Context: an optimization exercise on an open-source flow, tuned for small area and a short achievable clock period. The choices shown serve that exercise and are no tape-out recipe. RTL that was checked went through simulation tests only; none was proved equivalent to the original. Not every run is shown, and edits may drop behaviour that the tests do not exercise. Function not checked in run 3: the RTL went through the layout flow alone. Power and IR drop assume default switching activity.

<file path="flow/run.sh">
#!/bin/bash
# synth_recipe.tcl (not shown) runs the flow's synth.tcl, then flattens the netlist and writes it again
# the make line also repeats each setting of config.mk as NAME=value (left out here)
make -C /OpenROAD-flow-scripts/flow DESIGN_CONFIG=/design/flow/config.mk WORK_HOME=/design/flow/orfs CLKGATE_MAP_FILE= SYNTH_SCRIPT=/design/flow/synth_recipe.tcl finish
</file>
<file path="flow/config.mk">
export PLATFORM = sky130hd
export DESIGN_NAME = Top_Level
export DESIGN_NICKNAME = Top_Level
export VERILOG_FILES = /design/flow/design.v
export SDC_FILE = /design/flow/constraint.sdc
export NUM_CORES = 4
export LEC_CHECK = 0
export CAP_MARGIN = 20
export CORE_MARGIN = 2
export CORE_UTILIZATION = 30
export SLEW_MARGIN = 20
</file>
<file path="flow/constraint.sdc">
create_clock -name core_clock -period 17.0 [get_ports {Clk}]
set_input_delay 3.4000 -clock core_clock [delete_from_list [all_inputs] [get_ports {Clk}]]
set_output_delay 3.4000 -clock core_clock [all_outputs]
set_load 0.01 [all_outputs]
</file>
<file path="flow/design.v">
module ExtensorSinal(input [15:0] A, output [31:0]Y);
		assign Y = (A[15]==1'b1) ? {16'hFFFF,A} : {16'h0000,A}; 
endmodule
module Mux2x1_32bits(input [31:0] A, input [31:0] B, input S, output [31:0] Y);
   assign Y = (S==0) ? A:B;
endmodule
module Mux2x1_5bits(input [4:0]A,input [4:0] B,input S, output [4:0]Y);
   assign Y = (S==0) ? A:B;
endmodule
module PC_Soma4(
    input wire [31:0] A,  
    output wire [31:0] Y  
);
	assign Y = A+1;
endmodule
module PC_SomaDesvio (
  input [31:0] pcAtual,      
  input [31:0] valorDesvio,  
  output wire [31:0] novoPC   
);
   assign novoPC = pcAtual + valorDesvio;
endmodule
module RegistradorPC(
    input wire [31:0] A,  
    input wire Clk,       
    input wire Rst,       
    output wire [31:0] Y  
);
    reg [31:0] pc_reg;
    always @(posedge Clk or posedge Rst) begin
        if (Rst)
            pc_reg <= 32'd0;
        else
            pc_reg <= A;
    end
    assign Y = pc_reg;
endmodule
module ULA (
  input [3:0] codigo_controle,  
  input [31:0] operando_A,      
  input [31:0] operando_B,      
  output reg [31:0] resultado,  
  output reg zero_flag          
);
  always @(*) begin
	zero_flag = 0;
	resultado = 32'd0;
    case (codigo_controle)
      4'b0000:begin
		 resultado = operando_A + operando_B;    
	      	end
      4'b0001:begin
		 resultado = operando_A - operando_B;    
		end
      4'b0010:begin
		 resultado = operando_A & operando_B;    
		end
      4'b0011:begin
		 resultado = operando_A | operando_B;    
		end
      4'b0100:begin
		resultado = (operando_A[31] == 1 && operando_B[31] == 0) ? 1 :		 
           	(operando_A[31] == 0 && operando_B[31] == 1) ? 0 :
           	(operando_A < operando_B) ? 1 : 0;
		end
      4'b0101:begin
		 resultado = operando_A ^ operando_B;    
		end
      4'b0110:begin
		 resultado = ~(operando_A | operando_B);  
		end
      4'b0111:begin
		 resultado = operando_A << operando_B;   
		end
      4'b1000:begin
		 resultado = operando_A >> operando_B;   
		end
      4'b1001:begin
		 resultado = $signed(operando_A) >>> operando_B;  
		end
      4'b1010:begin
		 resultado = (operando_A < operando_B) ? 1'b1 : 1'b0;  
		end
      4'b1011:begin
		 zero_flag = 1'b1;                
		end
      4'b1100:begin
		 resultado = 0;
		zero_flag = (operando_A == operando_B) ? 1'b1: 1'b0;  
		end
      4'b1101:begin
		 zero_flag = 1'b1;                
    		end
       4'b1110:begin
		 zero_flag = (operando_A != operando_B) ? 1'b1 : 1'b0;	 
		end
      4'b1111:begin
		 resultado = {operando_B[15:0], 16'b0}; 
		end
      default:begin
		 resultado = 32'd0;
		end
    endcase
  end
endmodule
module alu_decoder(i_opcode, i_funct, o_alu_control);
input [5:0] i_opcode;		
input [5:0] i_funct;		
output reg [3:0] o_alu_control;	
always @(*) begin 
	o_alu_control = 4'b1011;	
	casez(i_opcode)
		6'b000000:	 
			begin
				casez(i_funct)
					6'b100000:	
						begin	
							o_alu_control = 4'b0000;  
						end 
					6'b100010:	
						begin	
							o_alu_control = 4'b0001;  
						end
					6'b100100:	
						begin
							o_alu_control = 4'b0010;  
						end
					6'b100101:	
						begin	
							o_alu_control = 4'b0011;  
						end
					6'b101010:	
						begin	
							o_alu_control = 4'b0100;  
						end
					6'b100110:	
						begin	
							o_alu_control = 4'b0101;  
						end
					6'b100111:	
						begin	
							o_alu_control = 4'b0110;  
						end
					6'b000000:						
						begin
							o_alu_control = 4'b0111;  
						end
					6'b000010:
						begin
							o_alu_control = 4'b1000;  
						end
					6'b000011:	
						begin
							o_alu_control = 4'b1001;  
						end
					6'b000100:	
						begin
							o_alu_control = 4'b0111;  
						end
					6'b000110:	
						begin
							o_alu_control = 4'b1000;  
						end
					6'b000111:	
						begin
							o_alu_control = 4'b1001;  
						end
					6'b101011:	
						begin
							o_alu_control = 4'b1010;  
						end
					6'b001000:	
						begin
							o_alu_control = 4'b1011;  
						end			
					default: 	
						begin
							o_alu_control = 4'b1011;  
						end
				endcase	
			end
		6'b100011:	 
			begin
				o_alu_control = 4'b0000;	 
			end
		6'b101011:	 
			begin
				o_alu_control = 4'b0000;	 
			end
		6'b000100:	 
			begin
				o_alu_control = 4'b1100;	
			end
		6'b000101:	 
			begin
				o_alu_control = 4'b1110;	
			end
		6'b001000:	 
			begin
				o_alu_control = 4'b0000;	 
			end
		6'b001010:	 
			begin
				o_alu_control = 4'b0100;	 
			end
		6'b001100:	 
			begin
				o_alu_control = 4'b0010;	 
			end
		6'b001101:	 
			begin
				o_alu_control = 4'b0011;	 
			end
		6'b001110:	 
			begin
				o_alu_control = 4'b0101;	 
			end
		6'b001011:	 
			begin
				o_alu_control = 4'b1010;	 
			end
		6'b001111:	 
			begin
				o_alu_control = 4'b1111;	
			end
		6'b000010:	 
			begin
				o_alu_control = 4'b1011;	
			end
		6'b000011:	 
			begin
				o_alu_control = 4'b1101;	
			end
		default:	 
			begin
				o_alu_control = 4'b1011;	
			end
	endcase
end
endmodule
module control(i_opcode, i_funct, o_memto_reg, o_mem_write, o_mem_read, o_branch_beq, o_branch_bne, o_jump, o_jal, o_jr, o_alu_src, o_reg_dst, o_reg_write);  
input [5:0] i_opcode;
input [5:0] i_funct;
output reg o_memto_reg;
output reg o_mem_write;
output reg o_mem_read;
output reg o_branch_beq;
output reg o_branch_bne;
output reg o_jump;
output reg o_jal;
output reg o_jr;
output reg o_alu_src;
output reg o_reg_dst;
output reg o_reg_write;
reg r_valid;
always @(*) begin
	case (i_funct)
		6'b100000, 6'b100010, 6'b100100, 6'b100101, 6'b101010, 6'b100110, 6'b100111,
		6'b000000, 6'b000010, 6'b000011, 6'b000100, 6'b000110, 6'b000111, 6'b101011:
			r_valid = 1'b1;
		default:
			r_valid = 1'b0;
	endcase
end
always @(*) begin
	o_reg_write = 1'b0;
	o_reg_dst = 1'b0;
	o_alu_src = 1'b0;
	o_branch_beq = 1'b0;
	o_branch_bne = 1'b0;
	o_mem_write = 1'b0;
	o_mem_read = 1'b0;
	o_memto_reg = 1'b0;
	o_jump = 1'b0;
	o_jal = 1'b0;
	o_jr = 1'b0;
	case(i_opcode)
		6'b000000:	 
			begin
				o_reg_write = r_valid;
				o_reg_dst = 1'b1;
				o_jump = (i_funct == 6'b001000);
				o_jr = (i_funct == 6'b001000);
			end
		6'b100011:				 
			begin
				o_reg_write = 1'b1;
				o_alu_src = 1'b1;
				o_mem_read = 1'b1;
				o_memto_reg = 1'b1;
			end
		6'b101011:				 
			begin
				o_alu_src = 1'b1;
				o_mem_write = 1'b1;
			end
		6'b000100:				 
			begin
				o_branch_beq = 1'b1;
			end
		6'b000101:				 
			begin
				o_branch_bne = 1'b1;
			end
		6'b001000,				 
		6'b001010,				 
		6'b001100,				 
		6'b001101,				 
		6'b001110,				 
		6'b001011,				 
		6'b001111:				 
			begin
				o_reg_write = 1'b1;
				o_alu_src = 1'b1;
			end
		6'b000010:				 
			begin
				o_jump = 1'b1;
			end
		6'b000011:				 
			begin
				o_reg_write = 1'b1;
				o_jump = 1'b1;
				o_jal = 1'b1;
			end
		default:
			begin
			end
	endcase
end
endmodule
module data_mem #(
parameter mem_size = 32
)
(
  input wire clk,
  input wire [31:0] address,
  input wire [31:0] data_in,
  input wire write_enable,
  input wire read_enable,
  output reg [31:0] data_out
);
  reg [31:0] memory [0:mem_size - 1];
  always @(posedge clk) begin
    if (write_enable) begin
      memory[address[4:0]] <= data_in;
    end
  end
  always @(*) begin
    if (read_enable)
      data_out = memory[address[4:0]];
    else
      data_out = 32'd0;
  end
endmodule
module regfile(
input wire [4:0] ReadAddr1,
input wire [4:0] ReadAddr2,
output reg [31:0] ReadData1,
output reg [31:0] ReadData2,
input wire clk,
input wire [4:0] WriteAddr,
input wire [31:0] WriteData,
input wire RegWrite,
input wire Reset
);
reg [1023:0] regMem;
integer i;
always @(posedge clk or posedge Reset)
	begin
	if(Reset == 1)
		begin
			regMem <= 1024'd0;
		end
	else if(RegWrite == 1 && WriteAddr != 0) begin
		regMem[32*WriteAddr +: 32] <= WriteData;
		end
	end
always @(*) begin
	ReadData1 = regMem[32*ReadAddr1 +: 32];
	ReadData2 = regMem[32*ReadAddr2 +: 32];
	end
endmodule
module Top_Level(
    input wire Clk,               
    input wire Rst,               
    input wire [31:0] instr,      
    output wire [31:0] Y,         
    output wire [31:0] resultado,  
    output wire [31:0] data_out   
);
	wire [31:0] Soma4_Y;
	wire [31:0] i_out;
	wire o_memto_reg;
	wire o_mem_read;
	wire o_mem_write;
	wire o_branch_beq;
	wire o_branch_bne;
	wire o_jump;
	wire o_jal;
	wire o_jr;
	wire o_alu_src;
	wire o_reg_dst;
	wire o_reg_write;
	wire [4:0] Mux_5bits_Y;
	wire [4:0] WriteAddr;
	wire [31:0] ReadData1;
	wire [31:0] ReadData2;
	wire [3:0] o_alu_control;
	wire [31:0] Y_Ext;
	wire zero_flag;
	wire [31:0] Mux_32bits_Y_ULA;
	wire [31:0] pc_desvio;
	wire [31:0] Mux2x1_32bits_Y_memOrUla;
	wire [31:0] WriteData;
	wire [31:0] MuxPC32_Y;
	wire [31:0] MuxPC32_J;
	wire [31:0] pc_jump;
	assign i_out = instr;
	PC_Soma4 pc_soma4(
    .A(Y),
    .Y(Soma4_Y)
   );
	RegistradorPC pc_register(
    .A(MuxPC32_J),
    .Clk(Clk),
    .Rst(Rst),
    .Y(Y)
   );
	control ctrl(
	.i_opcode(i_out[31:26]),
	.i_funct(i_out[5:0]),
	.o_memto_reg(o_memto_reg),
	.o_mem_write(o_mem_write),
	.o_mem_read(o_mem_read),
	.o_branch_beq(o_branch_beq),
	.o_branch_bne(o_branch_bne),
	.o_jump(o_jump),
	.o_jal(o_jal),
	.o_jr(o_jr),
	.o_alu_src(o_alu_src),
	.o_reg_dst(o_reg_dst),
	.o_reg_write(o_reg_write)
	);
	Mux2x1_5bits Mux5Bits_para_regfile(
	.A(i_out[20:16]),
	.B(i_out[15:11]),
	.S(o_reg_dst),
	.Y(Mux_5bits_Y)
	);
	assign WriteAddr = o_jal ? 5'd31 : Mux_5bits_Y;
	assign WriteData = o_jal ? Soma4_Y : Mux2x1_32bits_Y_memOrUla;
	regfile rf(
	.ReadAddr1(i_out[25:21]),
	.ReadAddr2(i_out[20:16]),
	.ReadData1(ReadData1),
	.ReadData2(ReadData2),
	.clk(Clk),
	.WriteAddr(WriteAddr),
	.WriteData(WriteData),
	.RegWrite(o_reg_write),
	.Reset(Rst)
	);
	alu_decoder alu_dec(
	.i_opcode(i_out[31:26]),
	.i_funct(i_out[5:0]),
	.o_alu_control(o_alu_control)
	);
	ExtensorSinal sext(
	.A(i_out[15:0]),
	.Y(Y_Ext)
	);
	Mux2x1_32bits Mux32Bits_para_ULA(
	.A(ReadData2),
	.B(Y_Ext),
	.S(o_alu_src),
	.Y(Mux_32bits_Y_ULA)
	);
	ULA ula(
	.codigo_controle(o_alu_control),
	.operando_A(ReadData1),
	.operando_B(Mux_32bits_Y_ULA),
	.resultado(resultado),
	.zero_flag(zero_flag)
	);
	data_mem dmem(
	.clk(Clk),
	.address(resultado),
	.data_in(ReadData2),
	.write_enable(o_mem_write & ~Rst),  
	.read_enable(o_mem_read),
	.data_out(data_out)
	);
	PC_SomaDesvio pc_soma_desvio(
	.pcAtual(Soma4_Y),
	.valorDesvio(Y_Ext),
	.novoPC(pc_desvio)
	);
	Mux2x1_32bits MuxPC(
	.A(Soma4_Y),
	.B(pc_desvio),
	.S((o_branch_beq | o_branch_bne) & zero_flag),
	.Y(MuxPC32_Y)
	);
	assign pc_jump = o_jr ? ReadData1 : {Soma4_Y[31:26], i_out[25:0]};
	Mux2x1_32bits MuxJump(
	.A(MuxPC32_Y),
	.B(pc_jump),
	.S(o_jump),
	.Y(MuxPC32_J)
	);
	Mux2x1_32bits mem_or_ula(
	.A(resultado),
	.B(data_out),
	.S(o_memto_reg),
	.Y(Mux2x1_32bits_Y_memOrUla)
	);
endmodule
</file>
==> run_1/clocks.png <==
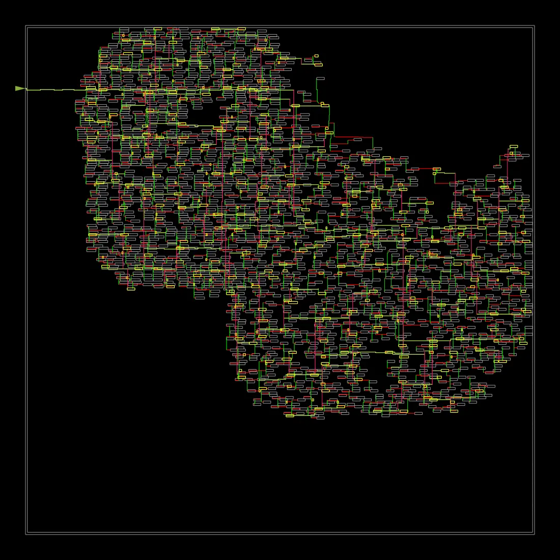
clk sink count: 2080
# clk buffers: 291

==> run_1/flops_by_reg.png <==
The bar under the picture is 200 um long.
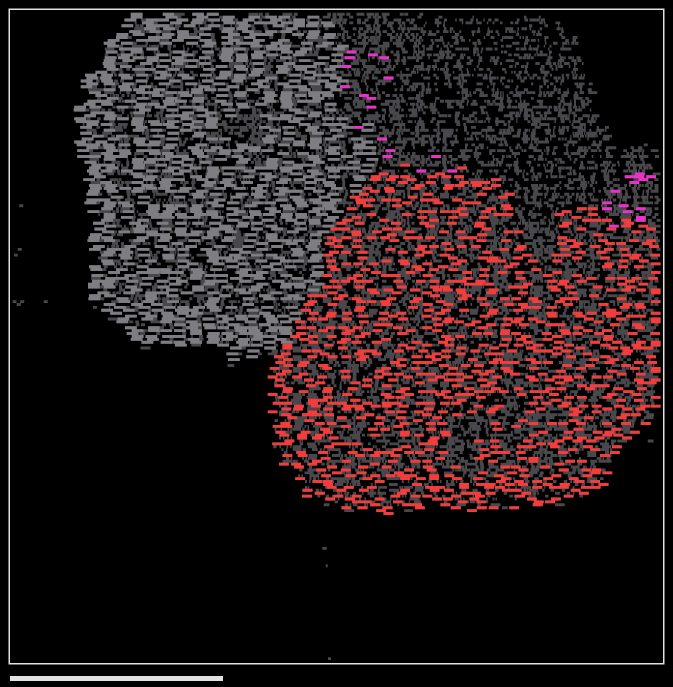
Magenta is pc_register.pc_reg, placed flops 32. Red is rf.regMem, placed flops 1024.
Another 1024 sequential cells are not coloured.
register area: 57200 um2
Seq area share: 45.5%
post-layout util: 34.1%

==> run_1/detail.png <==
The bar under the picture is 20 um long. Window x 128 to 178, y 434 to 484 um. Cells in grey, sequential cells in the stronger grey; small squares are vias.
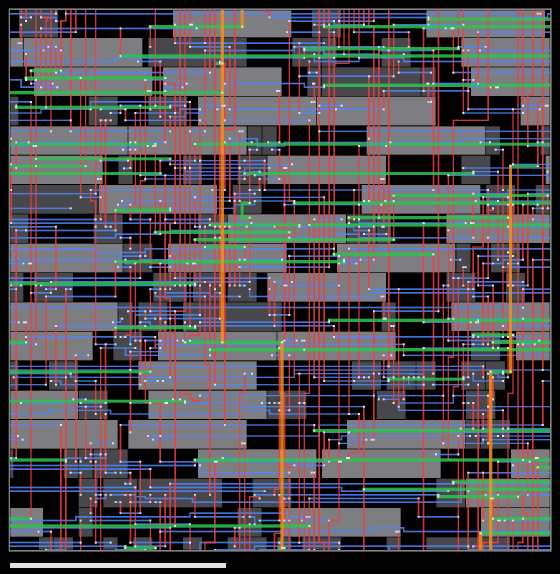
Blue is metal 1. Red is metal 2. Orange is metal 4. Green is metal 3.
102 logic cells have their middle in the window. Netlist names of flops here include dmem.memory (38). Most frequent: edfxtp_1 (38), a211oi_1 (23), inv_1 (12). Sequential cells in the window: 38.

==> metrics.cfg, run 1 <==
[sta]
final_max_slew_viol_count=0
layout_min_cycle_time_ns=16.23
whs_ns=0.399
post-route-period-util_pct=95.4

[global_routing]
grt.total_usage_pct=23.3
antenna_found_initial=28
grt_pass1_vias=82100

[finish]
drive_gt1_share_pct=14.7
final_common_cell=dfrtp_1
stdcell_count=14700
layout.non_clock_buffers=526
multi_input_gates=6569
final_cell_mix=1056 x dfrtp_1, 1024 x edfxtp_1, 1011 x nor2_1

[outcome]
status=no timing/DRC/antenna violations

[worst_setup_path]
cp_top_family=buffers and inverters

[clocking]
htree_num_levels=4

[synth]
synth-edff-count=1024
synth_compound_area_share_pct=15.9
synthSimpleGateAreaFrac_pct=9.32
synth_commonest_cells=1073 x nor2_1, 1056 x dfrtp_1, 1024 x edfxtp_1, 917 x a21oi_1, 838 x mux2i_1
ys_top_cells_by_area=edfxtp_1 28%, dfrtp_1 24%, mux2i_1 7.6%, mux4_2 6.9%, a21oi_1 4.1%

[power]
powerComb_mw=4.01
swShare_pct=33.5

[route]
wl_met1_mm=177
finalWirelength_mm=452
drtIter0Drc=13000

[placed_design]
dpl-instance-area_um2=119000
preCtsSetupSlack_ns=0.964

[run]
maxCapViolCount=0

## Run 2: files that changed since run 1, shown whole
==> flow/design.v <==
module Top_Level(
    input wire Clk,               
    input wire Rst,               
    input wire [31:0] instr,      
    output wire [31:0] Y,         
    output wire [31:0] resultado,  
    output wire [31:0] data_out   
);
	genvar i, b;
	wire [5:0] op = instr[31:26];
	wire [5:0] fn = instr[5:0];
	wire [4:0] rs = instr[25:21];
	wire [4:0] rt = instr[20:16];
	wire [4:0] rd = instr[15:11];
	wire [15:0] imm = instr[15:0];
	wire [31:0] simm = {{16{imm[15]}}, imm};
	wire rtype = (op == 6'b000000);
	wire f_add  = rtype & (fn == 6'b100000);
	wire f_sub  = rtype & (fn == 6'b100010);
	wire f_and  = rtype & (fn == 6'b100100);
	wire f_or   = rtype & (fn == 6'b100101);
	wire f_xor  = rtype & (fn == 6'b100110);
	wire f_nor  = rtype & (fn == 6'b100111);
	wire f_slt  = rtype & (fn == 6'b101010);
	wire f_sltu = rtype & (fn == 6'b101011);
	wire f_sll  = rtype & (fn == 6'b000000 | fn == 6'b000100);
	wire f_srl  = rtype & (fn == 6'b000010 | fn == 6'b000110);
	wire f_sra  = rtype & (fn == 6'b000011 | fn == 6'b000111);
	wire f_jr   = rtype & (fn == 6'b001000);
	wire o_lw    = (op == 6'b100011);
	wire o_sw    = (op == 6'b101011);
	wire o_beq   = (op == 6'b000100);
	wire o_bne   = (op == 6'b000101);
	wire o_addi  = (op == 6'b001000);
	wire o_slti  = (op == 6'b001010);
	wire o_sltiu = (op == 6'b001011);
	wire o_andi  = (op == 6'b001100);
	wire o_ori   = (op == 6'b001101);
	wire o_xori  = (op == 6'b001110);
	wire o_lui   = (op == 6'b001111);
	wire o_j     = (op == 6'b000010);
	wire o_jal   = (op == 6'b000011);
	wire use_imm = o_lw | o_sw | o_addi | o_slti | o_sltiu | o_andi | o_ori | o_xori;
	wire do_add  = f_add | o_lw | o_sw | o_addi;
	wire do_sub  = f_sub;
	wire do_slt  = f_slt | o_slti;
	wire do_sltu = f_sltu | o_sltiu;
	wire do_and  = f_and | o_andi;
	wire do_or   = f_or | o_ori;
	wire do_xor  = f_xor | o_xori;
	wire do_nor  = f_nor;
	wire inv_b   = do_sub | do_slt | do_sltu;
	wire r_write = f_add | f_sub | f_and | f_or | f_xor | f_nor | f_slt | f_sltu |
	               f_sll | f_srl | f_sra;
	wire reg_write = r_write | o_lw | o_addi | o_slti | o_sltiu | o_andi | o_ori |
	                 o_xori | o_lui | o_jal;
	wire [4:0] waddr = o_jal ? 5'd31 : (rtype ? rd : rt);
	wire [1023:0] rf;
	wire [31:0] rv;
	wire [31:0] wdata;
	assign rf[31:0] = 32'd0;
	assign rv[0] = 1'b0;
	generate
		for (i = 1; i < 32; i = i + 1) begin : g_rf
			reg [31:0] r;
			reg v;
			wire we = reg_write & (waddr == i);
			always @(posedge Clk)
				if (we) r <= wdata;
			always @(posedge Clk or posedge Rst)
				if (Rst) v <= 1'b0;
				else if (we) v <= 1'b1;
			assign rf[32*i +: 32] = r;
			assign rv[i] = v;
		end
	endgenerate
	wire [31:0] selA = (32'd1 << rs) & rv;
	wire [31:0] selB = (32'd1 << rt) & rv;
	wire [31:0] A, B;
	rdmux rdA(.sel(selA), .d(rf), .y(A));
	rdmux rdB(.sel(selB), .d(rf), .y(B));
	wire [31:0] Bop = use_imm ? simm : B;
	wire [31:0] Bx = Bop ^ {32{inv_b}};
	wire [32:0] sum = {1'b0, A} + {1'b0, Bx} + {32'd0, inv_b};
	wire lt_u = ~sum[32];
	wire lt_s = (A[31] ^ Bop[31]) ? A[31] : sum[31];
	wire [31:0] A_rev;
	generate
		for (b = 0; b < 32; b = b + 1) begin : g_rev
			assign A_rev[b] = A[31-b];
		end
	endgenerate
	wire [31:0] sh_in = f_sll ? A_rev : A;
	wire fill = f_sra & A[31];
	wire big = |B[31:5];
	wire [63:0] sh_full = {{32{fill}}, sh_in} >> B[4:0];
	wire [31:0] sh_r = big ? {32{fill}} : sh_full[31:0];
	wire [31:0] sh_rev;
	generate
		for (b = 0; b < 32; b = b + 1) begin : g_rev2
			assign sh_rev[b] = sh_r[31-b];
		end
	endgenerate
	assign resultado =
		({32{do_add | do_sub}} & sum[31:0]) |
		({32{do_and}} & (A & Bop)) |
		({32{do_or}}  & (A | Bop)) |
		({32{do_xor}} & (A ^ Bop)) |
		({32{do_nor}} & ~(A | Bop)) |
		{31'd0, (do_slt & lt_s) | (do_sltu & lt_u)} |
		({32{f_srl | f_sra}} & sh_r) |
		({32{f_sll}} & sh_rev) |
		({32{o_lui}} & {imm, 16'd0});
	wire [4:0] maddr = A[4:0] + imm[4:0];
	wire [31:0] mdec = 32'd1 << maddr;
	wire [31:0] msel = mdec & {32{o_lw}};
	wire [31:0] mwe = mdec & {32{o_sw & ~Rst}};
	wire [1023:0] mem;
	generate
		for (i = 0; i < 32; i = i + 1) begin : g_mem
			reg [31:0] m;
			always @(posedge Clk)
				if (mwe[i]) m <= B;
			assign mem[32*i +: 32] = m;
		end
	endgenerate
	rdmux rdM(.sel(msel), .d(mem), .y(data_out));
	reg [31:0] pc;
	wire [31:0] pc1 = pc + 32'd1;
	assign wdata = o_jal ? pc1 : (o_lw ? data_out : resultado);
	wire eq = (A == B);
	wire taken = (o_beq & eq) | (o_bne & ~eq);
	wire [31:0] pc_br = pc1 + simm;
	wire [31:0] pc_next =
		f_jr ? A :
		(o_j | o_jal) ? {pc1[31:26], instr[25:0]} :
		taken ? pc_br : pc1;
	always @(posedge Clk or posedge Rst)
		if (Rst) pc <= 32'd0;
		else pc <= pc_next;
	assign Y = pc;
endmodule
module rdmux(
    input wire [31:0] sel,
    input wire [1023:0] d,
    output wire [31:0] y
);
	genvar b, i;
	generate
		for (b = 0; b < 32; b = b + 1) begin : g_bit
			wire [31:0] col;
			for (i = 0; i < 32; i = i + 1) begin : g_col
				assign col[i] = d[32*i + b];
			end
			assign y[b] = |(col & sel);
		end
	endgenerate
endmodule
==> flow/config.mk <==
export PLATFORM = sky130hd
export DESIGN_NAME = Top_Level
export DESIGN_NICKNAME = Top_Level
export VERILOG_FILES = /design/flow/design.v
export SDC_FILE = /design/flow/constraint.sdc
export NUM_CORES = 4
export LEC_CHECK = 0
export CAP_MARGIN = 20
export CORE_MARGIN = 2
export CORE_UTILIZATION = 30
export SETUP_SLACK_MARGIN = 5
export SLEW_MARGIN = 20
export SYNTH_HIERARCHICAL = 1
==> run_2/flops_by_reg.png <==
The bar under the picture is 200 um long.
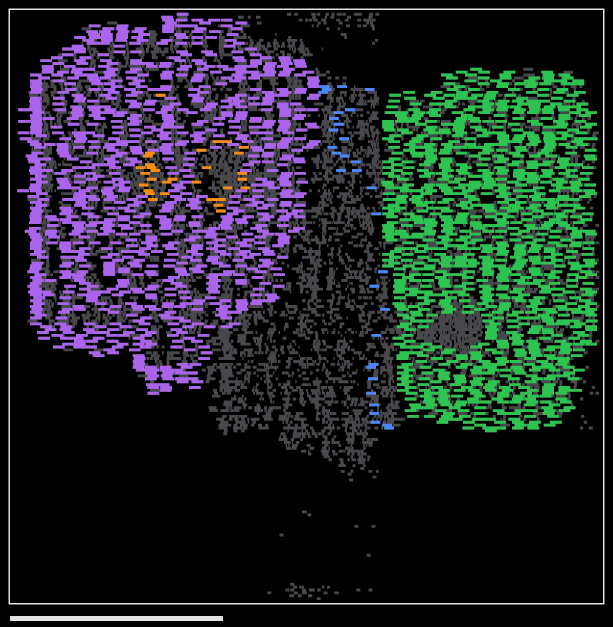
Orange is g_rf.v, placed flops 31. Green is g_mem.m, placed flops 1024. Blue is pc, placed flops 32. Purple is g_rf.r, placed flops 992.
sequential power: 5.86 mW
post-layout util: 36.8%

==> run_2/detail.png <==
The bar under the picture is 20 um long. Window x 114 to 164, y 393 to 443 um. Cells in grey, sequential cells in the stronger grey; small squares are vias.
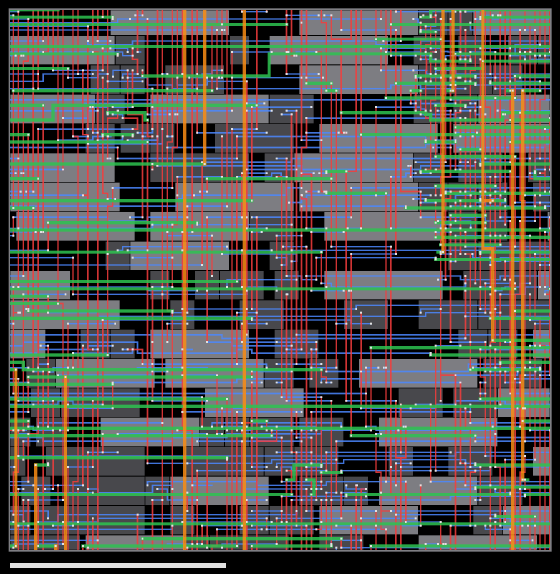
Blue is metal 1. Red is metal 2. Green is metal 3. Orange is metal 4.
129 logic cells have their middle in the window. Sequential cells in the window: 35. Most frequent: a22oi_1 (28), edfxtp_1 (24), and3_4 (15). Netlist names of flops here include g_rf.r (24), g_rf.v (11).

==> run 2 against run 1 <==
  * Sequential cell count decreased by 1
  * Clock power decreased by 9.2%
  * Synthesized area decreased by 17%
  * Non-clock buffer count increased by 201
  * Wire length decreased by 13%
  * Cell count decreased by 23%
  * Clock-buffer cell count decreased by 28
  * Synthesized cell count decreased by 35%
  * Maximum frequency increased by 33%
  * Sequential power decreased by 8.9%
  * Via count decreased by 20%
==> metrics.cfg, run 2 <==
[synth]
synth-edff-count=2016
ys_top_cells_by_area=edfxtp_1 66%, a22oi_1 13%, nand4_1 2.7%, ha_1 1.9%, dfrtp_1 1.7%
synthSimpleGateAreaFrac_pct=7.98
synth_compound_area_share_pct=16.7
synth_commonest_cells=2016 x edfxtp_1, 1550 x a22oi_1, 402 x nand4_1, 283 x nor2_1, 251 x clkbuf_1

[outcome]
status=no timing/DRC/antenna violations

[finish]
seq_share_pct=55.3
multi_input_gates=3942
final_cell_mix=2016 x edfxtp_1, 1493 x a22oi_1, 441 x buf_4
nClkBuffers=263
stdcell_count=11300
layout.non_clock_buffers=727
drive_gt1_share_pct=21.5
final_common_cell=edfxtp_1

[placed_design]
preCtsSetupSlack_ns=2.15
dpl-instance-area_um2=100000

[sta]
layout_min_cycle_time_ns=12.18
final_max_slew_viol_count=0
post-route-period-util_pct=71.7
whs_ns=0.496

[worst_setup_path]
cp_top_family=simple AND/OR/NAND/NOR gates

[global_routing]
antenna_found_initial=45
grt_pass1_vias=65700

[route]
finalWirelength_mm=393
wl_met1_mm=141
drtIter0Drc=11200

[power]
powerComb_mw=1.84
swShare_pct=26.7

[clocking]
htree_num_levels=4
cts.sinks=2079

==> run 3: a larger rewrite; changed files in full <==
removed: flow/run.sh
==> flow/design.v <==
module Top_Level(
    input wire Clk,               
    input wire Rst,               
    input wire [31:0] instr,      
    output wire [31:0] Y,         
    output wire [31:0] resultado,  
    output wire [31:0] data_out   
);
	genvar i, b;
	wire [5:0] op = instr[31:26];
	wire [5:0] fn = instr[5:0];
	wire [4:0] rs = instr[25:21];
	wire [4:0] rt = instr[20:16];
	wire [4:0] rd = instr[15:11];
	wire [15:0] imm = instr[15:0];
	wire [31:0] simm = {{16{imm[15]}}, imm};
	wire rtype = (op == 6'b000000);
	wire f_add  = rtype & (fn == 6'b100000);
	wire f_sub  = rtype & (fn == 6'b100010);
	wire f_and  = rtype & (fn == 6'b100100);
	wire f_or   = rtype & (fn == 6'b100101);
	wire f_xor  = rtype & (fn == 6'b100110);
	wire f_nor  = rtype & (fn == 6'b100111);
	wire f_slt  = rtype & (fn == 6'b101010);
	wire f_sltu = rtype & (fn == 6'b101011);
	wire f_sll  = rtype & (fn == 6'b000000 | fn == 6'b000100);
	wire f_srl  = rtype & (fn == 6'b000010 | fn == 6'b000110);
	wire f_sra  = rtype & (fn == 6'b000011 | fn == 6'b000111);
	wire f_jr   = rtype & (fn == 6'b001000);
	wire o_lw    = (op == 6'b100011);
	wire o_sw    = (op == 6'b101011);
	wire o_beq   = (op == 6'b000100);
	wire o_bne   = (op == 6'b000101);
	wire o_addi  = (op == 6'b001000);
	wire o_slti  = (op == 6'b001010);
	wire o_sltiu = (op == 6'b001011);
	wire o_andi  = (op == 6'b001100);
	wire o_ori   = (op == 6'b001101);
	wire o_xori  = (op == 6'b001110);
	wire o_lui   = (op == 6'b001111);
	wire o_j     = (op == 6'b000010);
	wire o_jal   = (op == 6'b000011);
	wire use_imm = o_lw | o_sw | o_addi | o_slti | o_sltiu | o_andi | o_ori | o_xori;
	wire do_add  = f_add | o_lw | o_sw | o_addi;
	wire do_sub  = f_sub;
	wire do_slt  = f_slt | o_slti;
	wire do_sltu = f_sltu | o_sltiu;
	wire do_and  = f_and | o_andi;
	wire do_or   = f_or | o_ori;
	wire do_xor  = f_xor | o_xori;
	wire do_nor  = f_nor;
	wire inv_b   = do_sub | do_slt | do_sltu;
	wire r_write = f_add | f_sub | f_and | f_or | f_xor | f_nor | f_slt | f_sltu |
	               f_sll | f_srl | f_sra;
	wire reg_write = r_write | o_lw | o_addi | o_slti | o_sltiu | o_andi | o_ori |
	                 o_xori | o_lui | o_jal;
	wire [4:0] waddr = o_jal ? 5'd31 : (rtype ? rd : rt);
	wire [1023:0] rf;
	wire [31:0] rv;
	wire [31:0] wdata;
	assign rf[31:0] = 32'd0;
	assign rv[0] = 1'b0;
	generate
		for (i = 1; i < 32; i = i + 1) begin : g_rf
			reg [31:0] r;
			reg v;
			wire we = reg_write & (waddr == i);
			always @(posedge Clk)
				if (we) r <= wdata;
			always @(posedge Clk or posedge Rst)
				if (Rst) v <= 1'b0;
				else if (we) v <= 1'b1;
			assign rf[32*i +: 32] = r;
			assign rv[i] = v;
		end
	endgenerate
	wire [31:0] selA = (32'd1 << rs) & rv;
	wire [31:0] selB = (32'd1 << rt) & rv;
	wire [31:0] A, B;
	rdmux rdA(.sel(selA), .d(rf), .y(A));
	rdmux rdB(.sel(selB), .d(rf), .y(B));
	wire [31:0] Bop = use_imm ? simm : B;
	wire [31:0] Bx = Bop ^ {32{inv_b}};
	wire [31:0] sum;
	wire lt_s, lt_u;
	ks_add add(.a(A), .b(Bx), .cin(inv_b), .s(sum), .lt_s(lt_s), .lt_u(lt_u));
	wire [31:0] sh_r, sh_rev;
	shifter ush(.A(A), .B(B), .f_sll(f_sll), .f_sra(f_sra), .sh_r(sh_r), .sh_rev(sh_rev));
	wire [31:0] rest_n = ~(
		({32{do_and}} & (A & Bop)) |
		({32{do_or}}  & (A | Bop)) |
		({32{do_xor}} & (A ^ Bop)) |
		({32{do_nor}} & ~(A | Bop)) |
		({32{f_srl | f_sra}} & sh_r) |
		({32{f_sll}} & sh_rev) |
		({32{o_lui}} & {imm, 16'd0}));
	wire [31:0] sum_n;
	nand2v #(32) u_sum_n(.a(sum), .b({32{do_add | do_sub}}), .y(sum_n));
	wire lt_n;
	ltsel u_lt(.lt_s(lt_s), .lt_u(lt_u), .do_slt(do_slt), .do_sltu(do_sltu), .y_n(lt_n));
	wire [31:0] res_n0 = {rest_n[31:1], rest_n[0] & lt_n};
	nand2v #(32) u_res(.a(sum_n), .b(res_n0), .y(resultado));
	wire [31:0] msel, mwe;
	mdecode u_md(.a(A[4:0]), .imm(imm[4:0]), .rd_en(o_lw), .wr_en(o_sw & ~Rst), .rsel(msel), .wsel(mwe));
	wire [1023:0] mem;
	generate
		for (i = 0; i < 32; i = i + 1) begin : g_mem
			reg [31:0] m;
			always @(posedge Clk)
				if (mwe[i]) m <= B;
			assign mem[32*i +: 32] = m;
		end
	endgenerate
	rdmux rdM(.sel(msel), .d(mem), .y(data_out));
	reg [31:0] pc;
	wire [31:0] pc1 = pc + 32'd1;
	assign wdata = o_jal ? pc1 : (o_lw ? data_out : resultado);
	wire eq = (A == B);
	wire taken = (o_beq & eq) | (o_bne & ~eq);
	wire [31:0] pc_br = pc1 + simm;
	wire [31:0] pc_next =
		f_jr ? A :
		(o_j | o_jal) ? {pc1[31:26], instr[25:0]} :
		taken ? pc_br : pc1;
	always @(posedge Clk or posedge Rst)
		if (Rst) pc <= 32'd0;
		else pc <= pc_next;
	assign Y = pc;
endmodule
module rdmux(
    input wire [31:0] sel,
    input wire [1023:0] d,
    output wire [31:0] y
);
	wire [31:0] q0, q1, q2, q3, n01, n23;
	rd8 u0(.sel(sel[7:0]),   .d(d[255:0]),    .y(q0));
	rd8 u1(.sel(sel[15:8]),  .d(d[511:256]),  .y(q1));
	rd8 u2(.sel(sel[23:16]), .d(d[767:512]),  .y(q2));
	rd8 u3(.sel(sel[31:24]), .d(d[1023:768]), .y(q3));
	nor2v #(32) u4(.a(q0), .b(q1), .y(n01));
	nor2v #(32) u5(.a(q2), .b(q3), .y(n23));
	nand2v #(32) u6(.a(n01), .b(n23), .y(y));
endmodule
module rd8(
    input wire [7:0] sel,
    input wire [255:0] d,
    output wire [31:0] y
);
	genvar b, i;
	generate
		for (b = 0; b < 32; b = b + 1) begin : g_bit
			wire [7:0] col;
			for (i = 0; i < 8; i = i + 1) begin : g_col
				assign col[i] = d[32*i + b];
			end
			assign y[b] = |(col & sel);
		end
	endgenerate
endmodule
module nor2v #(parameter W = 32) (input wire [W-1:0] a, input wire [W-1:0] b, output wire [W-1:0] y);
	assign y = ~(a | b);
endmodule
module nand2v #(parameter W = 32) (input wire [W-1:0] a, input wire [W-1:0] b, output wire [W-1:0] y);
	assign y = ~(a & b);
endmodule
module ltsel(input wire lt_s, input wire lt_u, input wire do_slt, input wire do_sltu, output wire y_n);
	assign y_n = ~((lt_s & do_slt) | (lt_u & do_sltu));
endmodule
module mdecode(
    input wire [4:0] a,
    input wire [4:0] imm,
    input wire rd_en,
    input wire wr_en,
    output wire [31:0] rsel,
    output wire [31:0] wsel
);
	wire [3:0] la = 4'd1 << a[1:0];
	wire [3:0] li = 4'd1 << imm[1:0];
	wire [7:0] ha = 8'd1 << a[4:2];
	wire [7:0] hi = 8'd1 << imm[4:2];
	wire [3:0] lo;
	wire [7:0] h0, h1;
	genvar j, k;
	generate
		for (j = 0; j < 4; j = j + 1) begin : g_lo
			wire [3:0] t;
			for (k = 0; k < 4; k = k + 1) begin : g_t
				assign t[k] = la[k] & li[(j - k + 4) % 4];
			end
			assign lo[j] = |t;
		end
		for (j = 0; j < 8; j = j + 1) begin : g_hi
			wire [7:0] t;
			for (k = 0; k < 8; k = k + 1) begin : g_t
				assign t[k] = ha[k] & hi[(j - k + 8) % 8];
			end
			assign h0[j] = |t;
		end
	endgenerate
	wire c2 = (a[1] & imm[1]) | ((a[1] | imm[1]) & a[0] & imm[0]);
	assign h1 = {h0[6:0], h0[7]};
	wire [7:0] hd = c2 ? h1 : h0;
	wire [7:0] hr = hd & {8{rd_en}};
	wire [7:0] hw = hd & {8{wr_en}};
	generate
		for (k = 0; k < 32; k = k + 1) begin : g_k
			assign rsel[k] = lo[k % 4] & hr[k / 4];
			assign wsel[k] = lo[k % 4] & hw[k / 4];
		end
	endgenerate
endmodule
module xor2v #(parameter W = 32) (input wire [W-1:0] a, input wire [W-1:0] b, output wire [W-1:0] y);
	assign y = a ^ b;
endmodule
module and2v #(parameter W = 32) (input wire [W-1:0] a, input wire [W-1:0] b, output wire [W-1:0] y);
	assign y = a & b;
endmodule
module ks_add(
    input wire [31:0] a,
    input wire [31:0] b,
    input wire cin,
    output wire [31:0] s,
    output wire lt_s,
    output wire lt_u
);
	wire [31:0] p, g;
	wire [32:0] c;
	xor2v #(32) u_p(.a(a), .b(b), .y(p));
	and2v #(32) u_g(.a(a), .b(b), .y(g));
	ks_tree u_t(.g(g), .p(p), .cin(cin), .c(c));
	xor2v #(32) u_s(.a(p), .b(c[31:0]), .y(s));
	ltcalc u_lt(.p31(p[31]), .c31(c[31]), .a31(a[31]), .c32(c[32]), .lt_s(lt_s), .lt_u(lt_u));
endmodule
module ltcalc(input wire p31, input wire c31, input wire a31, input wire c32, output wire lt_s, output wire lt_u);
	assign lt_u = ~c32;
	assign lt_s = p31 ? ~c31 : a31;
endmodule
module ks_tree(
    input wire [31:0] g,
    input wire [31:0] p,
    input wire cin,
    output wire [32:0] c
);
	wire [31:0] G [0:5];
	wire [31:0] P [0:5];
	assign G[0] = {g[31:1], g[0] | (p[0] & cin)};
	assign P[0] = p;
	genvar l, i;
	generate
		for (l = 0; l < 5; l = l + 1) begin : g_lvl
			for (i = 0; i < 32; i = i + 1) begin : g_bit
				if (i >= (1 << l)) begin : g_op
					assign G[l+1][i] = G[l][i] | (P[l][i] & G[l][i - (1 << l)]);
					assign P[l+1][i] = P[l][i] & P[l][i - (1 << l)];
				end else begin : g_pass
					assign G[l+1][i] = G[l][i];
					assign P[l+1][i] = P[l][i];
				end
			end
		end
	endgenerate
	assign c = {G[5], cin};
endmodule
module shifter(input [31:0] A, input [31:0] B, input f_sll, input f_sra, output [31:0] sh_r, output [31:0] sh_rev);
	genvar b;
	wire [31:0] A_rev;
	generate
		for (b = 0; b < 32; b = b + 1) begin : g_rev
			assign A_rev[b] = A[31-b];
		end
	endgenerate
	wire [31:0] sh_in = f_sll ? A_rev : A;
	wire fill = f_sra & A[31];
	wire big = |B[31:5];
	wire [63:0] sh_full = {{32{fill}}, sh_in} >> B[4:0];
	assign sh_r = big ? {32{fill}} : sh_full[31:0];
	generate
		for (b = 0; b < 32; b = b + 1) begin : g_rev2
			assign sh_rev[b] = sh_r[31-b];
		end
	endgenerate
endmodule
==> flow/flow/run.sh <==
#!/bin/bash
# The standard layout, with a tighter target for the setup repair and a
# clock tree built from larger sink clusters without dummy balancing loads.
export SETUP_SLACK_MARGIN=6
export CTS_ARGS="-sink_clustering_enable -repair_clock_nets -dont_use_dummy_load -sink_clustering_size 30 -sink_clustering_max_diameter 80"
bash standard.sh > standard.log 2>&1
==> flow/standard.sh <==
#!/bin/bash
# synth_recipe.tcl (not shown) runs the flow's synth.tcl, then flattens the netlist and writes it again
# the make line also repeats each setting of config.mk as NAME=value (left out here)
make -C /OpenROAD-flow-scripts/flow DESIGN_CONFIG=/design/flow/config.mk WORK_HOME=/design/flow/orfs CLKGATE_MAP_FILE= SYNTH_SCRIPT=/design/flow/synth_recipe.tcl "${@:-finish}"
==> flow/config.mk <==
export PLATFORM = sky130hd
export DESIGN_NAME = Top_Level
export DESIGN_NICKNAME = Top_Level
export VERILOG_FILES = /design/flow/design.v
export SDC_FILE = /design/flow/constraint.sdc
export NUM_CORES = 4
export LEC_CHECK = 0
export CAP_MARGIN = 20
export CORE_MARGIN = 2
export CORE_UTILIZATION = 40
export SLEW_MARGIN = 20
export SYNTH_HIERARCHICAL = 1
==> run_3/flops_by_reg.png <==
The bar under the picture is 100 um long.
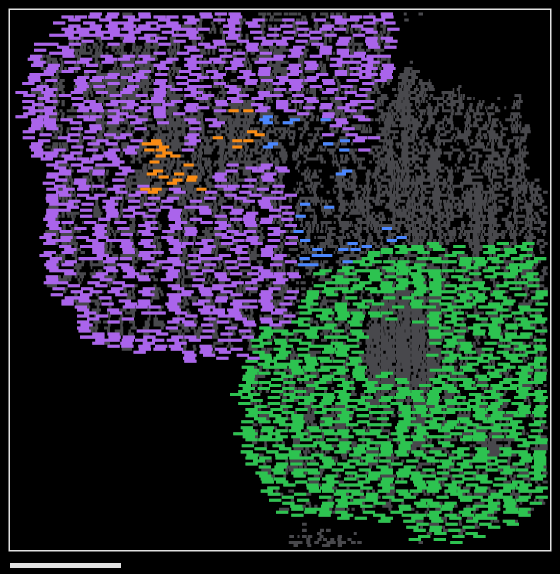
Green is g_mem.m, placed flops 1024. Orange is g_rf.v, placed flops 31. Blue is pc, placed flops 32, where centre. Purple is g_rf.r, placed flops 992.

==> run_3/detail.png <==
The bar under the picture is 20 um long. Window x 97 to 147, y 340 to 390 um. Cells in grey, sequential cells in the stronger grey; small squares are vias.
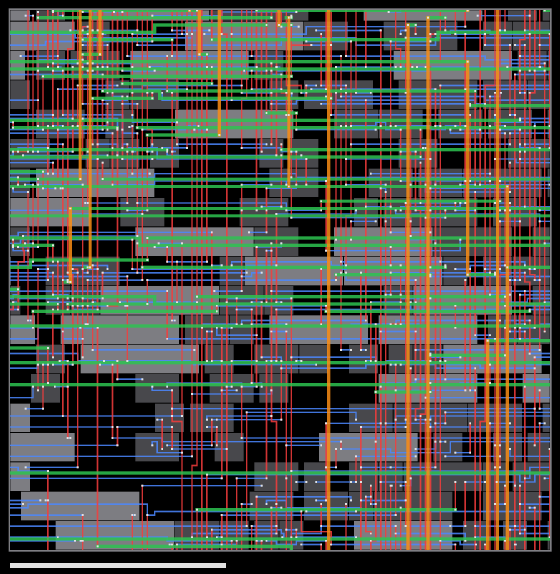
Red is metal 2. Green is metal 3. Blue is metal 1. Orange is metal 4.
Sequential cells in the window: 24. Most frequent: and3_4 (15), edfxtp_1 (14). 122 logic cells have their middle in the window. Netlist names of flops here include g_rf.r (14), g_rf.v (10).

==> run 3 against run 2 <==
  * Combinational power rose by 15%
  * Non-clock buffer count up 266
  * Hold slack lost 0.016 ns
  * Critical path type unchanged
  * Clock skew up 0.074 ns
  * Register-to-register slack got worse by 0.17 ns
  * Global-route usage rose by 8.4 points
  * Maximum frequency is 3.7% higher
  * Still clean on timing, DRC and antenna
==> metrics.cfg, run 3 <==
[finish]
final_common_cell=edfxtp_1
seq_share_pct=54.1
final_cell_mix=2016 x edfxtp_1, 1422 x a22oi_1, 559 x buf_4
multi_input_gates=4156
drive_gt1_share_pct=27.5
stdcell_count=10500
utilization_pct=49.4

[outcome]
status=no timing/DRC/antenna violations

[sta]
whs_ns=0.481
final_max_slew_viol_count=0
post-route-period-util_pct=69.1
layout_min_cycle_time_ns=11.75

[run]
maxCapViolCount=0

[power]
powerComb_mw=2.12
swShare_pct=28.8

[synth]
synth-edff-count=2016
synthSimpleGateAreaFrac_pct=8.29
synth_commonest_cells=2016 x edfxtp_1, 1574 x a22oi_1, 403 x nand4_1, 367 x nand2_1, 342 x nor2_1
synth_compound_area_share_pct=16.4
synth_fa_ha_area_share_pct=1.31

[clocking]
cts.sinks=2079

[route]
finalWirelength_mm=404
drtIter0Drc=11900
wl_met1_mm=139

[placed_design]
preCtsSetupSlack_ns=2.34
dpl-instance-area_um2=99000

[global_routing]
grt_pass1_vias=66500
antenna_found_initial=25

--- run 4 (diff from run 3) ---
--- a/flow/design.v
+++ b/flow/design.v
@@ -51,3 +51,2 @@
 	wire do_nor  = f_nor;
-	wire inv_b   = do_sub | do_slt | do_sltu;
 	wire r_write = f_add | f_sub | f_and | f_or | f_xor | f_nor | f_slt | f_sltu |
@@ -82,6 +81,9 @@
 	wire [31:0] Bop = use_imm ? simm : B;
-	wire [31:0] Bx = Bop ^ {32{inv_b}};
+	wire inv_i = o_slti | o_sltiu;
+	wire inv_r = (fn == 6'b100010) | (fn == 6'b101010) | (fn == 6'b101011);
+	wire sa = use_imm ? inv_i : inv_r;
 	wire [31:0] sum;
 	wire lt_s, lt_u;
-	ks_add add(.a(A), .b(Bx), .cin(inv_b), .s(sum), .lt_s(lt_s), .lt_u(lt_u));
+	ks_add add(.a(A), .inv_a(sa), .b(B), .imm(simm), .use_imm(use_imm),
+	           .s(sum), .lt_s(lt_s), .lt_u(lt_u));
 	wire [31:0] sh_r, sh_rev;
@@ -100,4 +102,4 @@
 	ltsel u_lt(.lt_s(lt_s), .lt_u(lt_u), .do_slt(do_slt), .do_sltu(do_sltu), .y_n(lt_n));
-	wire [31:0] res_n0 = {rest_n[31:1], rest_n[0] & lt_n};
-	nand2v #(32) u_res(.a(sum_n), .b(res_n0), .y(resultado));
+	nand2v #(31) u_res(.a(sum_n[31:1]), .b(rest_n[31:1]), .y(resultado[31:1]));
+	nand3v #(1) u_res0(.a(sum_n[0]), .b(rest_n[0]), .c(lt_n), .y(resultado[0]));
 	wire [31:0] msel, mwe;
@@ -211,2 +213,8 @@
 endmodule
+module nand3v #(parameter W = 32) (input wire [W-1:0] a, input wire [W-1:0] b, input wire [W-1:0] c, output wire [W-1:0] y);
+	assign y = ~(a & b & c);
+endmodule
+module mux2v #(parameter W = 32) (input wire [W-1:0] s, input wire [W-1:0] a, input wire [W-1:0] b, output wire [W-1:0] y);
+	assign y = (s & b) | (~s & a);
+endmodule
 module xor2v #(parameter W = 32) (input wire [W-1:0] a, input wire [W-1:0] b, output wire [W-1:0] y);
@@ -219,4 +227,6 @@
     input wire [31:0] a,
+    input wire inv_a,
     input wire [31:0] b,
-    input wire cin,
+    input wire [31:0] imm,
+    input wire use_imm,
     output wire [31:0] s,
@@ -225,8 +235,11 @@
 );
-	wire [31:0] p, g;
+	wire [31:0] ax, bx, p, g, pq;
 	wire [32:0] c;
-	xor2v #(32) u_p(.a(a), .b(b), .y(p));
-	and2v #(32) u_g(.a(a), .b(b), .y(g));
-	ks_tree u_t(.g(g), .p(p), .cin(cin), .c(c));
-	xor2v #(32) u_s(.a(p), .b(c[31:0]), .y(s));
+	xor2v #(32) u_ax(.a(a), .b({32{inv_a}}), .y(ax));
+	mux2v #(32) u_bx(.s({32{use_imm}}), .a(b), .b(imm), .y(bx));
+	xor2v #(32) u_p(.a(ax), .b(bx), .y(p));
+	and2v #(32) u_g(.a(ax), .b(bx), .y(g));
+	ks_tree u_t(.g(g), .p(p), .c(c));
+	xor2v #(32) u_pq(.a(p), .b({32{inv_a}}), .y(pq));
+	xor2v #(32) u_s(.a(pq), .b(c[31:0]), .y(s));
 	ltcalc u_lt(.p31(p[31]), .c31(c[31]), .a31(a[31]), .c32(c[32]), .lt_s(lt_s), .lt_u(lt_u));
@@ -234,4 +247,4 @@
 module ltcalc(input wire p31, input wire c31, input wire a31, input wire c32, output wire lt_s, output wire lt_u);
-	assign lt_u = ~c32;
-	assign lt_s = p31 ? ~c31 : a31;
+	assign lt_u = c32;
+	assign lt_s = p31 ? c31 : a31;
 endmodule
@@ -240,3 +253,2 @@
     input wire [31:0] p,
-    input wire cin,
     output wire [32:0] c
@@ -245,3 +257,3 @@
 	wire [31:0] P [0:5];
-	assign G[0] = {g[31:1], g[0] | (p[0] & cin)};
+	assign G[0] = g;
 	assign P[0] = p;
@@ -261,22 +273,11 @@
 	endgenerate
-	assign c = {G[5], cin};
+	assign c = {G[5], 1'b0};
 endmodule
 module shifter(input [31:0] A, input [31:0] B, input f_sll, input f_sra, output [31:0] sh_r, output [31:0] sh_rev);
-	genvar b;
-	wire [31:0] A_rev;
-	generate
-		for (b = 0; b < 32; b = b + 1) begin : g_rev
-			assign A_rev[b] = A[31-b];
-		end
-	endgenerate
-	wire [31:0] sh_in = f_sll ? A_rev : A;
 	wire fill = f_sra & A[31];
 	wire big = |B[31:5];
-	wire [63:0] sh_full = {{32{fill}}, sh_in} >> B[4:0];
+	wire [63:0] sh_full = {{32{fill}}, A} >> B[4:0];
 	assign sh_r = big ? {32{fill}} : sh_full[31:0];
-	generate
-		for (b = 0; b < 32; b = b + 1) begin : g_rev2
-			assign sh_rev[b] = sh_r[31-b];
-		end
-	endgenerate
-endmodule
+	wire [31:0] shl = A << B[4:0];
+	assign sh_rev = big ? 32'd0 : shl;
+endmodule
==> flow/flow/run.sh (replaced) <==
#!/bin/bash
# The standard layout with: a setup repair target of 5 ns slack, a clock
# tree built from larger sink clusters without dummy balancing loads, and
# plain buffers on the ports.
export CTS_ARGS="-sink_clustering_enable -repair_clock_nets -dont_use_dummy_load -sink_clustering_size 20 -sink_clustering_max_diameter 60"
export BUFFER_PORTS_ARGS="-buffer_cell sky130_fd_sc_hd__buf_4"
bash standard.sh SETUP_SLACK_MARGIN=5 finish > standard.log 2>&1
==> run_4/detail.png <==
The bar under the picture is 20 um long. Window x 97 to 147, y 342 to 392 um. Cells in grey, sequential cells in the stronger grey; small squares are vias.
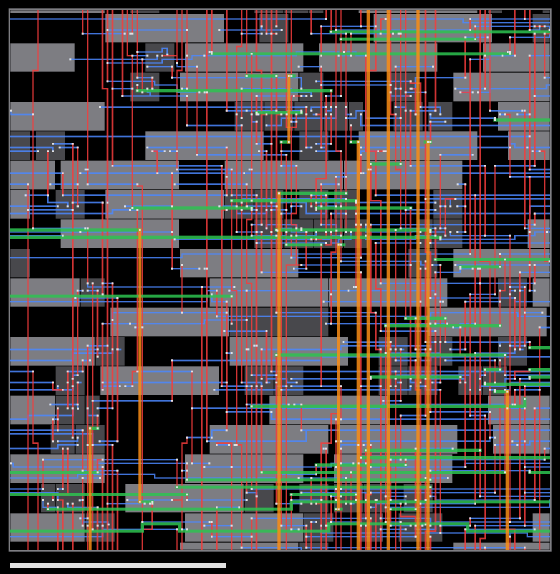
Red is metal 2. Orange is metal 4. Green is metal 3. Blue is metal 1.
Most frequent: a22oi_1 (39), edfxtp_1 (36), nand4_1 (10). Netlist names of flops here include g_rf.r (36). Sequential cells in the window: 36. 94 logic cells have their middle in the window.

==> run_4/flops_by_reg.png <==
The bar under the picture is 100 um long.
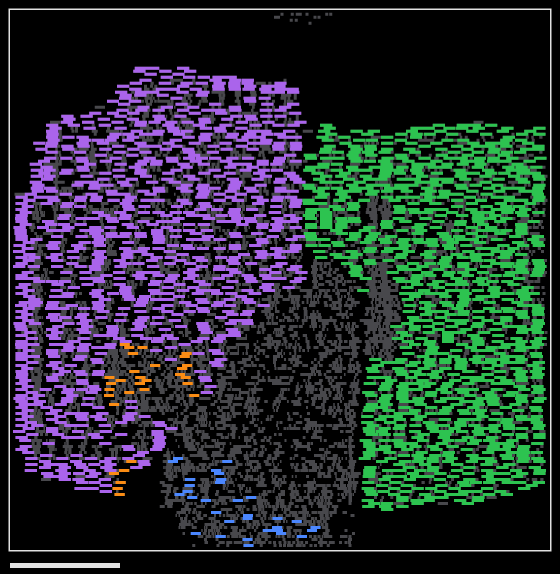
Purple is g_rf.r, placed flops 992. Green is g_mem.m, placed flops 1024. Orange is g_rf.v, placed flops 31. Blue is pc, placed flops 32, where south.
sequential power: 5.81 mW
post-layout util: 45.0%
register area: 62100 um2
Seq area share: 58.8%

==> run 4 against run 3 <==
  * Via count is 5.9% lower
  * Register-to-register slack better by 0.17 ns
  * Maximum frequency is 2.8% lower
  * Sequential share of layout area is 4.7 points higher
  * Critical endpoint is now resultado[14]
  * Clock power is 22% higher
==> metrics.cfg, run 4 <==
[outcome]
status=no timing/DRC/antenna violations

[sta]
post-route-period-util_pct=71.1
final_max_slew_viol_count=0
relSlewSlack_pct=15.5
layout_min_cycle_time_ns=12.08
whs_ns=0.484
worst_pin_slew_ns=1.26

[synth]
synth_commonest_cells=2016 x edfxtp_1, 1539 x a22oi_1, 400 x nor2_1, 396 x nand4_1, 295 x nand2_1
synthSimpleGateAreaFrac_pct=7.71
ys_top_cells_by_area=edfxtp_1 64%, a22oi_1 12%, nand4_1 2.6%, dfrtp_1 1.7%, xor2_1 1.7%
synth_fa_ha_area_share_pct=1.30
synth-edff-count=2016

[finish]
drive_gt1_share_pct=15.6
layout.non_clock_buffers=452
stdcell_count=10200
nClkBuffers=146

[route]
wl_met1_mm=134
finalWirelength_mm=360
drtIter0Drc=10200

[worst_setup_path]
r2r_slack_ns=10.07
path_cells=buf_4, and2_1, and3_1, buf_4, a22oi_1, nand4_1, nor2_1, nand2_1, buf_4, mux4_2, nor2_1, nor2_1, o21ai_0, o221ai_1, a222oi_1, o211ai_1, a21oi_1, nand2_1, buf_4

[placed_design]
preCtsSetupSlack_ns=3.66
dpl-instance-area_um2=100000

[global_routing]
grt.total_usage_pct=29.2
antenna_found_initial=35

[power]
swShare_pct=27.2
powerComb_mw=1.81

[run]
maxCapViolCount=0

[hold_path]
hold_end=g_rf[22].v

[clocking]
cts.sinks=2079
cts_resized=209

--- run 5 (diff from run 4) ---
==> flow/flow/run.sh (replaced) <==
#!/bin/bash
# The standard layout with: gate sizing not held to the cell footprint, a
# setup repair target of 5 ns slack, a clock tree built from larger sink
# clusters without dummy balancing loads, and plain buffers on the ports.
export CTS_ARGS="-sink_clustering_enable -repair_clock_nets -dont_use_dummy_load -sink_clustering_size 20 -sink_clustering_max_diameter 60"
export BUFFER_PORTS_ARGS="-buffer_cell sky130_fd_sc_hd__buf_4"
bash standard.sh MATCH_CELL_FOOTPRINT=0 SETUP_SLACK_MARGIN=5 finish > standard.log 2>&1
==> run_5/layer_met1.png <==
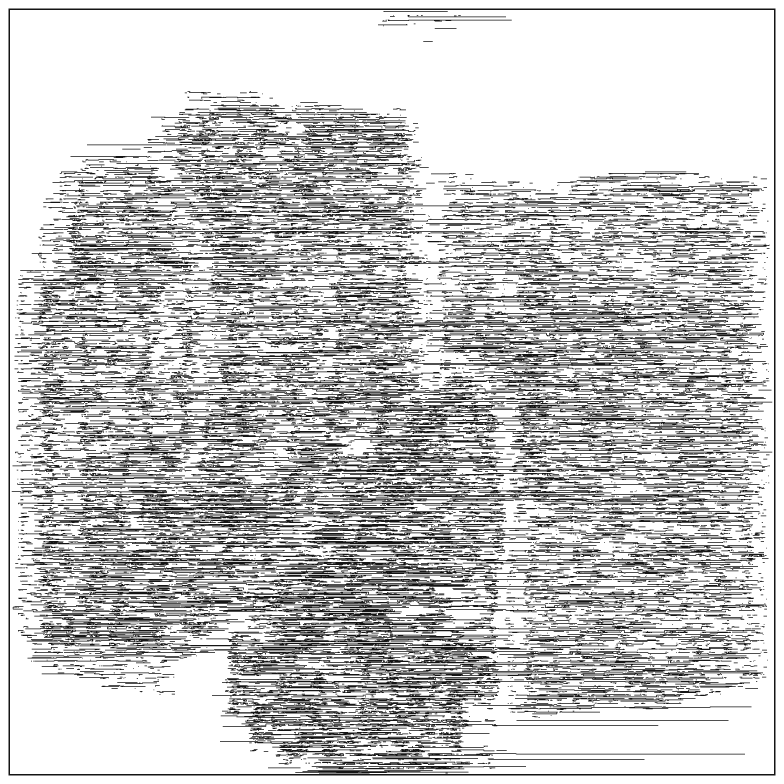
The wires run mostly horizontal. The layer holds 37% of the routed length. The layer carries 133 mm of wire. The longest straight run is 147 um.
met1 Use GR: 37.6%
Post-Route WL: 361 mm
via count: 68000

==> run_5/clocks.png <==
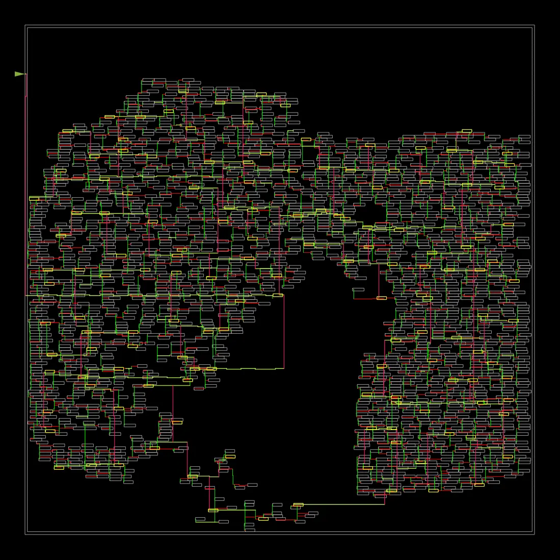
clk sink count: 2079
FF+latch count: 2079
clock skew: 0.101 ns

==> run 5 against run 4 <==
  * Still clean on timing, DRC and antenna
  * Synthesized area unchanged
  * Non-clock buffer count down 3
  * Critical path depth unchanged
  * Sequential power about the same
  * Maximum frequency down 0.36%
  * Worst setup slack worse by 0.044 ns
  * First-iteration DRC count about the same
  * Cell count down 0.13%
  * Wire length about the same
  * Sequential share of layout area about the same
  * Global-route usage about the same
  * Synthesized cell count unchanged
  * Largest power group unchanged
  * Highest routed layer unchanged
==> metrics.cfg, run 5 <==
[synth]
synth_top_cell_by_area=edfxtp_1
synth.most_common_cell=edfxtp_1
synthCells=6718
synth_fa_ha_area_share_pct=1.30
ys_ff_latch=2079
synth_commonest_cells=2016 x edfxtp_1, 1539 x a22oi_1, 400 x nor2_1, 396 x nand4_1, 295 x nand2_1
ys_top_cells_by_area=edfxtp_1 64%, a22oi_1 12%, nand4_1 2.6%, dfrtp_1 1.7%, xor2_1 1.7%
yosysSeqAreaShare_pct=65.9
synth_async_sr_flop_share_pct=3.03
synth_compound_area_share_pct=16.5
synth-edff-count=2016
muxShareOfSynthArea_pct=3.39
synthSimpleGateAreaFrac_pct=7.71

[placed_design]
dpl-instance-area_um2=100000
preCtsSetupSlack_ns=3.66

[run]
maxCapViolCount=0

[worst_setup_path]
path_cells=buf_4, and2_1, and3_1, buf_4, a22oi_1, nand4_1, nor2_1, nand2_1, buf_4, mux4_2, nor2_1, nor2_1, o21ai_0, o221ai_1, a222oi_1, o211ai_1, a21oi_1, nand2_1, buf_4
crit_path_frequent_cell=buf_4
arrival_ns=8.73
cp.buffers_inverters=4
r2r_slack_ns=10.24
cp_top_family=simple AND/OR/NAND/NOR gates

[sta]
whs_ns=0.481
final_max_slew_viol_count=0
post-route-period-util_pct=71.3
relSlewSlack_pct=14.8
rsz0062_at_grt=no
worst_pin_slew_ns=1.27
layout_min_cycle_time_ns=12.13

[finish]
final_cell_mix=2016 x edfxtp_1, 1539 x a22oi_1, 396 x nand4_1
multi_input_gates=4189
multiInputGateArea_um2=31500
regArea_um2=62100
nClkBuffers=146
utilization_pct=45.0
stdcell_count=10100
final_area_um2=106000
multi_input_area_share_pct=29.9
drive_gt1_share_pct=15.6
layout.non_clock_buffers=449
seq_share_pct=58.8
final_common_cell=edfxtp_1
antenna_cells=15

[route]
wl_met1_mm=133
drtIter0Drc=10200
drc=0

[outcome]
status=no timing/DRC/antenna violations

[clocking]
cts_resized=213
clk_latency_ns=0.85
htree_num_levels=4

[hold_path]
hold_end=g_rf[22].v

[floorplan]
pin_count=130

[power]
swShare_pct=27.3
p_seq_mw=5.81
clkPwrFrac_pct=29.2
powerComb_mw=1.81

[global_routing]
grt_pass1_vias=63600
antenna_found_initial=31
grt.total_usage_pct=29.2

--- run 6 (diff from run 5) ---
--- a/flow/config.mk
+++ b/flow/config.mk
@@ -7,6 +7,6 @@
 export LEC_CHECK = 0
-export CAP_MARGIN = 20
+export CAP_MARGIN = 10
 export CORE_MARGIN = 2
 export CORE_UTILIZATION = 40
-export SLEW_MARGIN = 20
+export SLEW_MARGIN = 10
 export SYNTH_HIERARCHICAL = 1
==> run_6/clocks.png <==
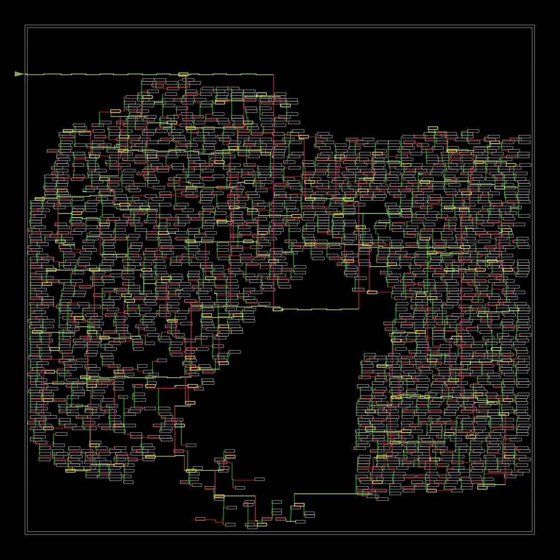
Inserted Clock Buffers: 146
clock skew: 0.0904 ns
clock latency (worst-skew pair): 0.86 ns
# clk buffers: 146
Clk power: 3.15 mW

==> run_6/layer_met1.png <==
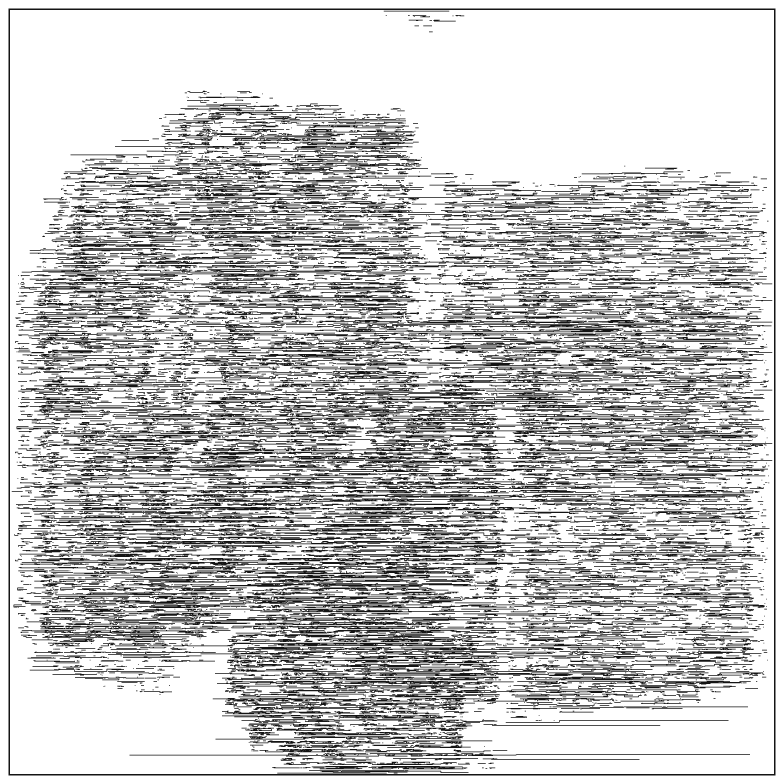
The layer holds 37% of the routed length. 6754 nets have wire on it. The longest straight run is 185 um.
via count: 68000
Post-Route WL: 360 mm
met1 Use GR: 38.0%

==> run 6 against run 5 <==
  * Wire length fell by 0.15%
  * Clock skew down 0.010 ns
  * Total power is essentially flat
  * Hold slack lost 0.0011 ns
  * Utilization fell by 0.071 points
  * Sequential cell count did not move
  * Sequential share of layout area increased by 0.094 points
  * Register-to-register slack worse by 0.20 ns
  * First-iteration DRC count rose by 1.5%
  * Synthesized area stayed put
  * Clock power about the same
  * Critical endpoint is now resultado[26]
  * Largest cell class unchanged
==> metrics.cfg, run 6 <==
[finish]
multi_input_area_share_pct=29.8
layout.non_clock_buffers=443
seq_share_pct=58.9
multi_input_gates=4191
regArea_um2=62100
stdcell_count=10100
final_area_um2=105000
drive_gt1_share_pct=15.3
utilization_pct=44.9
final_cell_mix=2016 x edfxtp_1, 1539 x a22oi_1, 396 x nand4_1
multiInputGateArea_um2=31400

[route]
drc=0
drtIter0Drc=10300
wl_met1_mm=133

[worst_setup_path]
r2r_slack_ns=10.04
cp_top_family=compound AO/OA/AOI/OAI gates
cp.buffers_inverters=4
arrival_ns=8.72
path_cells=buf_4, and2_1, and3_1, buf_6, a22oi_1, nand4_1, nor2_1, nand2_1, buf_4, mux4_2, mux2i_1, o22ai_1, a22o_1, a222oi_1, o21ai_0, a221o_1, a21oi_1, nand2_2, buf_4

[synth]
muxShareOfSynthArea_pct=3.39
synth-edff-count=2016
synth_async_sr_flop_share_pct=3.03
synthSimpleGateAreaFrac_pct=7.71
synth.most_common_cell=edfxtp_1
synth_commonest_cells=2016 x edfxtp_1, 1539 x a22oi_1, 400 x nor2_1, 396 x nand4_1, 295 x nand2_1
yosysSeqAreaShare_pct=65.9
synth_top_cell_by_area=edfxtp_1
ys_ff_latch=2079

[sta]
final_max_slew_viol_count=0
relSlewSlack_pct=9.19
whs_ns=0.480
worst_pin_slew_ns=1.36
post-route-period-util_pct=71.3

[floorplan]
pin_count=130

[hold_path]
hold_end=g_rf[18].v

[clocking]
htree_num_levels=4
cts.sinks=2079

[placed_design]
preCtsSetupSlack_ns=3.69
dpl-instance-area_um2=100000

[global_routing]
grt.total_usage_pct=29.3
antenna_found_initial=30

[power]
swShare_pct=27.3
powerComb_mw=1.80
p_seq_mw=5.81
clkPwrFrac_pct=29.3

[outcome]
status=no timing/DRC/antenna violations

--- run 7 (diff from run 6) ---
==> flow/flow/run.sh (replaced) <==
#!/bin/bash
# The standard layout with: a setup repair target of 5.5 ns slack, a clock
# tree built from larger sink clusters without dummy balancing loads, and
# plain buffers on the ports.
export CTS_ARGS="-sink_clustering_enable -repair_clock_nets -dont_use_dummy_load -sink_clustering_size 25 -sink_clustering_max_diameter 70"
export BUFFER_PORTS_ARGS="-buffer_cell sky130_fd_sc_hd__buf_4"
bash standard.sh SETUP_SLACK_MARGIN=5.5 finish > standard.log 2>&1
--- a/flow/config.mk
+++ b/flow/config.mk
@@ -7,6 +7,6 @@
 export LEC_CHECK = 0
-export CAP_MARGIN = 10
+export CAP_MARGIN = 20
 export CORE_MARGIN = 2
 export CORE_UTILIZATION = 40
-export SLEW_MARGIN = 10
+export SLEW_MARGIN = 20
 export SYNTH_HIERARCHICAL = 1
==> run_7/flops_by_reg.png <==
The bar under the picture is 100 um long.
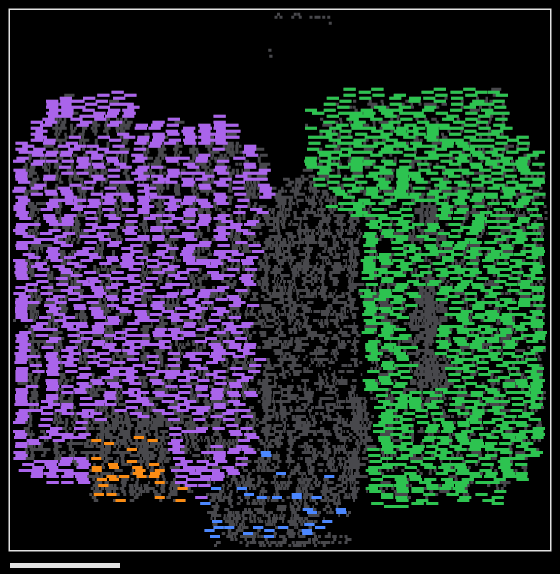
Orange is g_rf.v, placed flops 31, where south-west. Green is g_mem.m, placed flops 1024. Purple is g_rf.r, placed flops 992. Blue is pc, placed flops 32, where south.
sequential power: 5.80 mW
post-layout util: 46.5%

==> run_7/layer_met1.png <==
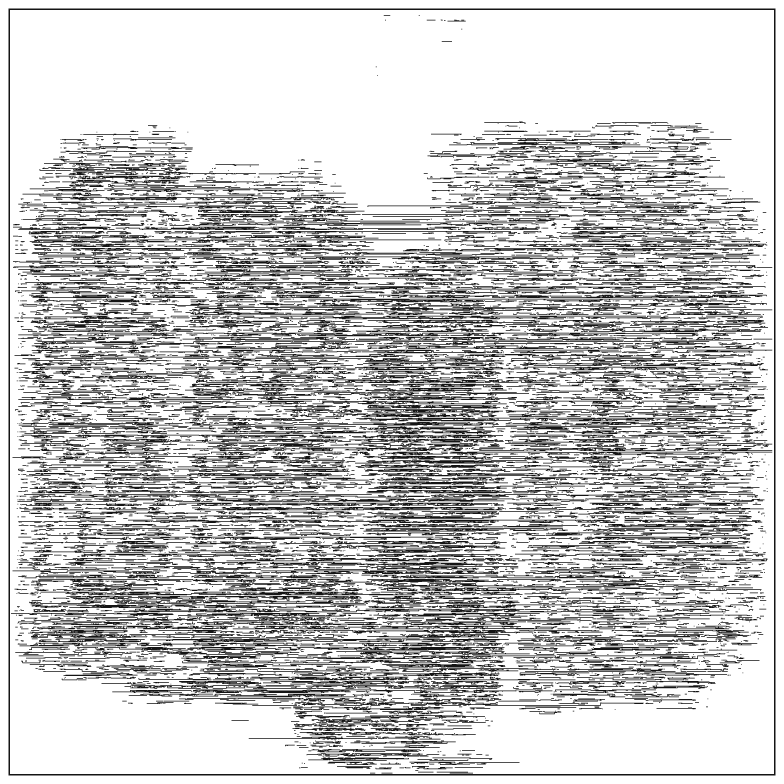
The layer carries 133 mm of wire. The layer holds 35% of the routed length.
met1 Use GR: 37.7%
via count: 70500
Post-Route WL: 382 mm

==> run 7 against run 6 <==
  * Utilization up 1.6 points
  * Sequential power about the same
  * Final area up 3.5%
  * Largest cell class unchanged
  * Highest routed layer unchanged
==> metrics.cfg, run 7 <==
[outcome]
status=no timing/DRC/antenna violations

[route]
drtIter0Drc=12400
dr.pass1.iters=11
wl_met1_mm=133
drc=0

[sta]
final_max_slew_viol_count=0
relSlewSlack_pct=17.9
rsz0062_at_grt=yes
post-route-period-util_pct=68.7
layout_min_cycle_time_ns=11.68
whs_ns=0.503

[finish]
final_cell_mix=2016 x edfxtp_1, 1472 x a22oi_1, 410 x buf_4
layout.non_clock_buffers=609
final_area_um2=109000
stdcell_count=10300
multi_input_gates=4191
nClkBuffers=110
drive_gt1_share_pct=20.0
final_common_cell=edfxtp_1
multi_input_area_share_pct=30.2
regArea_um2=62100
n_sequential_cell=2079

[power]
clkPwrFrac_pct=25.7
p_comb_share_pct=19.0
power_clock_mw=2.70
swShare_pct=27.8
powerDensity_nw_per_um2=96.2

[worst_setup_path]
path_cells=buf_4, nand2_1, nor2_1, and3_1, clkbuf_8, a22oi_1, nand4_1, nor2_1, nand2_1, buf_6, or3_1, mux2i_1, a211oi_4, nor3_2, buf_6, a22oi_1, nand4_1, nor2_4, nand2_1, buf_4
crit_path_frequent_cell=nand2_1
cp_top_family=simple AND/OR/NAND/NOR gates
r2r_slack_ns=10.81
arrival_ns=8.28
cp.buffers_inverters=5

[synth]
synth_top_cell_by_area=edfxtp_1
synth_commonest_cells=2016 x edfxtp_1, 1539 x a22oi_1, 400 x nor2_1, 396 x nand4_1, 295 x nand2_1
ys_ff_latch=2079
synthSimpleGateAreaFrac_pct=7.71
muxShareOfSynthArea_pct=3.39
synth.most_common_cell=edfxtp_1
synth-edff-count=2016
synth_async_sr_flop_share_pct=3.03
ys_top_cells_by_area=edfxtp_1 64%, a22oi_1 12%, nand4_1 2.6%, dfrtp_1 1.7%, xor2_1 1.7%
synth_compound_area_share_pct=16.5
synth_fa_ha_area_share_pct=1.30
yosysSeqAreaShare_pct=65.9
synthCells=6718

[run]
maxCapViolCount=0

[global_routing]
grt.total_usage_pct=29.6
antenna_found_initial=27
grt_pass1_vias=65400

[placed_design]
dpl-instance-area_um2=100000

[floorplan]
start_util_pct=40.2
core.rowCount=178
dieWidth_um=489

[clocking]
cts_made_buffers=110
htree_num_levels=3
cts_tree=yes
cts_resized=485
cts.sinks=2079

[hold_path]
hold_end=g_rf[20].v

--- run 8 (diff from run 7) ---
--- a/flow/design.v
+++ b/flow/design.v
@@ -88,5 +88,12 @@
 	           .s(sum), .lt_s(lt_s), .lt_u(lt_u));
-	wire [31:0] sh_r, sh_rev;
-	shifter ush(.A(A), .B(B), .f_sll(f_sll), .f_sra(f_sra), .sh_r(sh_r), .sh_rev(sh_rev));
-	wire [31:0] rest_n = ~(
+	wire [31:0] sh_r, sh_l;
+	shifter ush(.A(A), .sh(B[4:0]), .f_sra(f_sra), .sh_r(sh_r), .sh_l(sh_l));
+	wire big = |B[31:5];
+	wire en_r = (f_srl | f_sra) & ~big;
+	wire en_l = f_sll & ~big;
+	wire fill_big = f_sra & big & A[31];
+	wire [31:0] shift_n;
+	aoi221v #(32) u_shn(.a1({32{en_r}}), .a2(sh_r), .b1({32{en_l}}), .b2(sh_l),
+	                    .c({32{fill_big}}), .y(shift_n));
+	wire [31:0] logic_n = ~(
 		({32{do_and}} & (A & Bop)) |
@@ -95,4 +102,2 @@
 		({32{do_nor}} & ~(A | Bop)) |
-		({32{f_srl | f_sra}} & sh_r) |
-		({32{f_sll}} & sh_rev) |
 		({32{o_lui}} & {imm, 16'd0}));
@@ -102,4 +107,4 @@
 	ltsel u_lt(.lt_s(lt_s), .lt_u(lt_u), .do_slt(do_slt), .do_sltu(do_sltu), .y_n(lt_n));
-	nand2v #(31) u_res(.a(sum_n[31:1]), .b(rest_n[31:1]), .y(resultado[31:1]));
-	nand3v #(1) u_res0(.a(sum_n[0]), .b(rest_n[0]), .c(lt_n), .y(resultado[0]));
+	nand3v #(31) u_res(.a(sum_n[31:1]), .b(logic_n[31:1]), .c(shift_n[31:1]), .y(resultado[31:1]));
+	nand4v #(1) u_res0(.a(sum_n[0]), .b(logic_n[0]), .c(shift_n[0]), .d(lt_n), .y(resultado[0]));
 	wire [31:0] msel, mwe;
@@ -219,2 +224,8 @@
 endmodule
+module nand4v #(parameter W = 32) (input wire [W-1:0] a, input wire [W-1:0] b, input wire [W-1:0] c, input wire [W-1:0] d, output wire [W-1:0] y);
+	assign y = ~(a & b & c & d);
+endmodule
+module aoi221v #(parameter W = 32) (input wire [W-1:0] a1, input wire [W-1:0] a2, input wire [W-1:0] b1, input wire [W-1:0] b2, input wire [W-1:0] c, output wire [W-1:0] y);
+	assign y = ~((a1 & a2) | (b1 & b2) | c);
+endmodule
 module xor2v #(parameter W = 32) (input wire [W-1:0] a, input wire [W-1:0] b, output wire [W-1:0] y);
@@ -275,9 +286,7 @@
 endmodule
-module shifter(input [31:0] A, input [31:0] B, input f_sll, input f_sra, output [31:0] sh_r, output [31:0] sh_rev);
+module shifter(input [31:0] A, input [4:0] sh, input f_sra, output [31:0] sh_r, output [31:0] sh_l);
 	wire fill = f_sra & A[31];
-	wire big = |B[31:5];
-	wire [63:0] sh_full = {{32{fill}}, A} >> B[4:0];
-	assign sh_r = big ? {32{fill}} : sh_full[31:0];
-	wire [31:0] shl = A << B[4:0];
-	assign sh_rev = big ? 32'd0 : shl;
-endmodule
+	wire [63:0] sh_full = {{32{fill}}, A} >> sh;
+	assign sh_r = sh_full[31:0];
+	assign sh_l = A << sh;
+endmodule
==> flow/flow/run.sh (replaced) <==
#!/bin/bash
# The standard layout with: a setup repair target of 5 ns slack, a clock
# tree built from larger sink clusters without dummy balancing loads, and
# plain buffers on the ports.
export CTS_ARGS="-sink_clustering_enable -repair_clock_nets -dont_use_dummy_load -sink_clustering_size 20 -sink_clustering_max_diameter 60"
export BUFFER_PORTS_ARGS="-buffer_cell sky130_fd_sc_hd__buf_4"
bash standard.sh SETUP_SLACK_MARGIN=5 finish > standard.log 2>&1
==> run_8/layer_met1.png <==
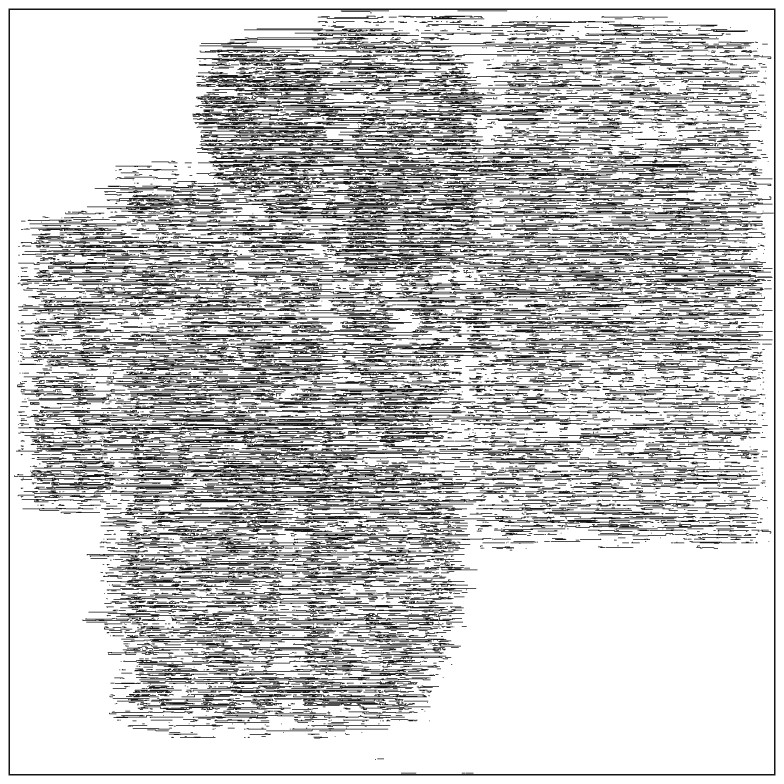
The longest straight run is 98.4 um. The layer holds 37% of the routed length. 6798 nets have wire on it.
Post-Route WL: 366 mm
via count: 69300
met1 Use GR: 37.8%

==> run_8/clocks.png <==
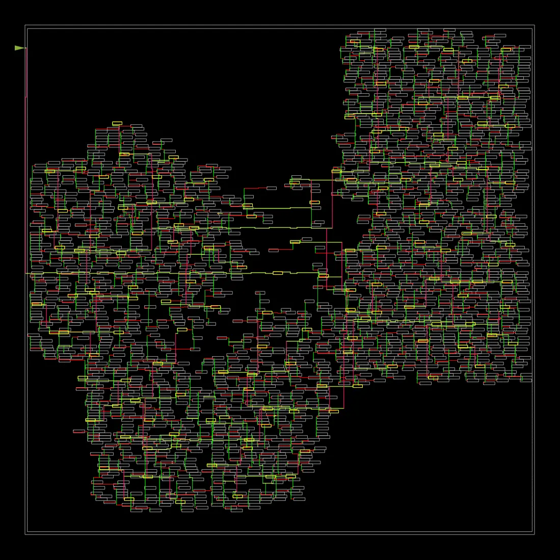
Clk power: 3.16 mW
clock skew: 0.104 ns
clock latency (worst-skew pair): 0.87 ns

==> run 8 against run 7 <==
  * Wire length shrank 4.1%
  * Worst setup slack lost 0.47 ns
  * Clock-buffer cell count grew 36
  * Combinational power shrank 11%
  * Hold slack lost 0.025 ns
  * Non-clock buffer count shrank 184
  * Final area shrank 3.1%
  * Die area grew 0.36%
  * Largest power group unchanged
==> metrics.cfg, run 8 <==
[synth]
synth_async_sr_flop_share_pct=3.03
ys_ff_latch=2079
synth-edff-count=2016
synth.most_common_cell=edfxtp_1
synthSimpleGateAreaFrac_pct=8.12
synthCells=6803
synth_compound_area_share_pct=17.4
synth_commonest_cells=2016 x edfxtp_1, 1554 x a22oi_1, 401 x nand4_1, 381 x nor2_1, 311 x nand2_1
yosysSeqAreaShare_pct=65.7
synth_fa_ha_area_share_pct=1.29
ys_top_cells_by_area=edfxtp_1 64%, a22oi_1 12%, nand4_1 2.7%, xor2_1 1.7%, dfrtp_1 1.7%
muxShareOfSynthArea_pct=2.46

[power]
clkPwrFrac_pct=29.3
p_comb_share_pct=16.5
powerDensity_nw_per_um2=102
swShare_pct=27.7
p_seq_mw=5.85

[sta]
final_max_slew_viol_count=0
whs_ns=0.478
post-route-period-util_pct=71.5
layout_min_cycle_time_ns=12.15
worst_pin_slew_ns=1.30
relSlewSlack_pct=13.3

[clocking]
cts_resized=153
cts_tree=yes
cts_made_buffers=146
cts.sinks=2079
htree_num_levels=4

[worst_setup_path]
crit_path_frequent_cell=buf_4
path_cells=buf_4, nor2b_1, buf_4, and2_1, and3_1, buf_6, a22oi_1, nand4_1, nor2_4, nand2_8, buf_4, nor2b_1, buf_4, nand2_1, o22ai_1, a221o_1, a221oi_2, nand3_2, buf_4
cp_top_family=simple AND/OR/NAND/NOR gates
r2r-end=g_rf[17].r[18]
arrival_ns=8.75
cp.buffers_inverters=6
r2r_slack_ns=9.61

[finish]
multi_input_gates=4309
multi_input_area_share_pct=30.3
antenna_cells=19
utilization_pct=45.0
seq_share_pct=58.7
final_cell_mix=2016 x edfxtp_1, 1552 x a22oi_1, 401 x nand4_1
multiInputGateArea_um2=32000
final_common_cell=edfxtp_1
stdcell_count=10200
n_sequential_cell=2079
drive_gt1_share_pct=15.7

[route]
drtIter0Drc=10800
dr.pass1.iters=9

[run]
maxCapViolCount=0

[floorplan]
start_util_pct=40.2
core.rowCount=178

[hold_path]
hold_end=g_rf[15].v

[global_routing]
antenna_found_initial=37
top_usage_layer=met2
grt_pass1_vias=64300

[placed_design]
dp_hpwl_mm=225
preCtsSetupSlack_ns=3.76
dpl-instance-area_um2=101000

[outcome]
status=no timing/DRC/antenna violations

--- run 9 (diff from run 8) ---
==> flow/flow/run.sh (replaced) <==
#!/bin/bash
# The standard layout with: a setup repair target of 5.5 ns slack, a clock
# tree built from larger sink clusters without dummy balancing loads, and
# plain buffers on the ports.
export CTS_ARGS="-sink_clustering_enable -repair_clock_nets -dont_use_dummy_load -sink_clustering_size 20 -sink_clustering_max_diameter 60"
export BUFFER_PORTS_ARGS="-buffer_cell sky130_fd_sc_hd__buf_4"
bash standard.sh SETUP_SLACK_MARGIN=5.5 finish > standard.log 2>&1
==> run_9/detail.png <==
The bar under the picture is 20 um long. Window x 98 to 148, y 343 to 393 um. Cells in grey, sequential cells in the stronger grey; small squares are vias.
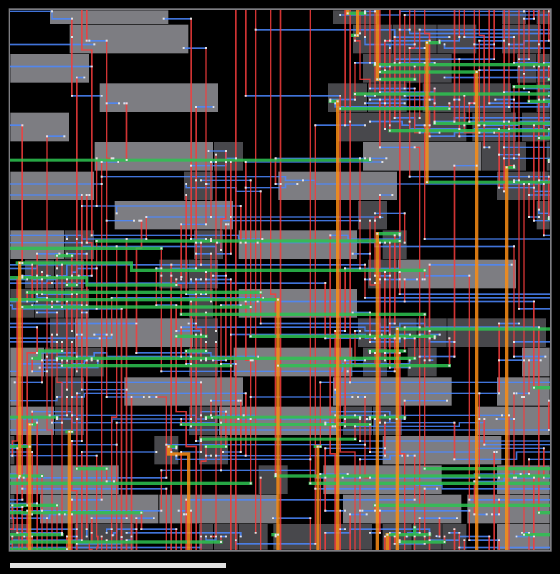
Red is metal 2. Green is metal 3. Orange is metal 4. Blue is metal 1.
Sequential cells in the window: 24. 85 logic cells have their middle in the window. Netlist names of flops here include g_rf.r (24). Most frequent: a22oi_1 (28), edfxtp_1 (24), nand4_1 (7).

==> run_9/layer_met1.png <==
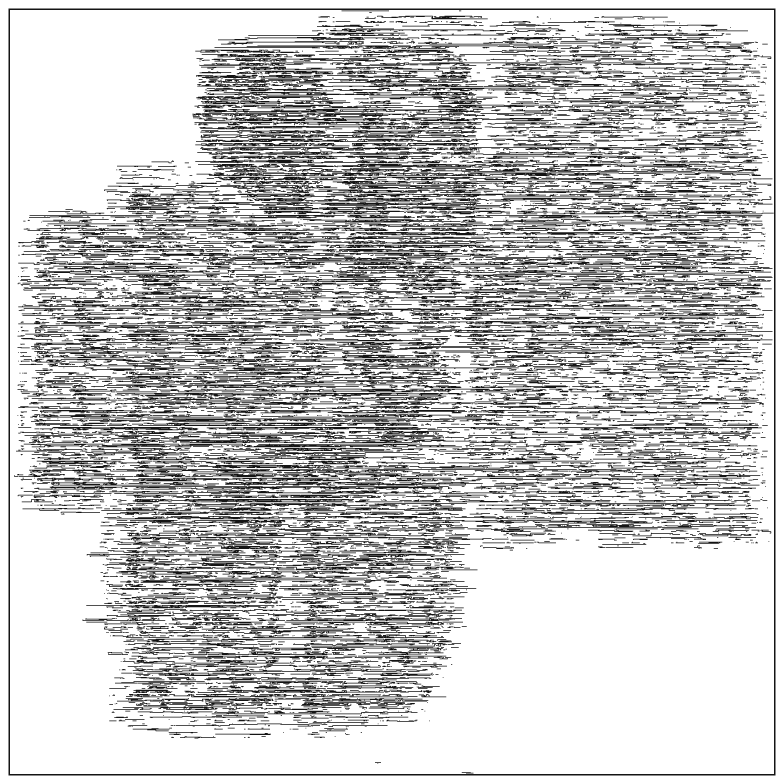
The layer holds 36% of the routed length. The layer carries 135 mm of wire.
via count: 70400
met1 Use GR: 38.1%
Post-Route WL: 378 mm

==> run 9 against run 8 <==
  * Sequential cell count stayed put
  * Final area is 2.9% higher
  * Non-clock buffer count rose by 104
  * Register-to-register slack improved by 0.40 ns
==> metrics.cfg, run 9 <==
[clocking]
cts.sinks=2079
htree_num_levels=4
cts_tree=yes
clk_latency_ns=0.87

[finish]
multi_input_gates=4317
final_cell_mix=2016 x edfxtp_1, 1533 x a22oi_1, 401 x nand4_1
multi_input_area_share_pct=30.5
antenna_cells=26
final_common_cell=edfxtp_1
regArea_um2=62100

[worst_setup_path]
r2r-end=g_rf[19].r[18]
arrival_ns=8.28
cp.buffers_inverters=4

[floorplan]
start_util_pct=40.2
core.rowCount=178

[route]
drtIter0Drc=11300

[synth]
synthSimpleGateAreaFrac_pct=8.12
muxShareOfSynthArea_pct=2.46
synth_top_cell_by_area=edfxtp_1
synth.most_common_cell=edfxtp_1
synth_async_sr_flop_share_pct=3.03
synthCells=6803

[sta]
relSlewSlack_pct=7.64
whs_ns=0.479

[power]
power_clock_mw=3.16
powerComb_mw=1.90

[outcome]
status=no timing/DRC/antenna violations

--- run 10 (diff from run 9) ---
--- a/flow/flow/run.sh
+++ b/flow/flow/run.sh
@@ -4,3 +4,3 @@
 # plain buffers on the ports.
-export CTS_ARGS="-sink_clustering_enable -repair_clock_nets -dont_use_dummy_load -sink_clustering_size 20 -sink_clustering_max_diameter 60"
+export CTS_ARGS="-sink_clustering_enable -repair_clock_nets -dont_use_dummy_load -sink_clustering_size 25 -sink_clustering_max_diameter 70"
 export BUFFER_PORTS_ARGS="-buffer_cell sky130_fd_sc_hd__buf_4"
==> run_10/layer_met1.png <==
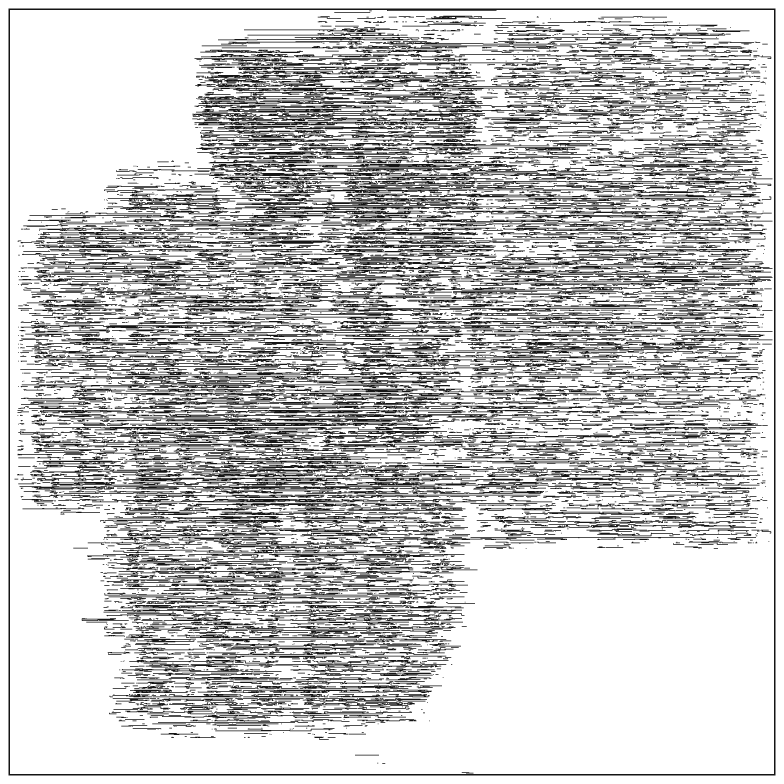
The wires run mostly horizontal. The layer holds 35% of the routed length. 6890 nets have wire on it. The layer carries 135 mm of wire. The longest straight run is 118 um.

==> run_10/flops_by_reg.png <==
The bar under the picture is 100 um long.
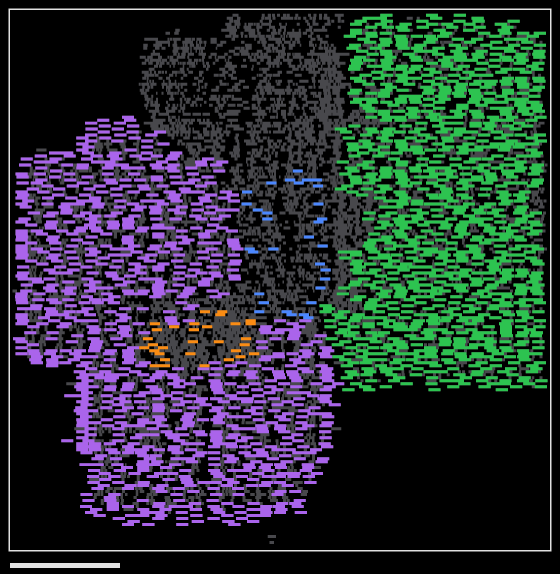
Orange is g_rf.v, placed flops 31. Purple is g_rf.r, placed flops 992. Blue is pc, placed flops 32, where centre. Green is g_mem.m, placed flops 1024.

==> run 10 against run 9 <==
  * Via count about the same
  * Wire length up 0.83%
  * Utilization shrank 0.24 points
  * Non-clock buffer count increased by 8
  * Sequential power about the same
  * Still clean
  * Hold slack improved by 0.0099 ns
  * Critical path depth unchanged
  * Clock power is 13% lower
  * Global-route usage fell by 0.075 points
  * Die area unchanged
  * Largest power group unchanged
  * Register-to-register slack got worse by 0.05 ns
==> metrics.cfg, run 10 <==
[outcome]
status=no timing/DRC/antenna violations

[route]
wl_met1_mm=135
dr.pass1.iters=12
finalWirelength_mm=381

[global_routing]
grt_util_met1_pct=38.1
antenna_found_initial=31

[finish]
regArea_um2=62100
drive_gt1_share_pct=18.8
multi_input_gates=4317
utilization_pct=46.1
final_area_um2=108000
multi_input_area_share_pct=30.7
nClkBuffers=114
layout.non_clock_buffers=537
seq_share_pct=57.3

[sta]
rsz0062_at_grt=yes
fin_worst_skew_ns=0.144
layout_min_cycle_time_ns=11.68

[worst_setup_path]
cp_top_family=simple AND/OR/NAND/NOR gates
crit_path_frequent_cell=nand4_1
arrival_ns=8.28

[synth]
yosysSeqAreaShare_pct=65.7
synth_top_cell_by_area=edfxtp_1
synthCells=6803
ys_ff_latch=2079
synth-edff-count=2016
synth_fa_ha_area_share_pct=1.29

[power]
powerDensity_nw_per_um2=97.0
p_seq_mw=5.84

[run]
maxCapViolCount=0

[clocking]
cts_tree=yes
clk_latency_ns=0.85

[floorplan]
start_util_pct=40.2

--- run 11 (diff from run 10) ---
==> flow/flow/run.sh (replaced) <==
#!/bin/bash
# The standard layout with: a setup repair target of 6 ns slack, a clock
# tree built from larger sink clusters without dummy balancing loads, and
# plain buffers on the ports.
export CTS_ARGS="-sink_clustering_enable -repair_clock_nets -dont_use_dummy_load -sink_clustering_size 25 -sink_clustering_max_diameter 70"
export BUFFER_PORTS_ARGS="-buffer_cell sky130_fd_sc_hd__buf_4"
bash standard.sh SETUP_SLACK_MARGIN=6 finish > standard.log 2>&1
==> run_11/layer_met1.png <==
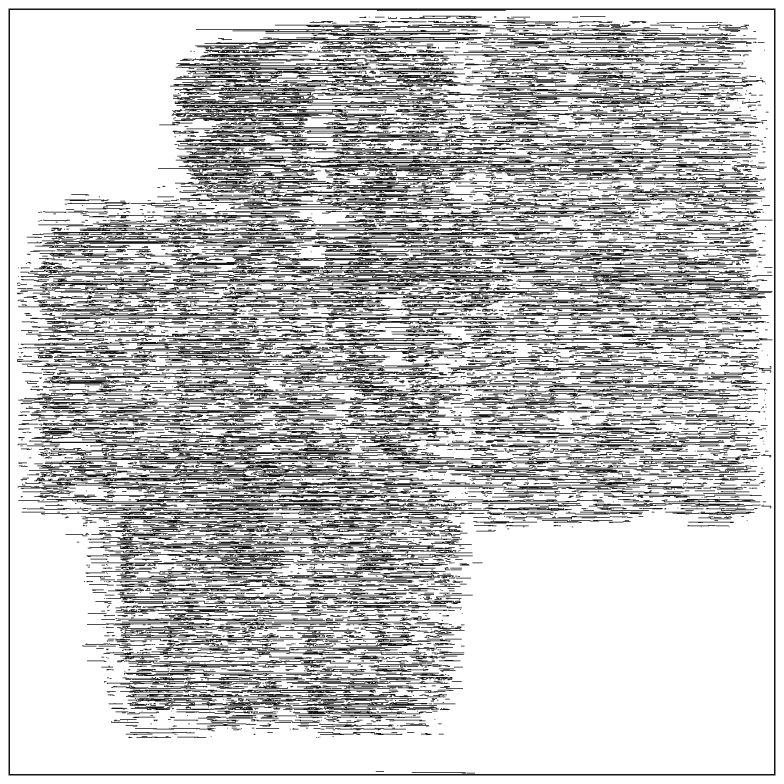
The layer carries 138 mm of wire. The layer holds 35% of the routed length. 7176 nets have wire on it.
met1 Use GR: 40.0%
via count: 72500

==> run_11/detail.png <==
The bar under the picture is 20 um long. Window x 98 to 148, y 343 to 393 um. Cells in grey, sequential cells in the stronger grey; small squares are vias.
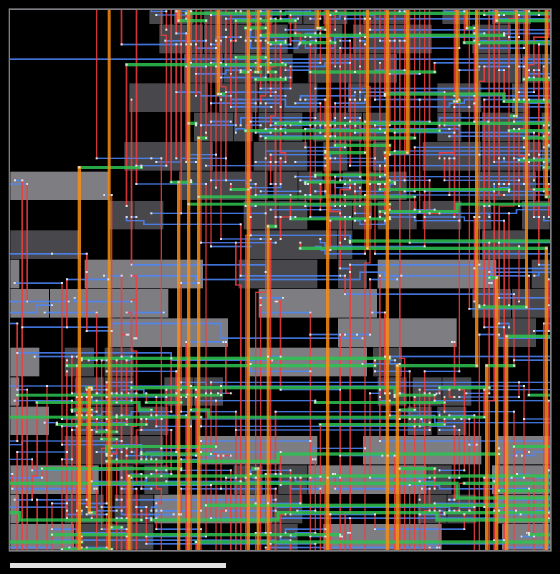
Orange is metal 4. Red is metal 2. Blue is metal 1. Green is metal 3.
Netlist names of flops here include g_rf.r (15). 110 logic cells have their middle in the window. Sequential cells in the window: 15. Most frequent: a22oi_1 (22), edfxtp_1 (15), mux2i_1 (8).

==> run 11 against run 10 <==
  * Cell count is 2.8% higher
  * Clock-buffer cell count unchanged
  * Combinational power grew 9%
  * Wire length increased by 5.0%
  * Still clean on timing, DRC and antenna
==> metrics.cfg, run 11 <==
[finish]
utilization_pct=48.8
layout.non_clock_buffers=828
nClkBuffers=114
antenna_cells=17
stdcell_count=10600
regArea_um2=62100
multi_input_gates=4319
final_cell_mix=2016 x edfxtp_1, 1407 x a22oi_1, 515 x buf_4
multi_input_area_share_pct=31.1
multiInputGateArea_um2=35700

[sta]
layout_min_cycle_time_ns=11.50
whs_ns=0.482
relSlewSlack_pct=16.4

[synth]
synthSimpleGateAreaFrac_pct=8.12
muxShareOfSynthArea_pct=2.46
synth_async_sr_flop_share_pct=3.03
synth_fa_ha_area_share_pct=1.29
synth-edff-count=2016
ys_top_cells_by_area=edfxtp_1 64%, a22oi_1 12%, nand4_1 2.7%, xor2_1 1.7%, dfrtp_1 1.7%
yosysSeqAreaShare_pct=65.7
synth.most_common_cell=edfxtp_1
synth_compound_area_share_pct=17.4
synthCells=6803
synth_top_cell_by_area=edfxtp_1

[clocking]
cts.sinks=2079
clk_latency_ns=0.84
cts_resized=1005

[floorplan]
pin_count=130
core.rowCount=178
dieWidth_um=490

[power]
p_seq_mw=5.85
power_clock_mw=2.77
p_comb_share_pct=19.6
swShare_pct=28.8

[global_routing]
top_usage_layer=met2

[route]
drc=0
dr.pass1.iters=10
wl_met1_mm=138

[worst_setup_path]
cp.buffers_inverters=7
arrival_ns=8.10
crit_path_frequent_cell=buf_12

[outcome]
status=no timing/DRC/antenna violations

[run]
maxCapViolCount=0


==> layout pictures side by side <==
The clock network.
shot_01.png
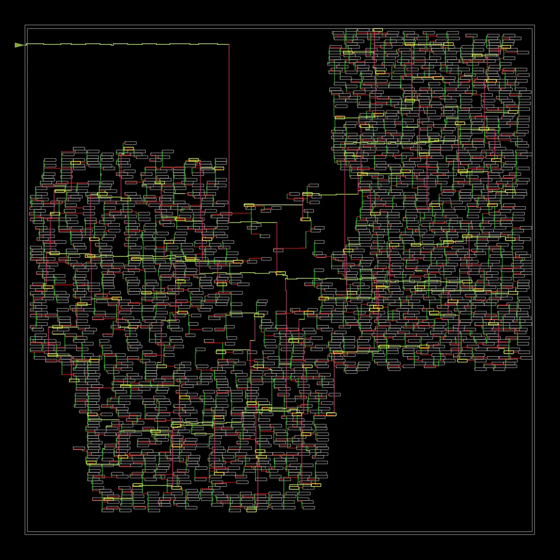
shot_02.png
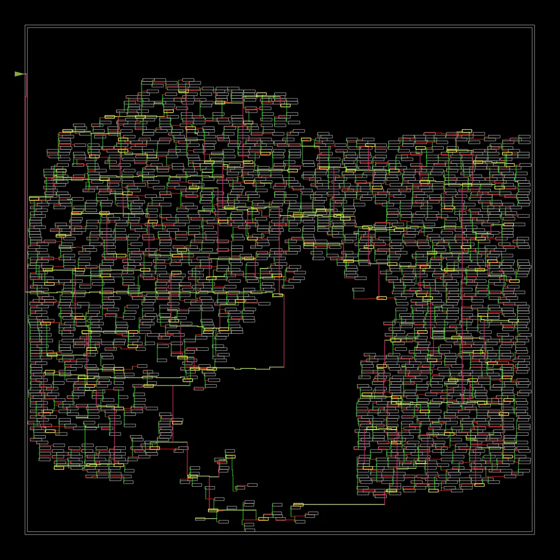
shot_03.png
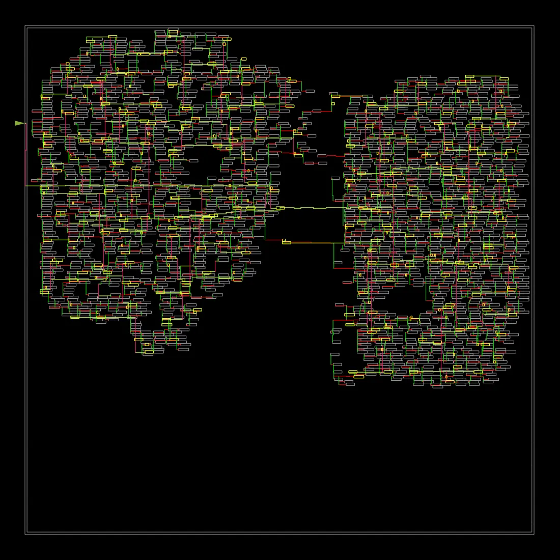
shot_04.png
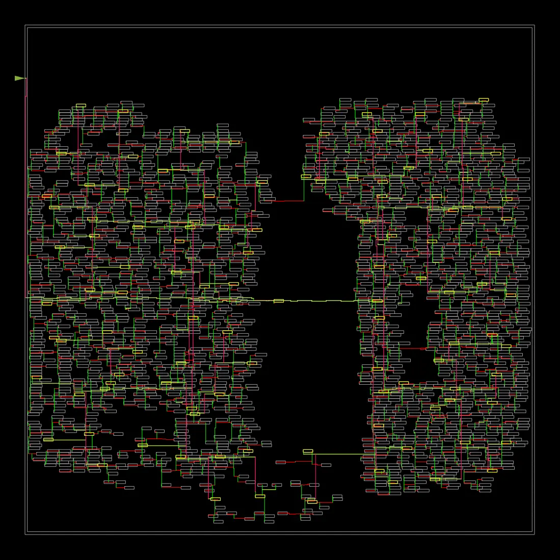
shot_05.png
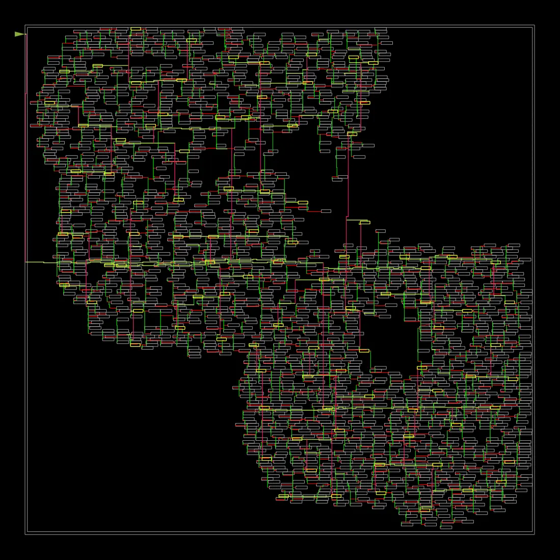
Of these, most clock buffers: shot_03.png
shot_01.png -> run 11
shot_03.png -> run 2
shot_04.png -> run 7
shot_02.png -> run 4
shot_05.png -> run 3

separate check: timing with driven ports:
The flow's constraints put no driver on any port. The routed layouts listed below were extracted and timed again, unchanged, in two steps. Step 1: set_driving_cell puts a clkbuf_16 on Clk and a buf_2 on each other input, an assumption about the parent block. Step 2 adds t to the input delays and takes it off the output delays; t is the mean of the earliest and latest rising clock arrival at the registers after step 1. Input paths then give back, and output paths get back, about the clock's delay inside the block. a / b / c = ideal / step 1 / step 2; a / b = the first two.
run	shift t [ns]	setup slack, ns	worst setup path at the end	slew at the worst register clock pin (ns)	cell pins on the clock port's net
run 1	0.994	0.775 / 0.704 / 0.704	input to output	0.08 / 0.08	1
run 2	0.925	4.817 / 4.767 / 4.767	input to output	0.08 / 0.08	1
run 3	0.848	5.253 / 5.117 / 5.117	input to output	0.12 / 0.12	1
run 4	0.893	4.919 / 4.712 / 4.712	input to output	0.09 / 0.09	1
run 5	0.893	4.875 / 4.695 / 4.695	input to output	0.09 / 0.09	1
run 6	0.902	4.883 / 4.688 / 4.688	input to output	0.09 / 0.09	1
run 7	0.857	5.318 / 5.122 / 5.122	input to output	0.10 / 0.10	1
run 8	0.904	4.852 / 4.810 / 4.810	input to output	0.09 / 0.09	1
run 9	0.906	5.316 / 5.200 / 5.200	input to output	0.09 / 0.09	1
run 10	0.874	5.325 / 5.205 / 5.205	input to output	0.10 / 0.10	1
run 11	0.883	5.499 / 5.359 / 5.359	input to output	0.11 / 0.11	1
After both steps setup and hold are still met in every run listed. For run 4, which loses most, drivers alone change the setup slack by -0.207 ns; drivers and shift together by -0.207 ns.
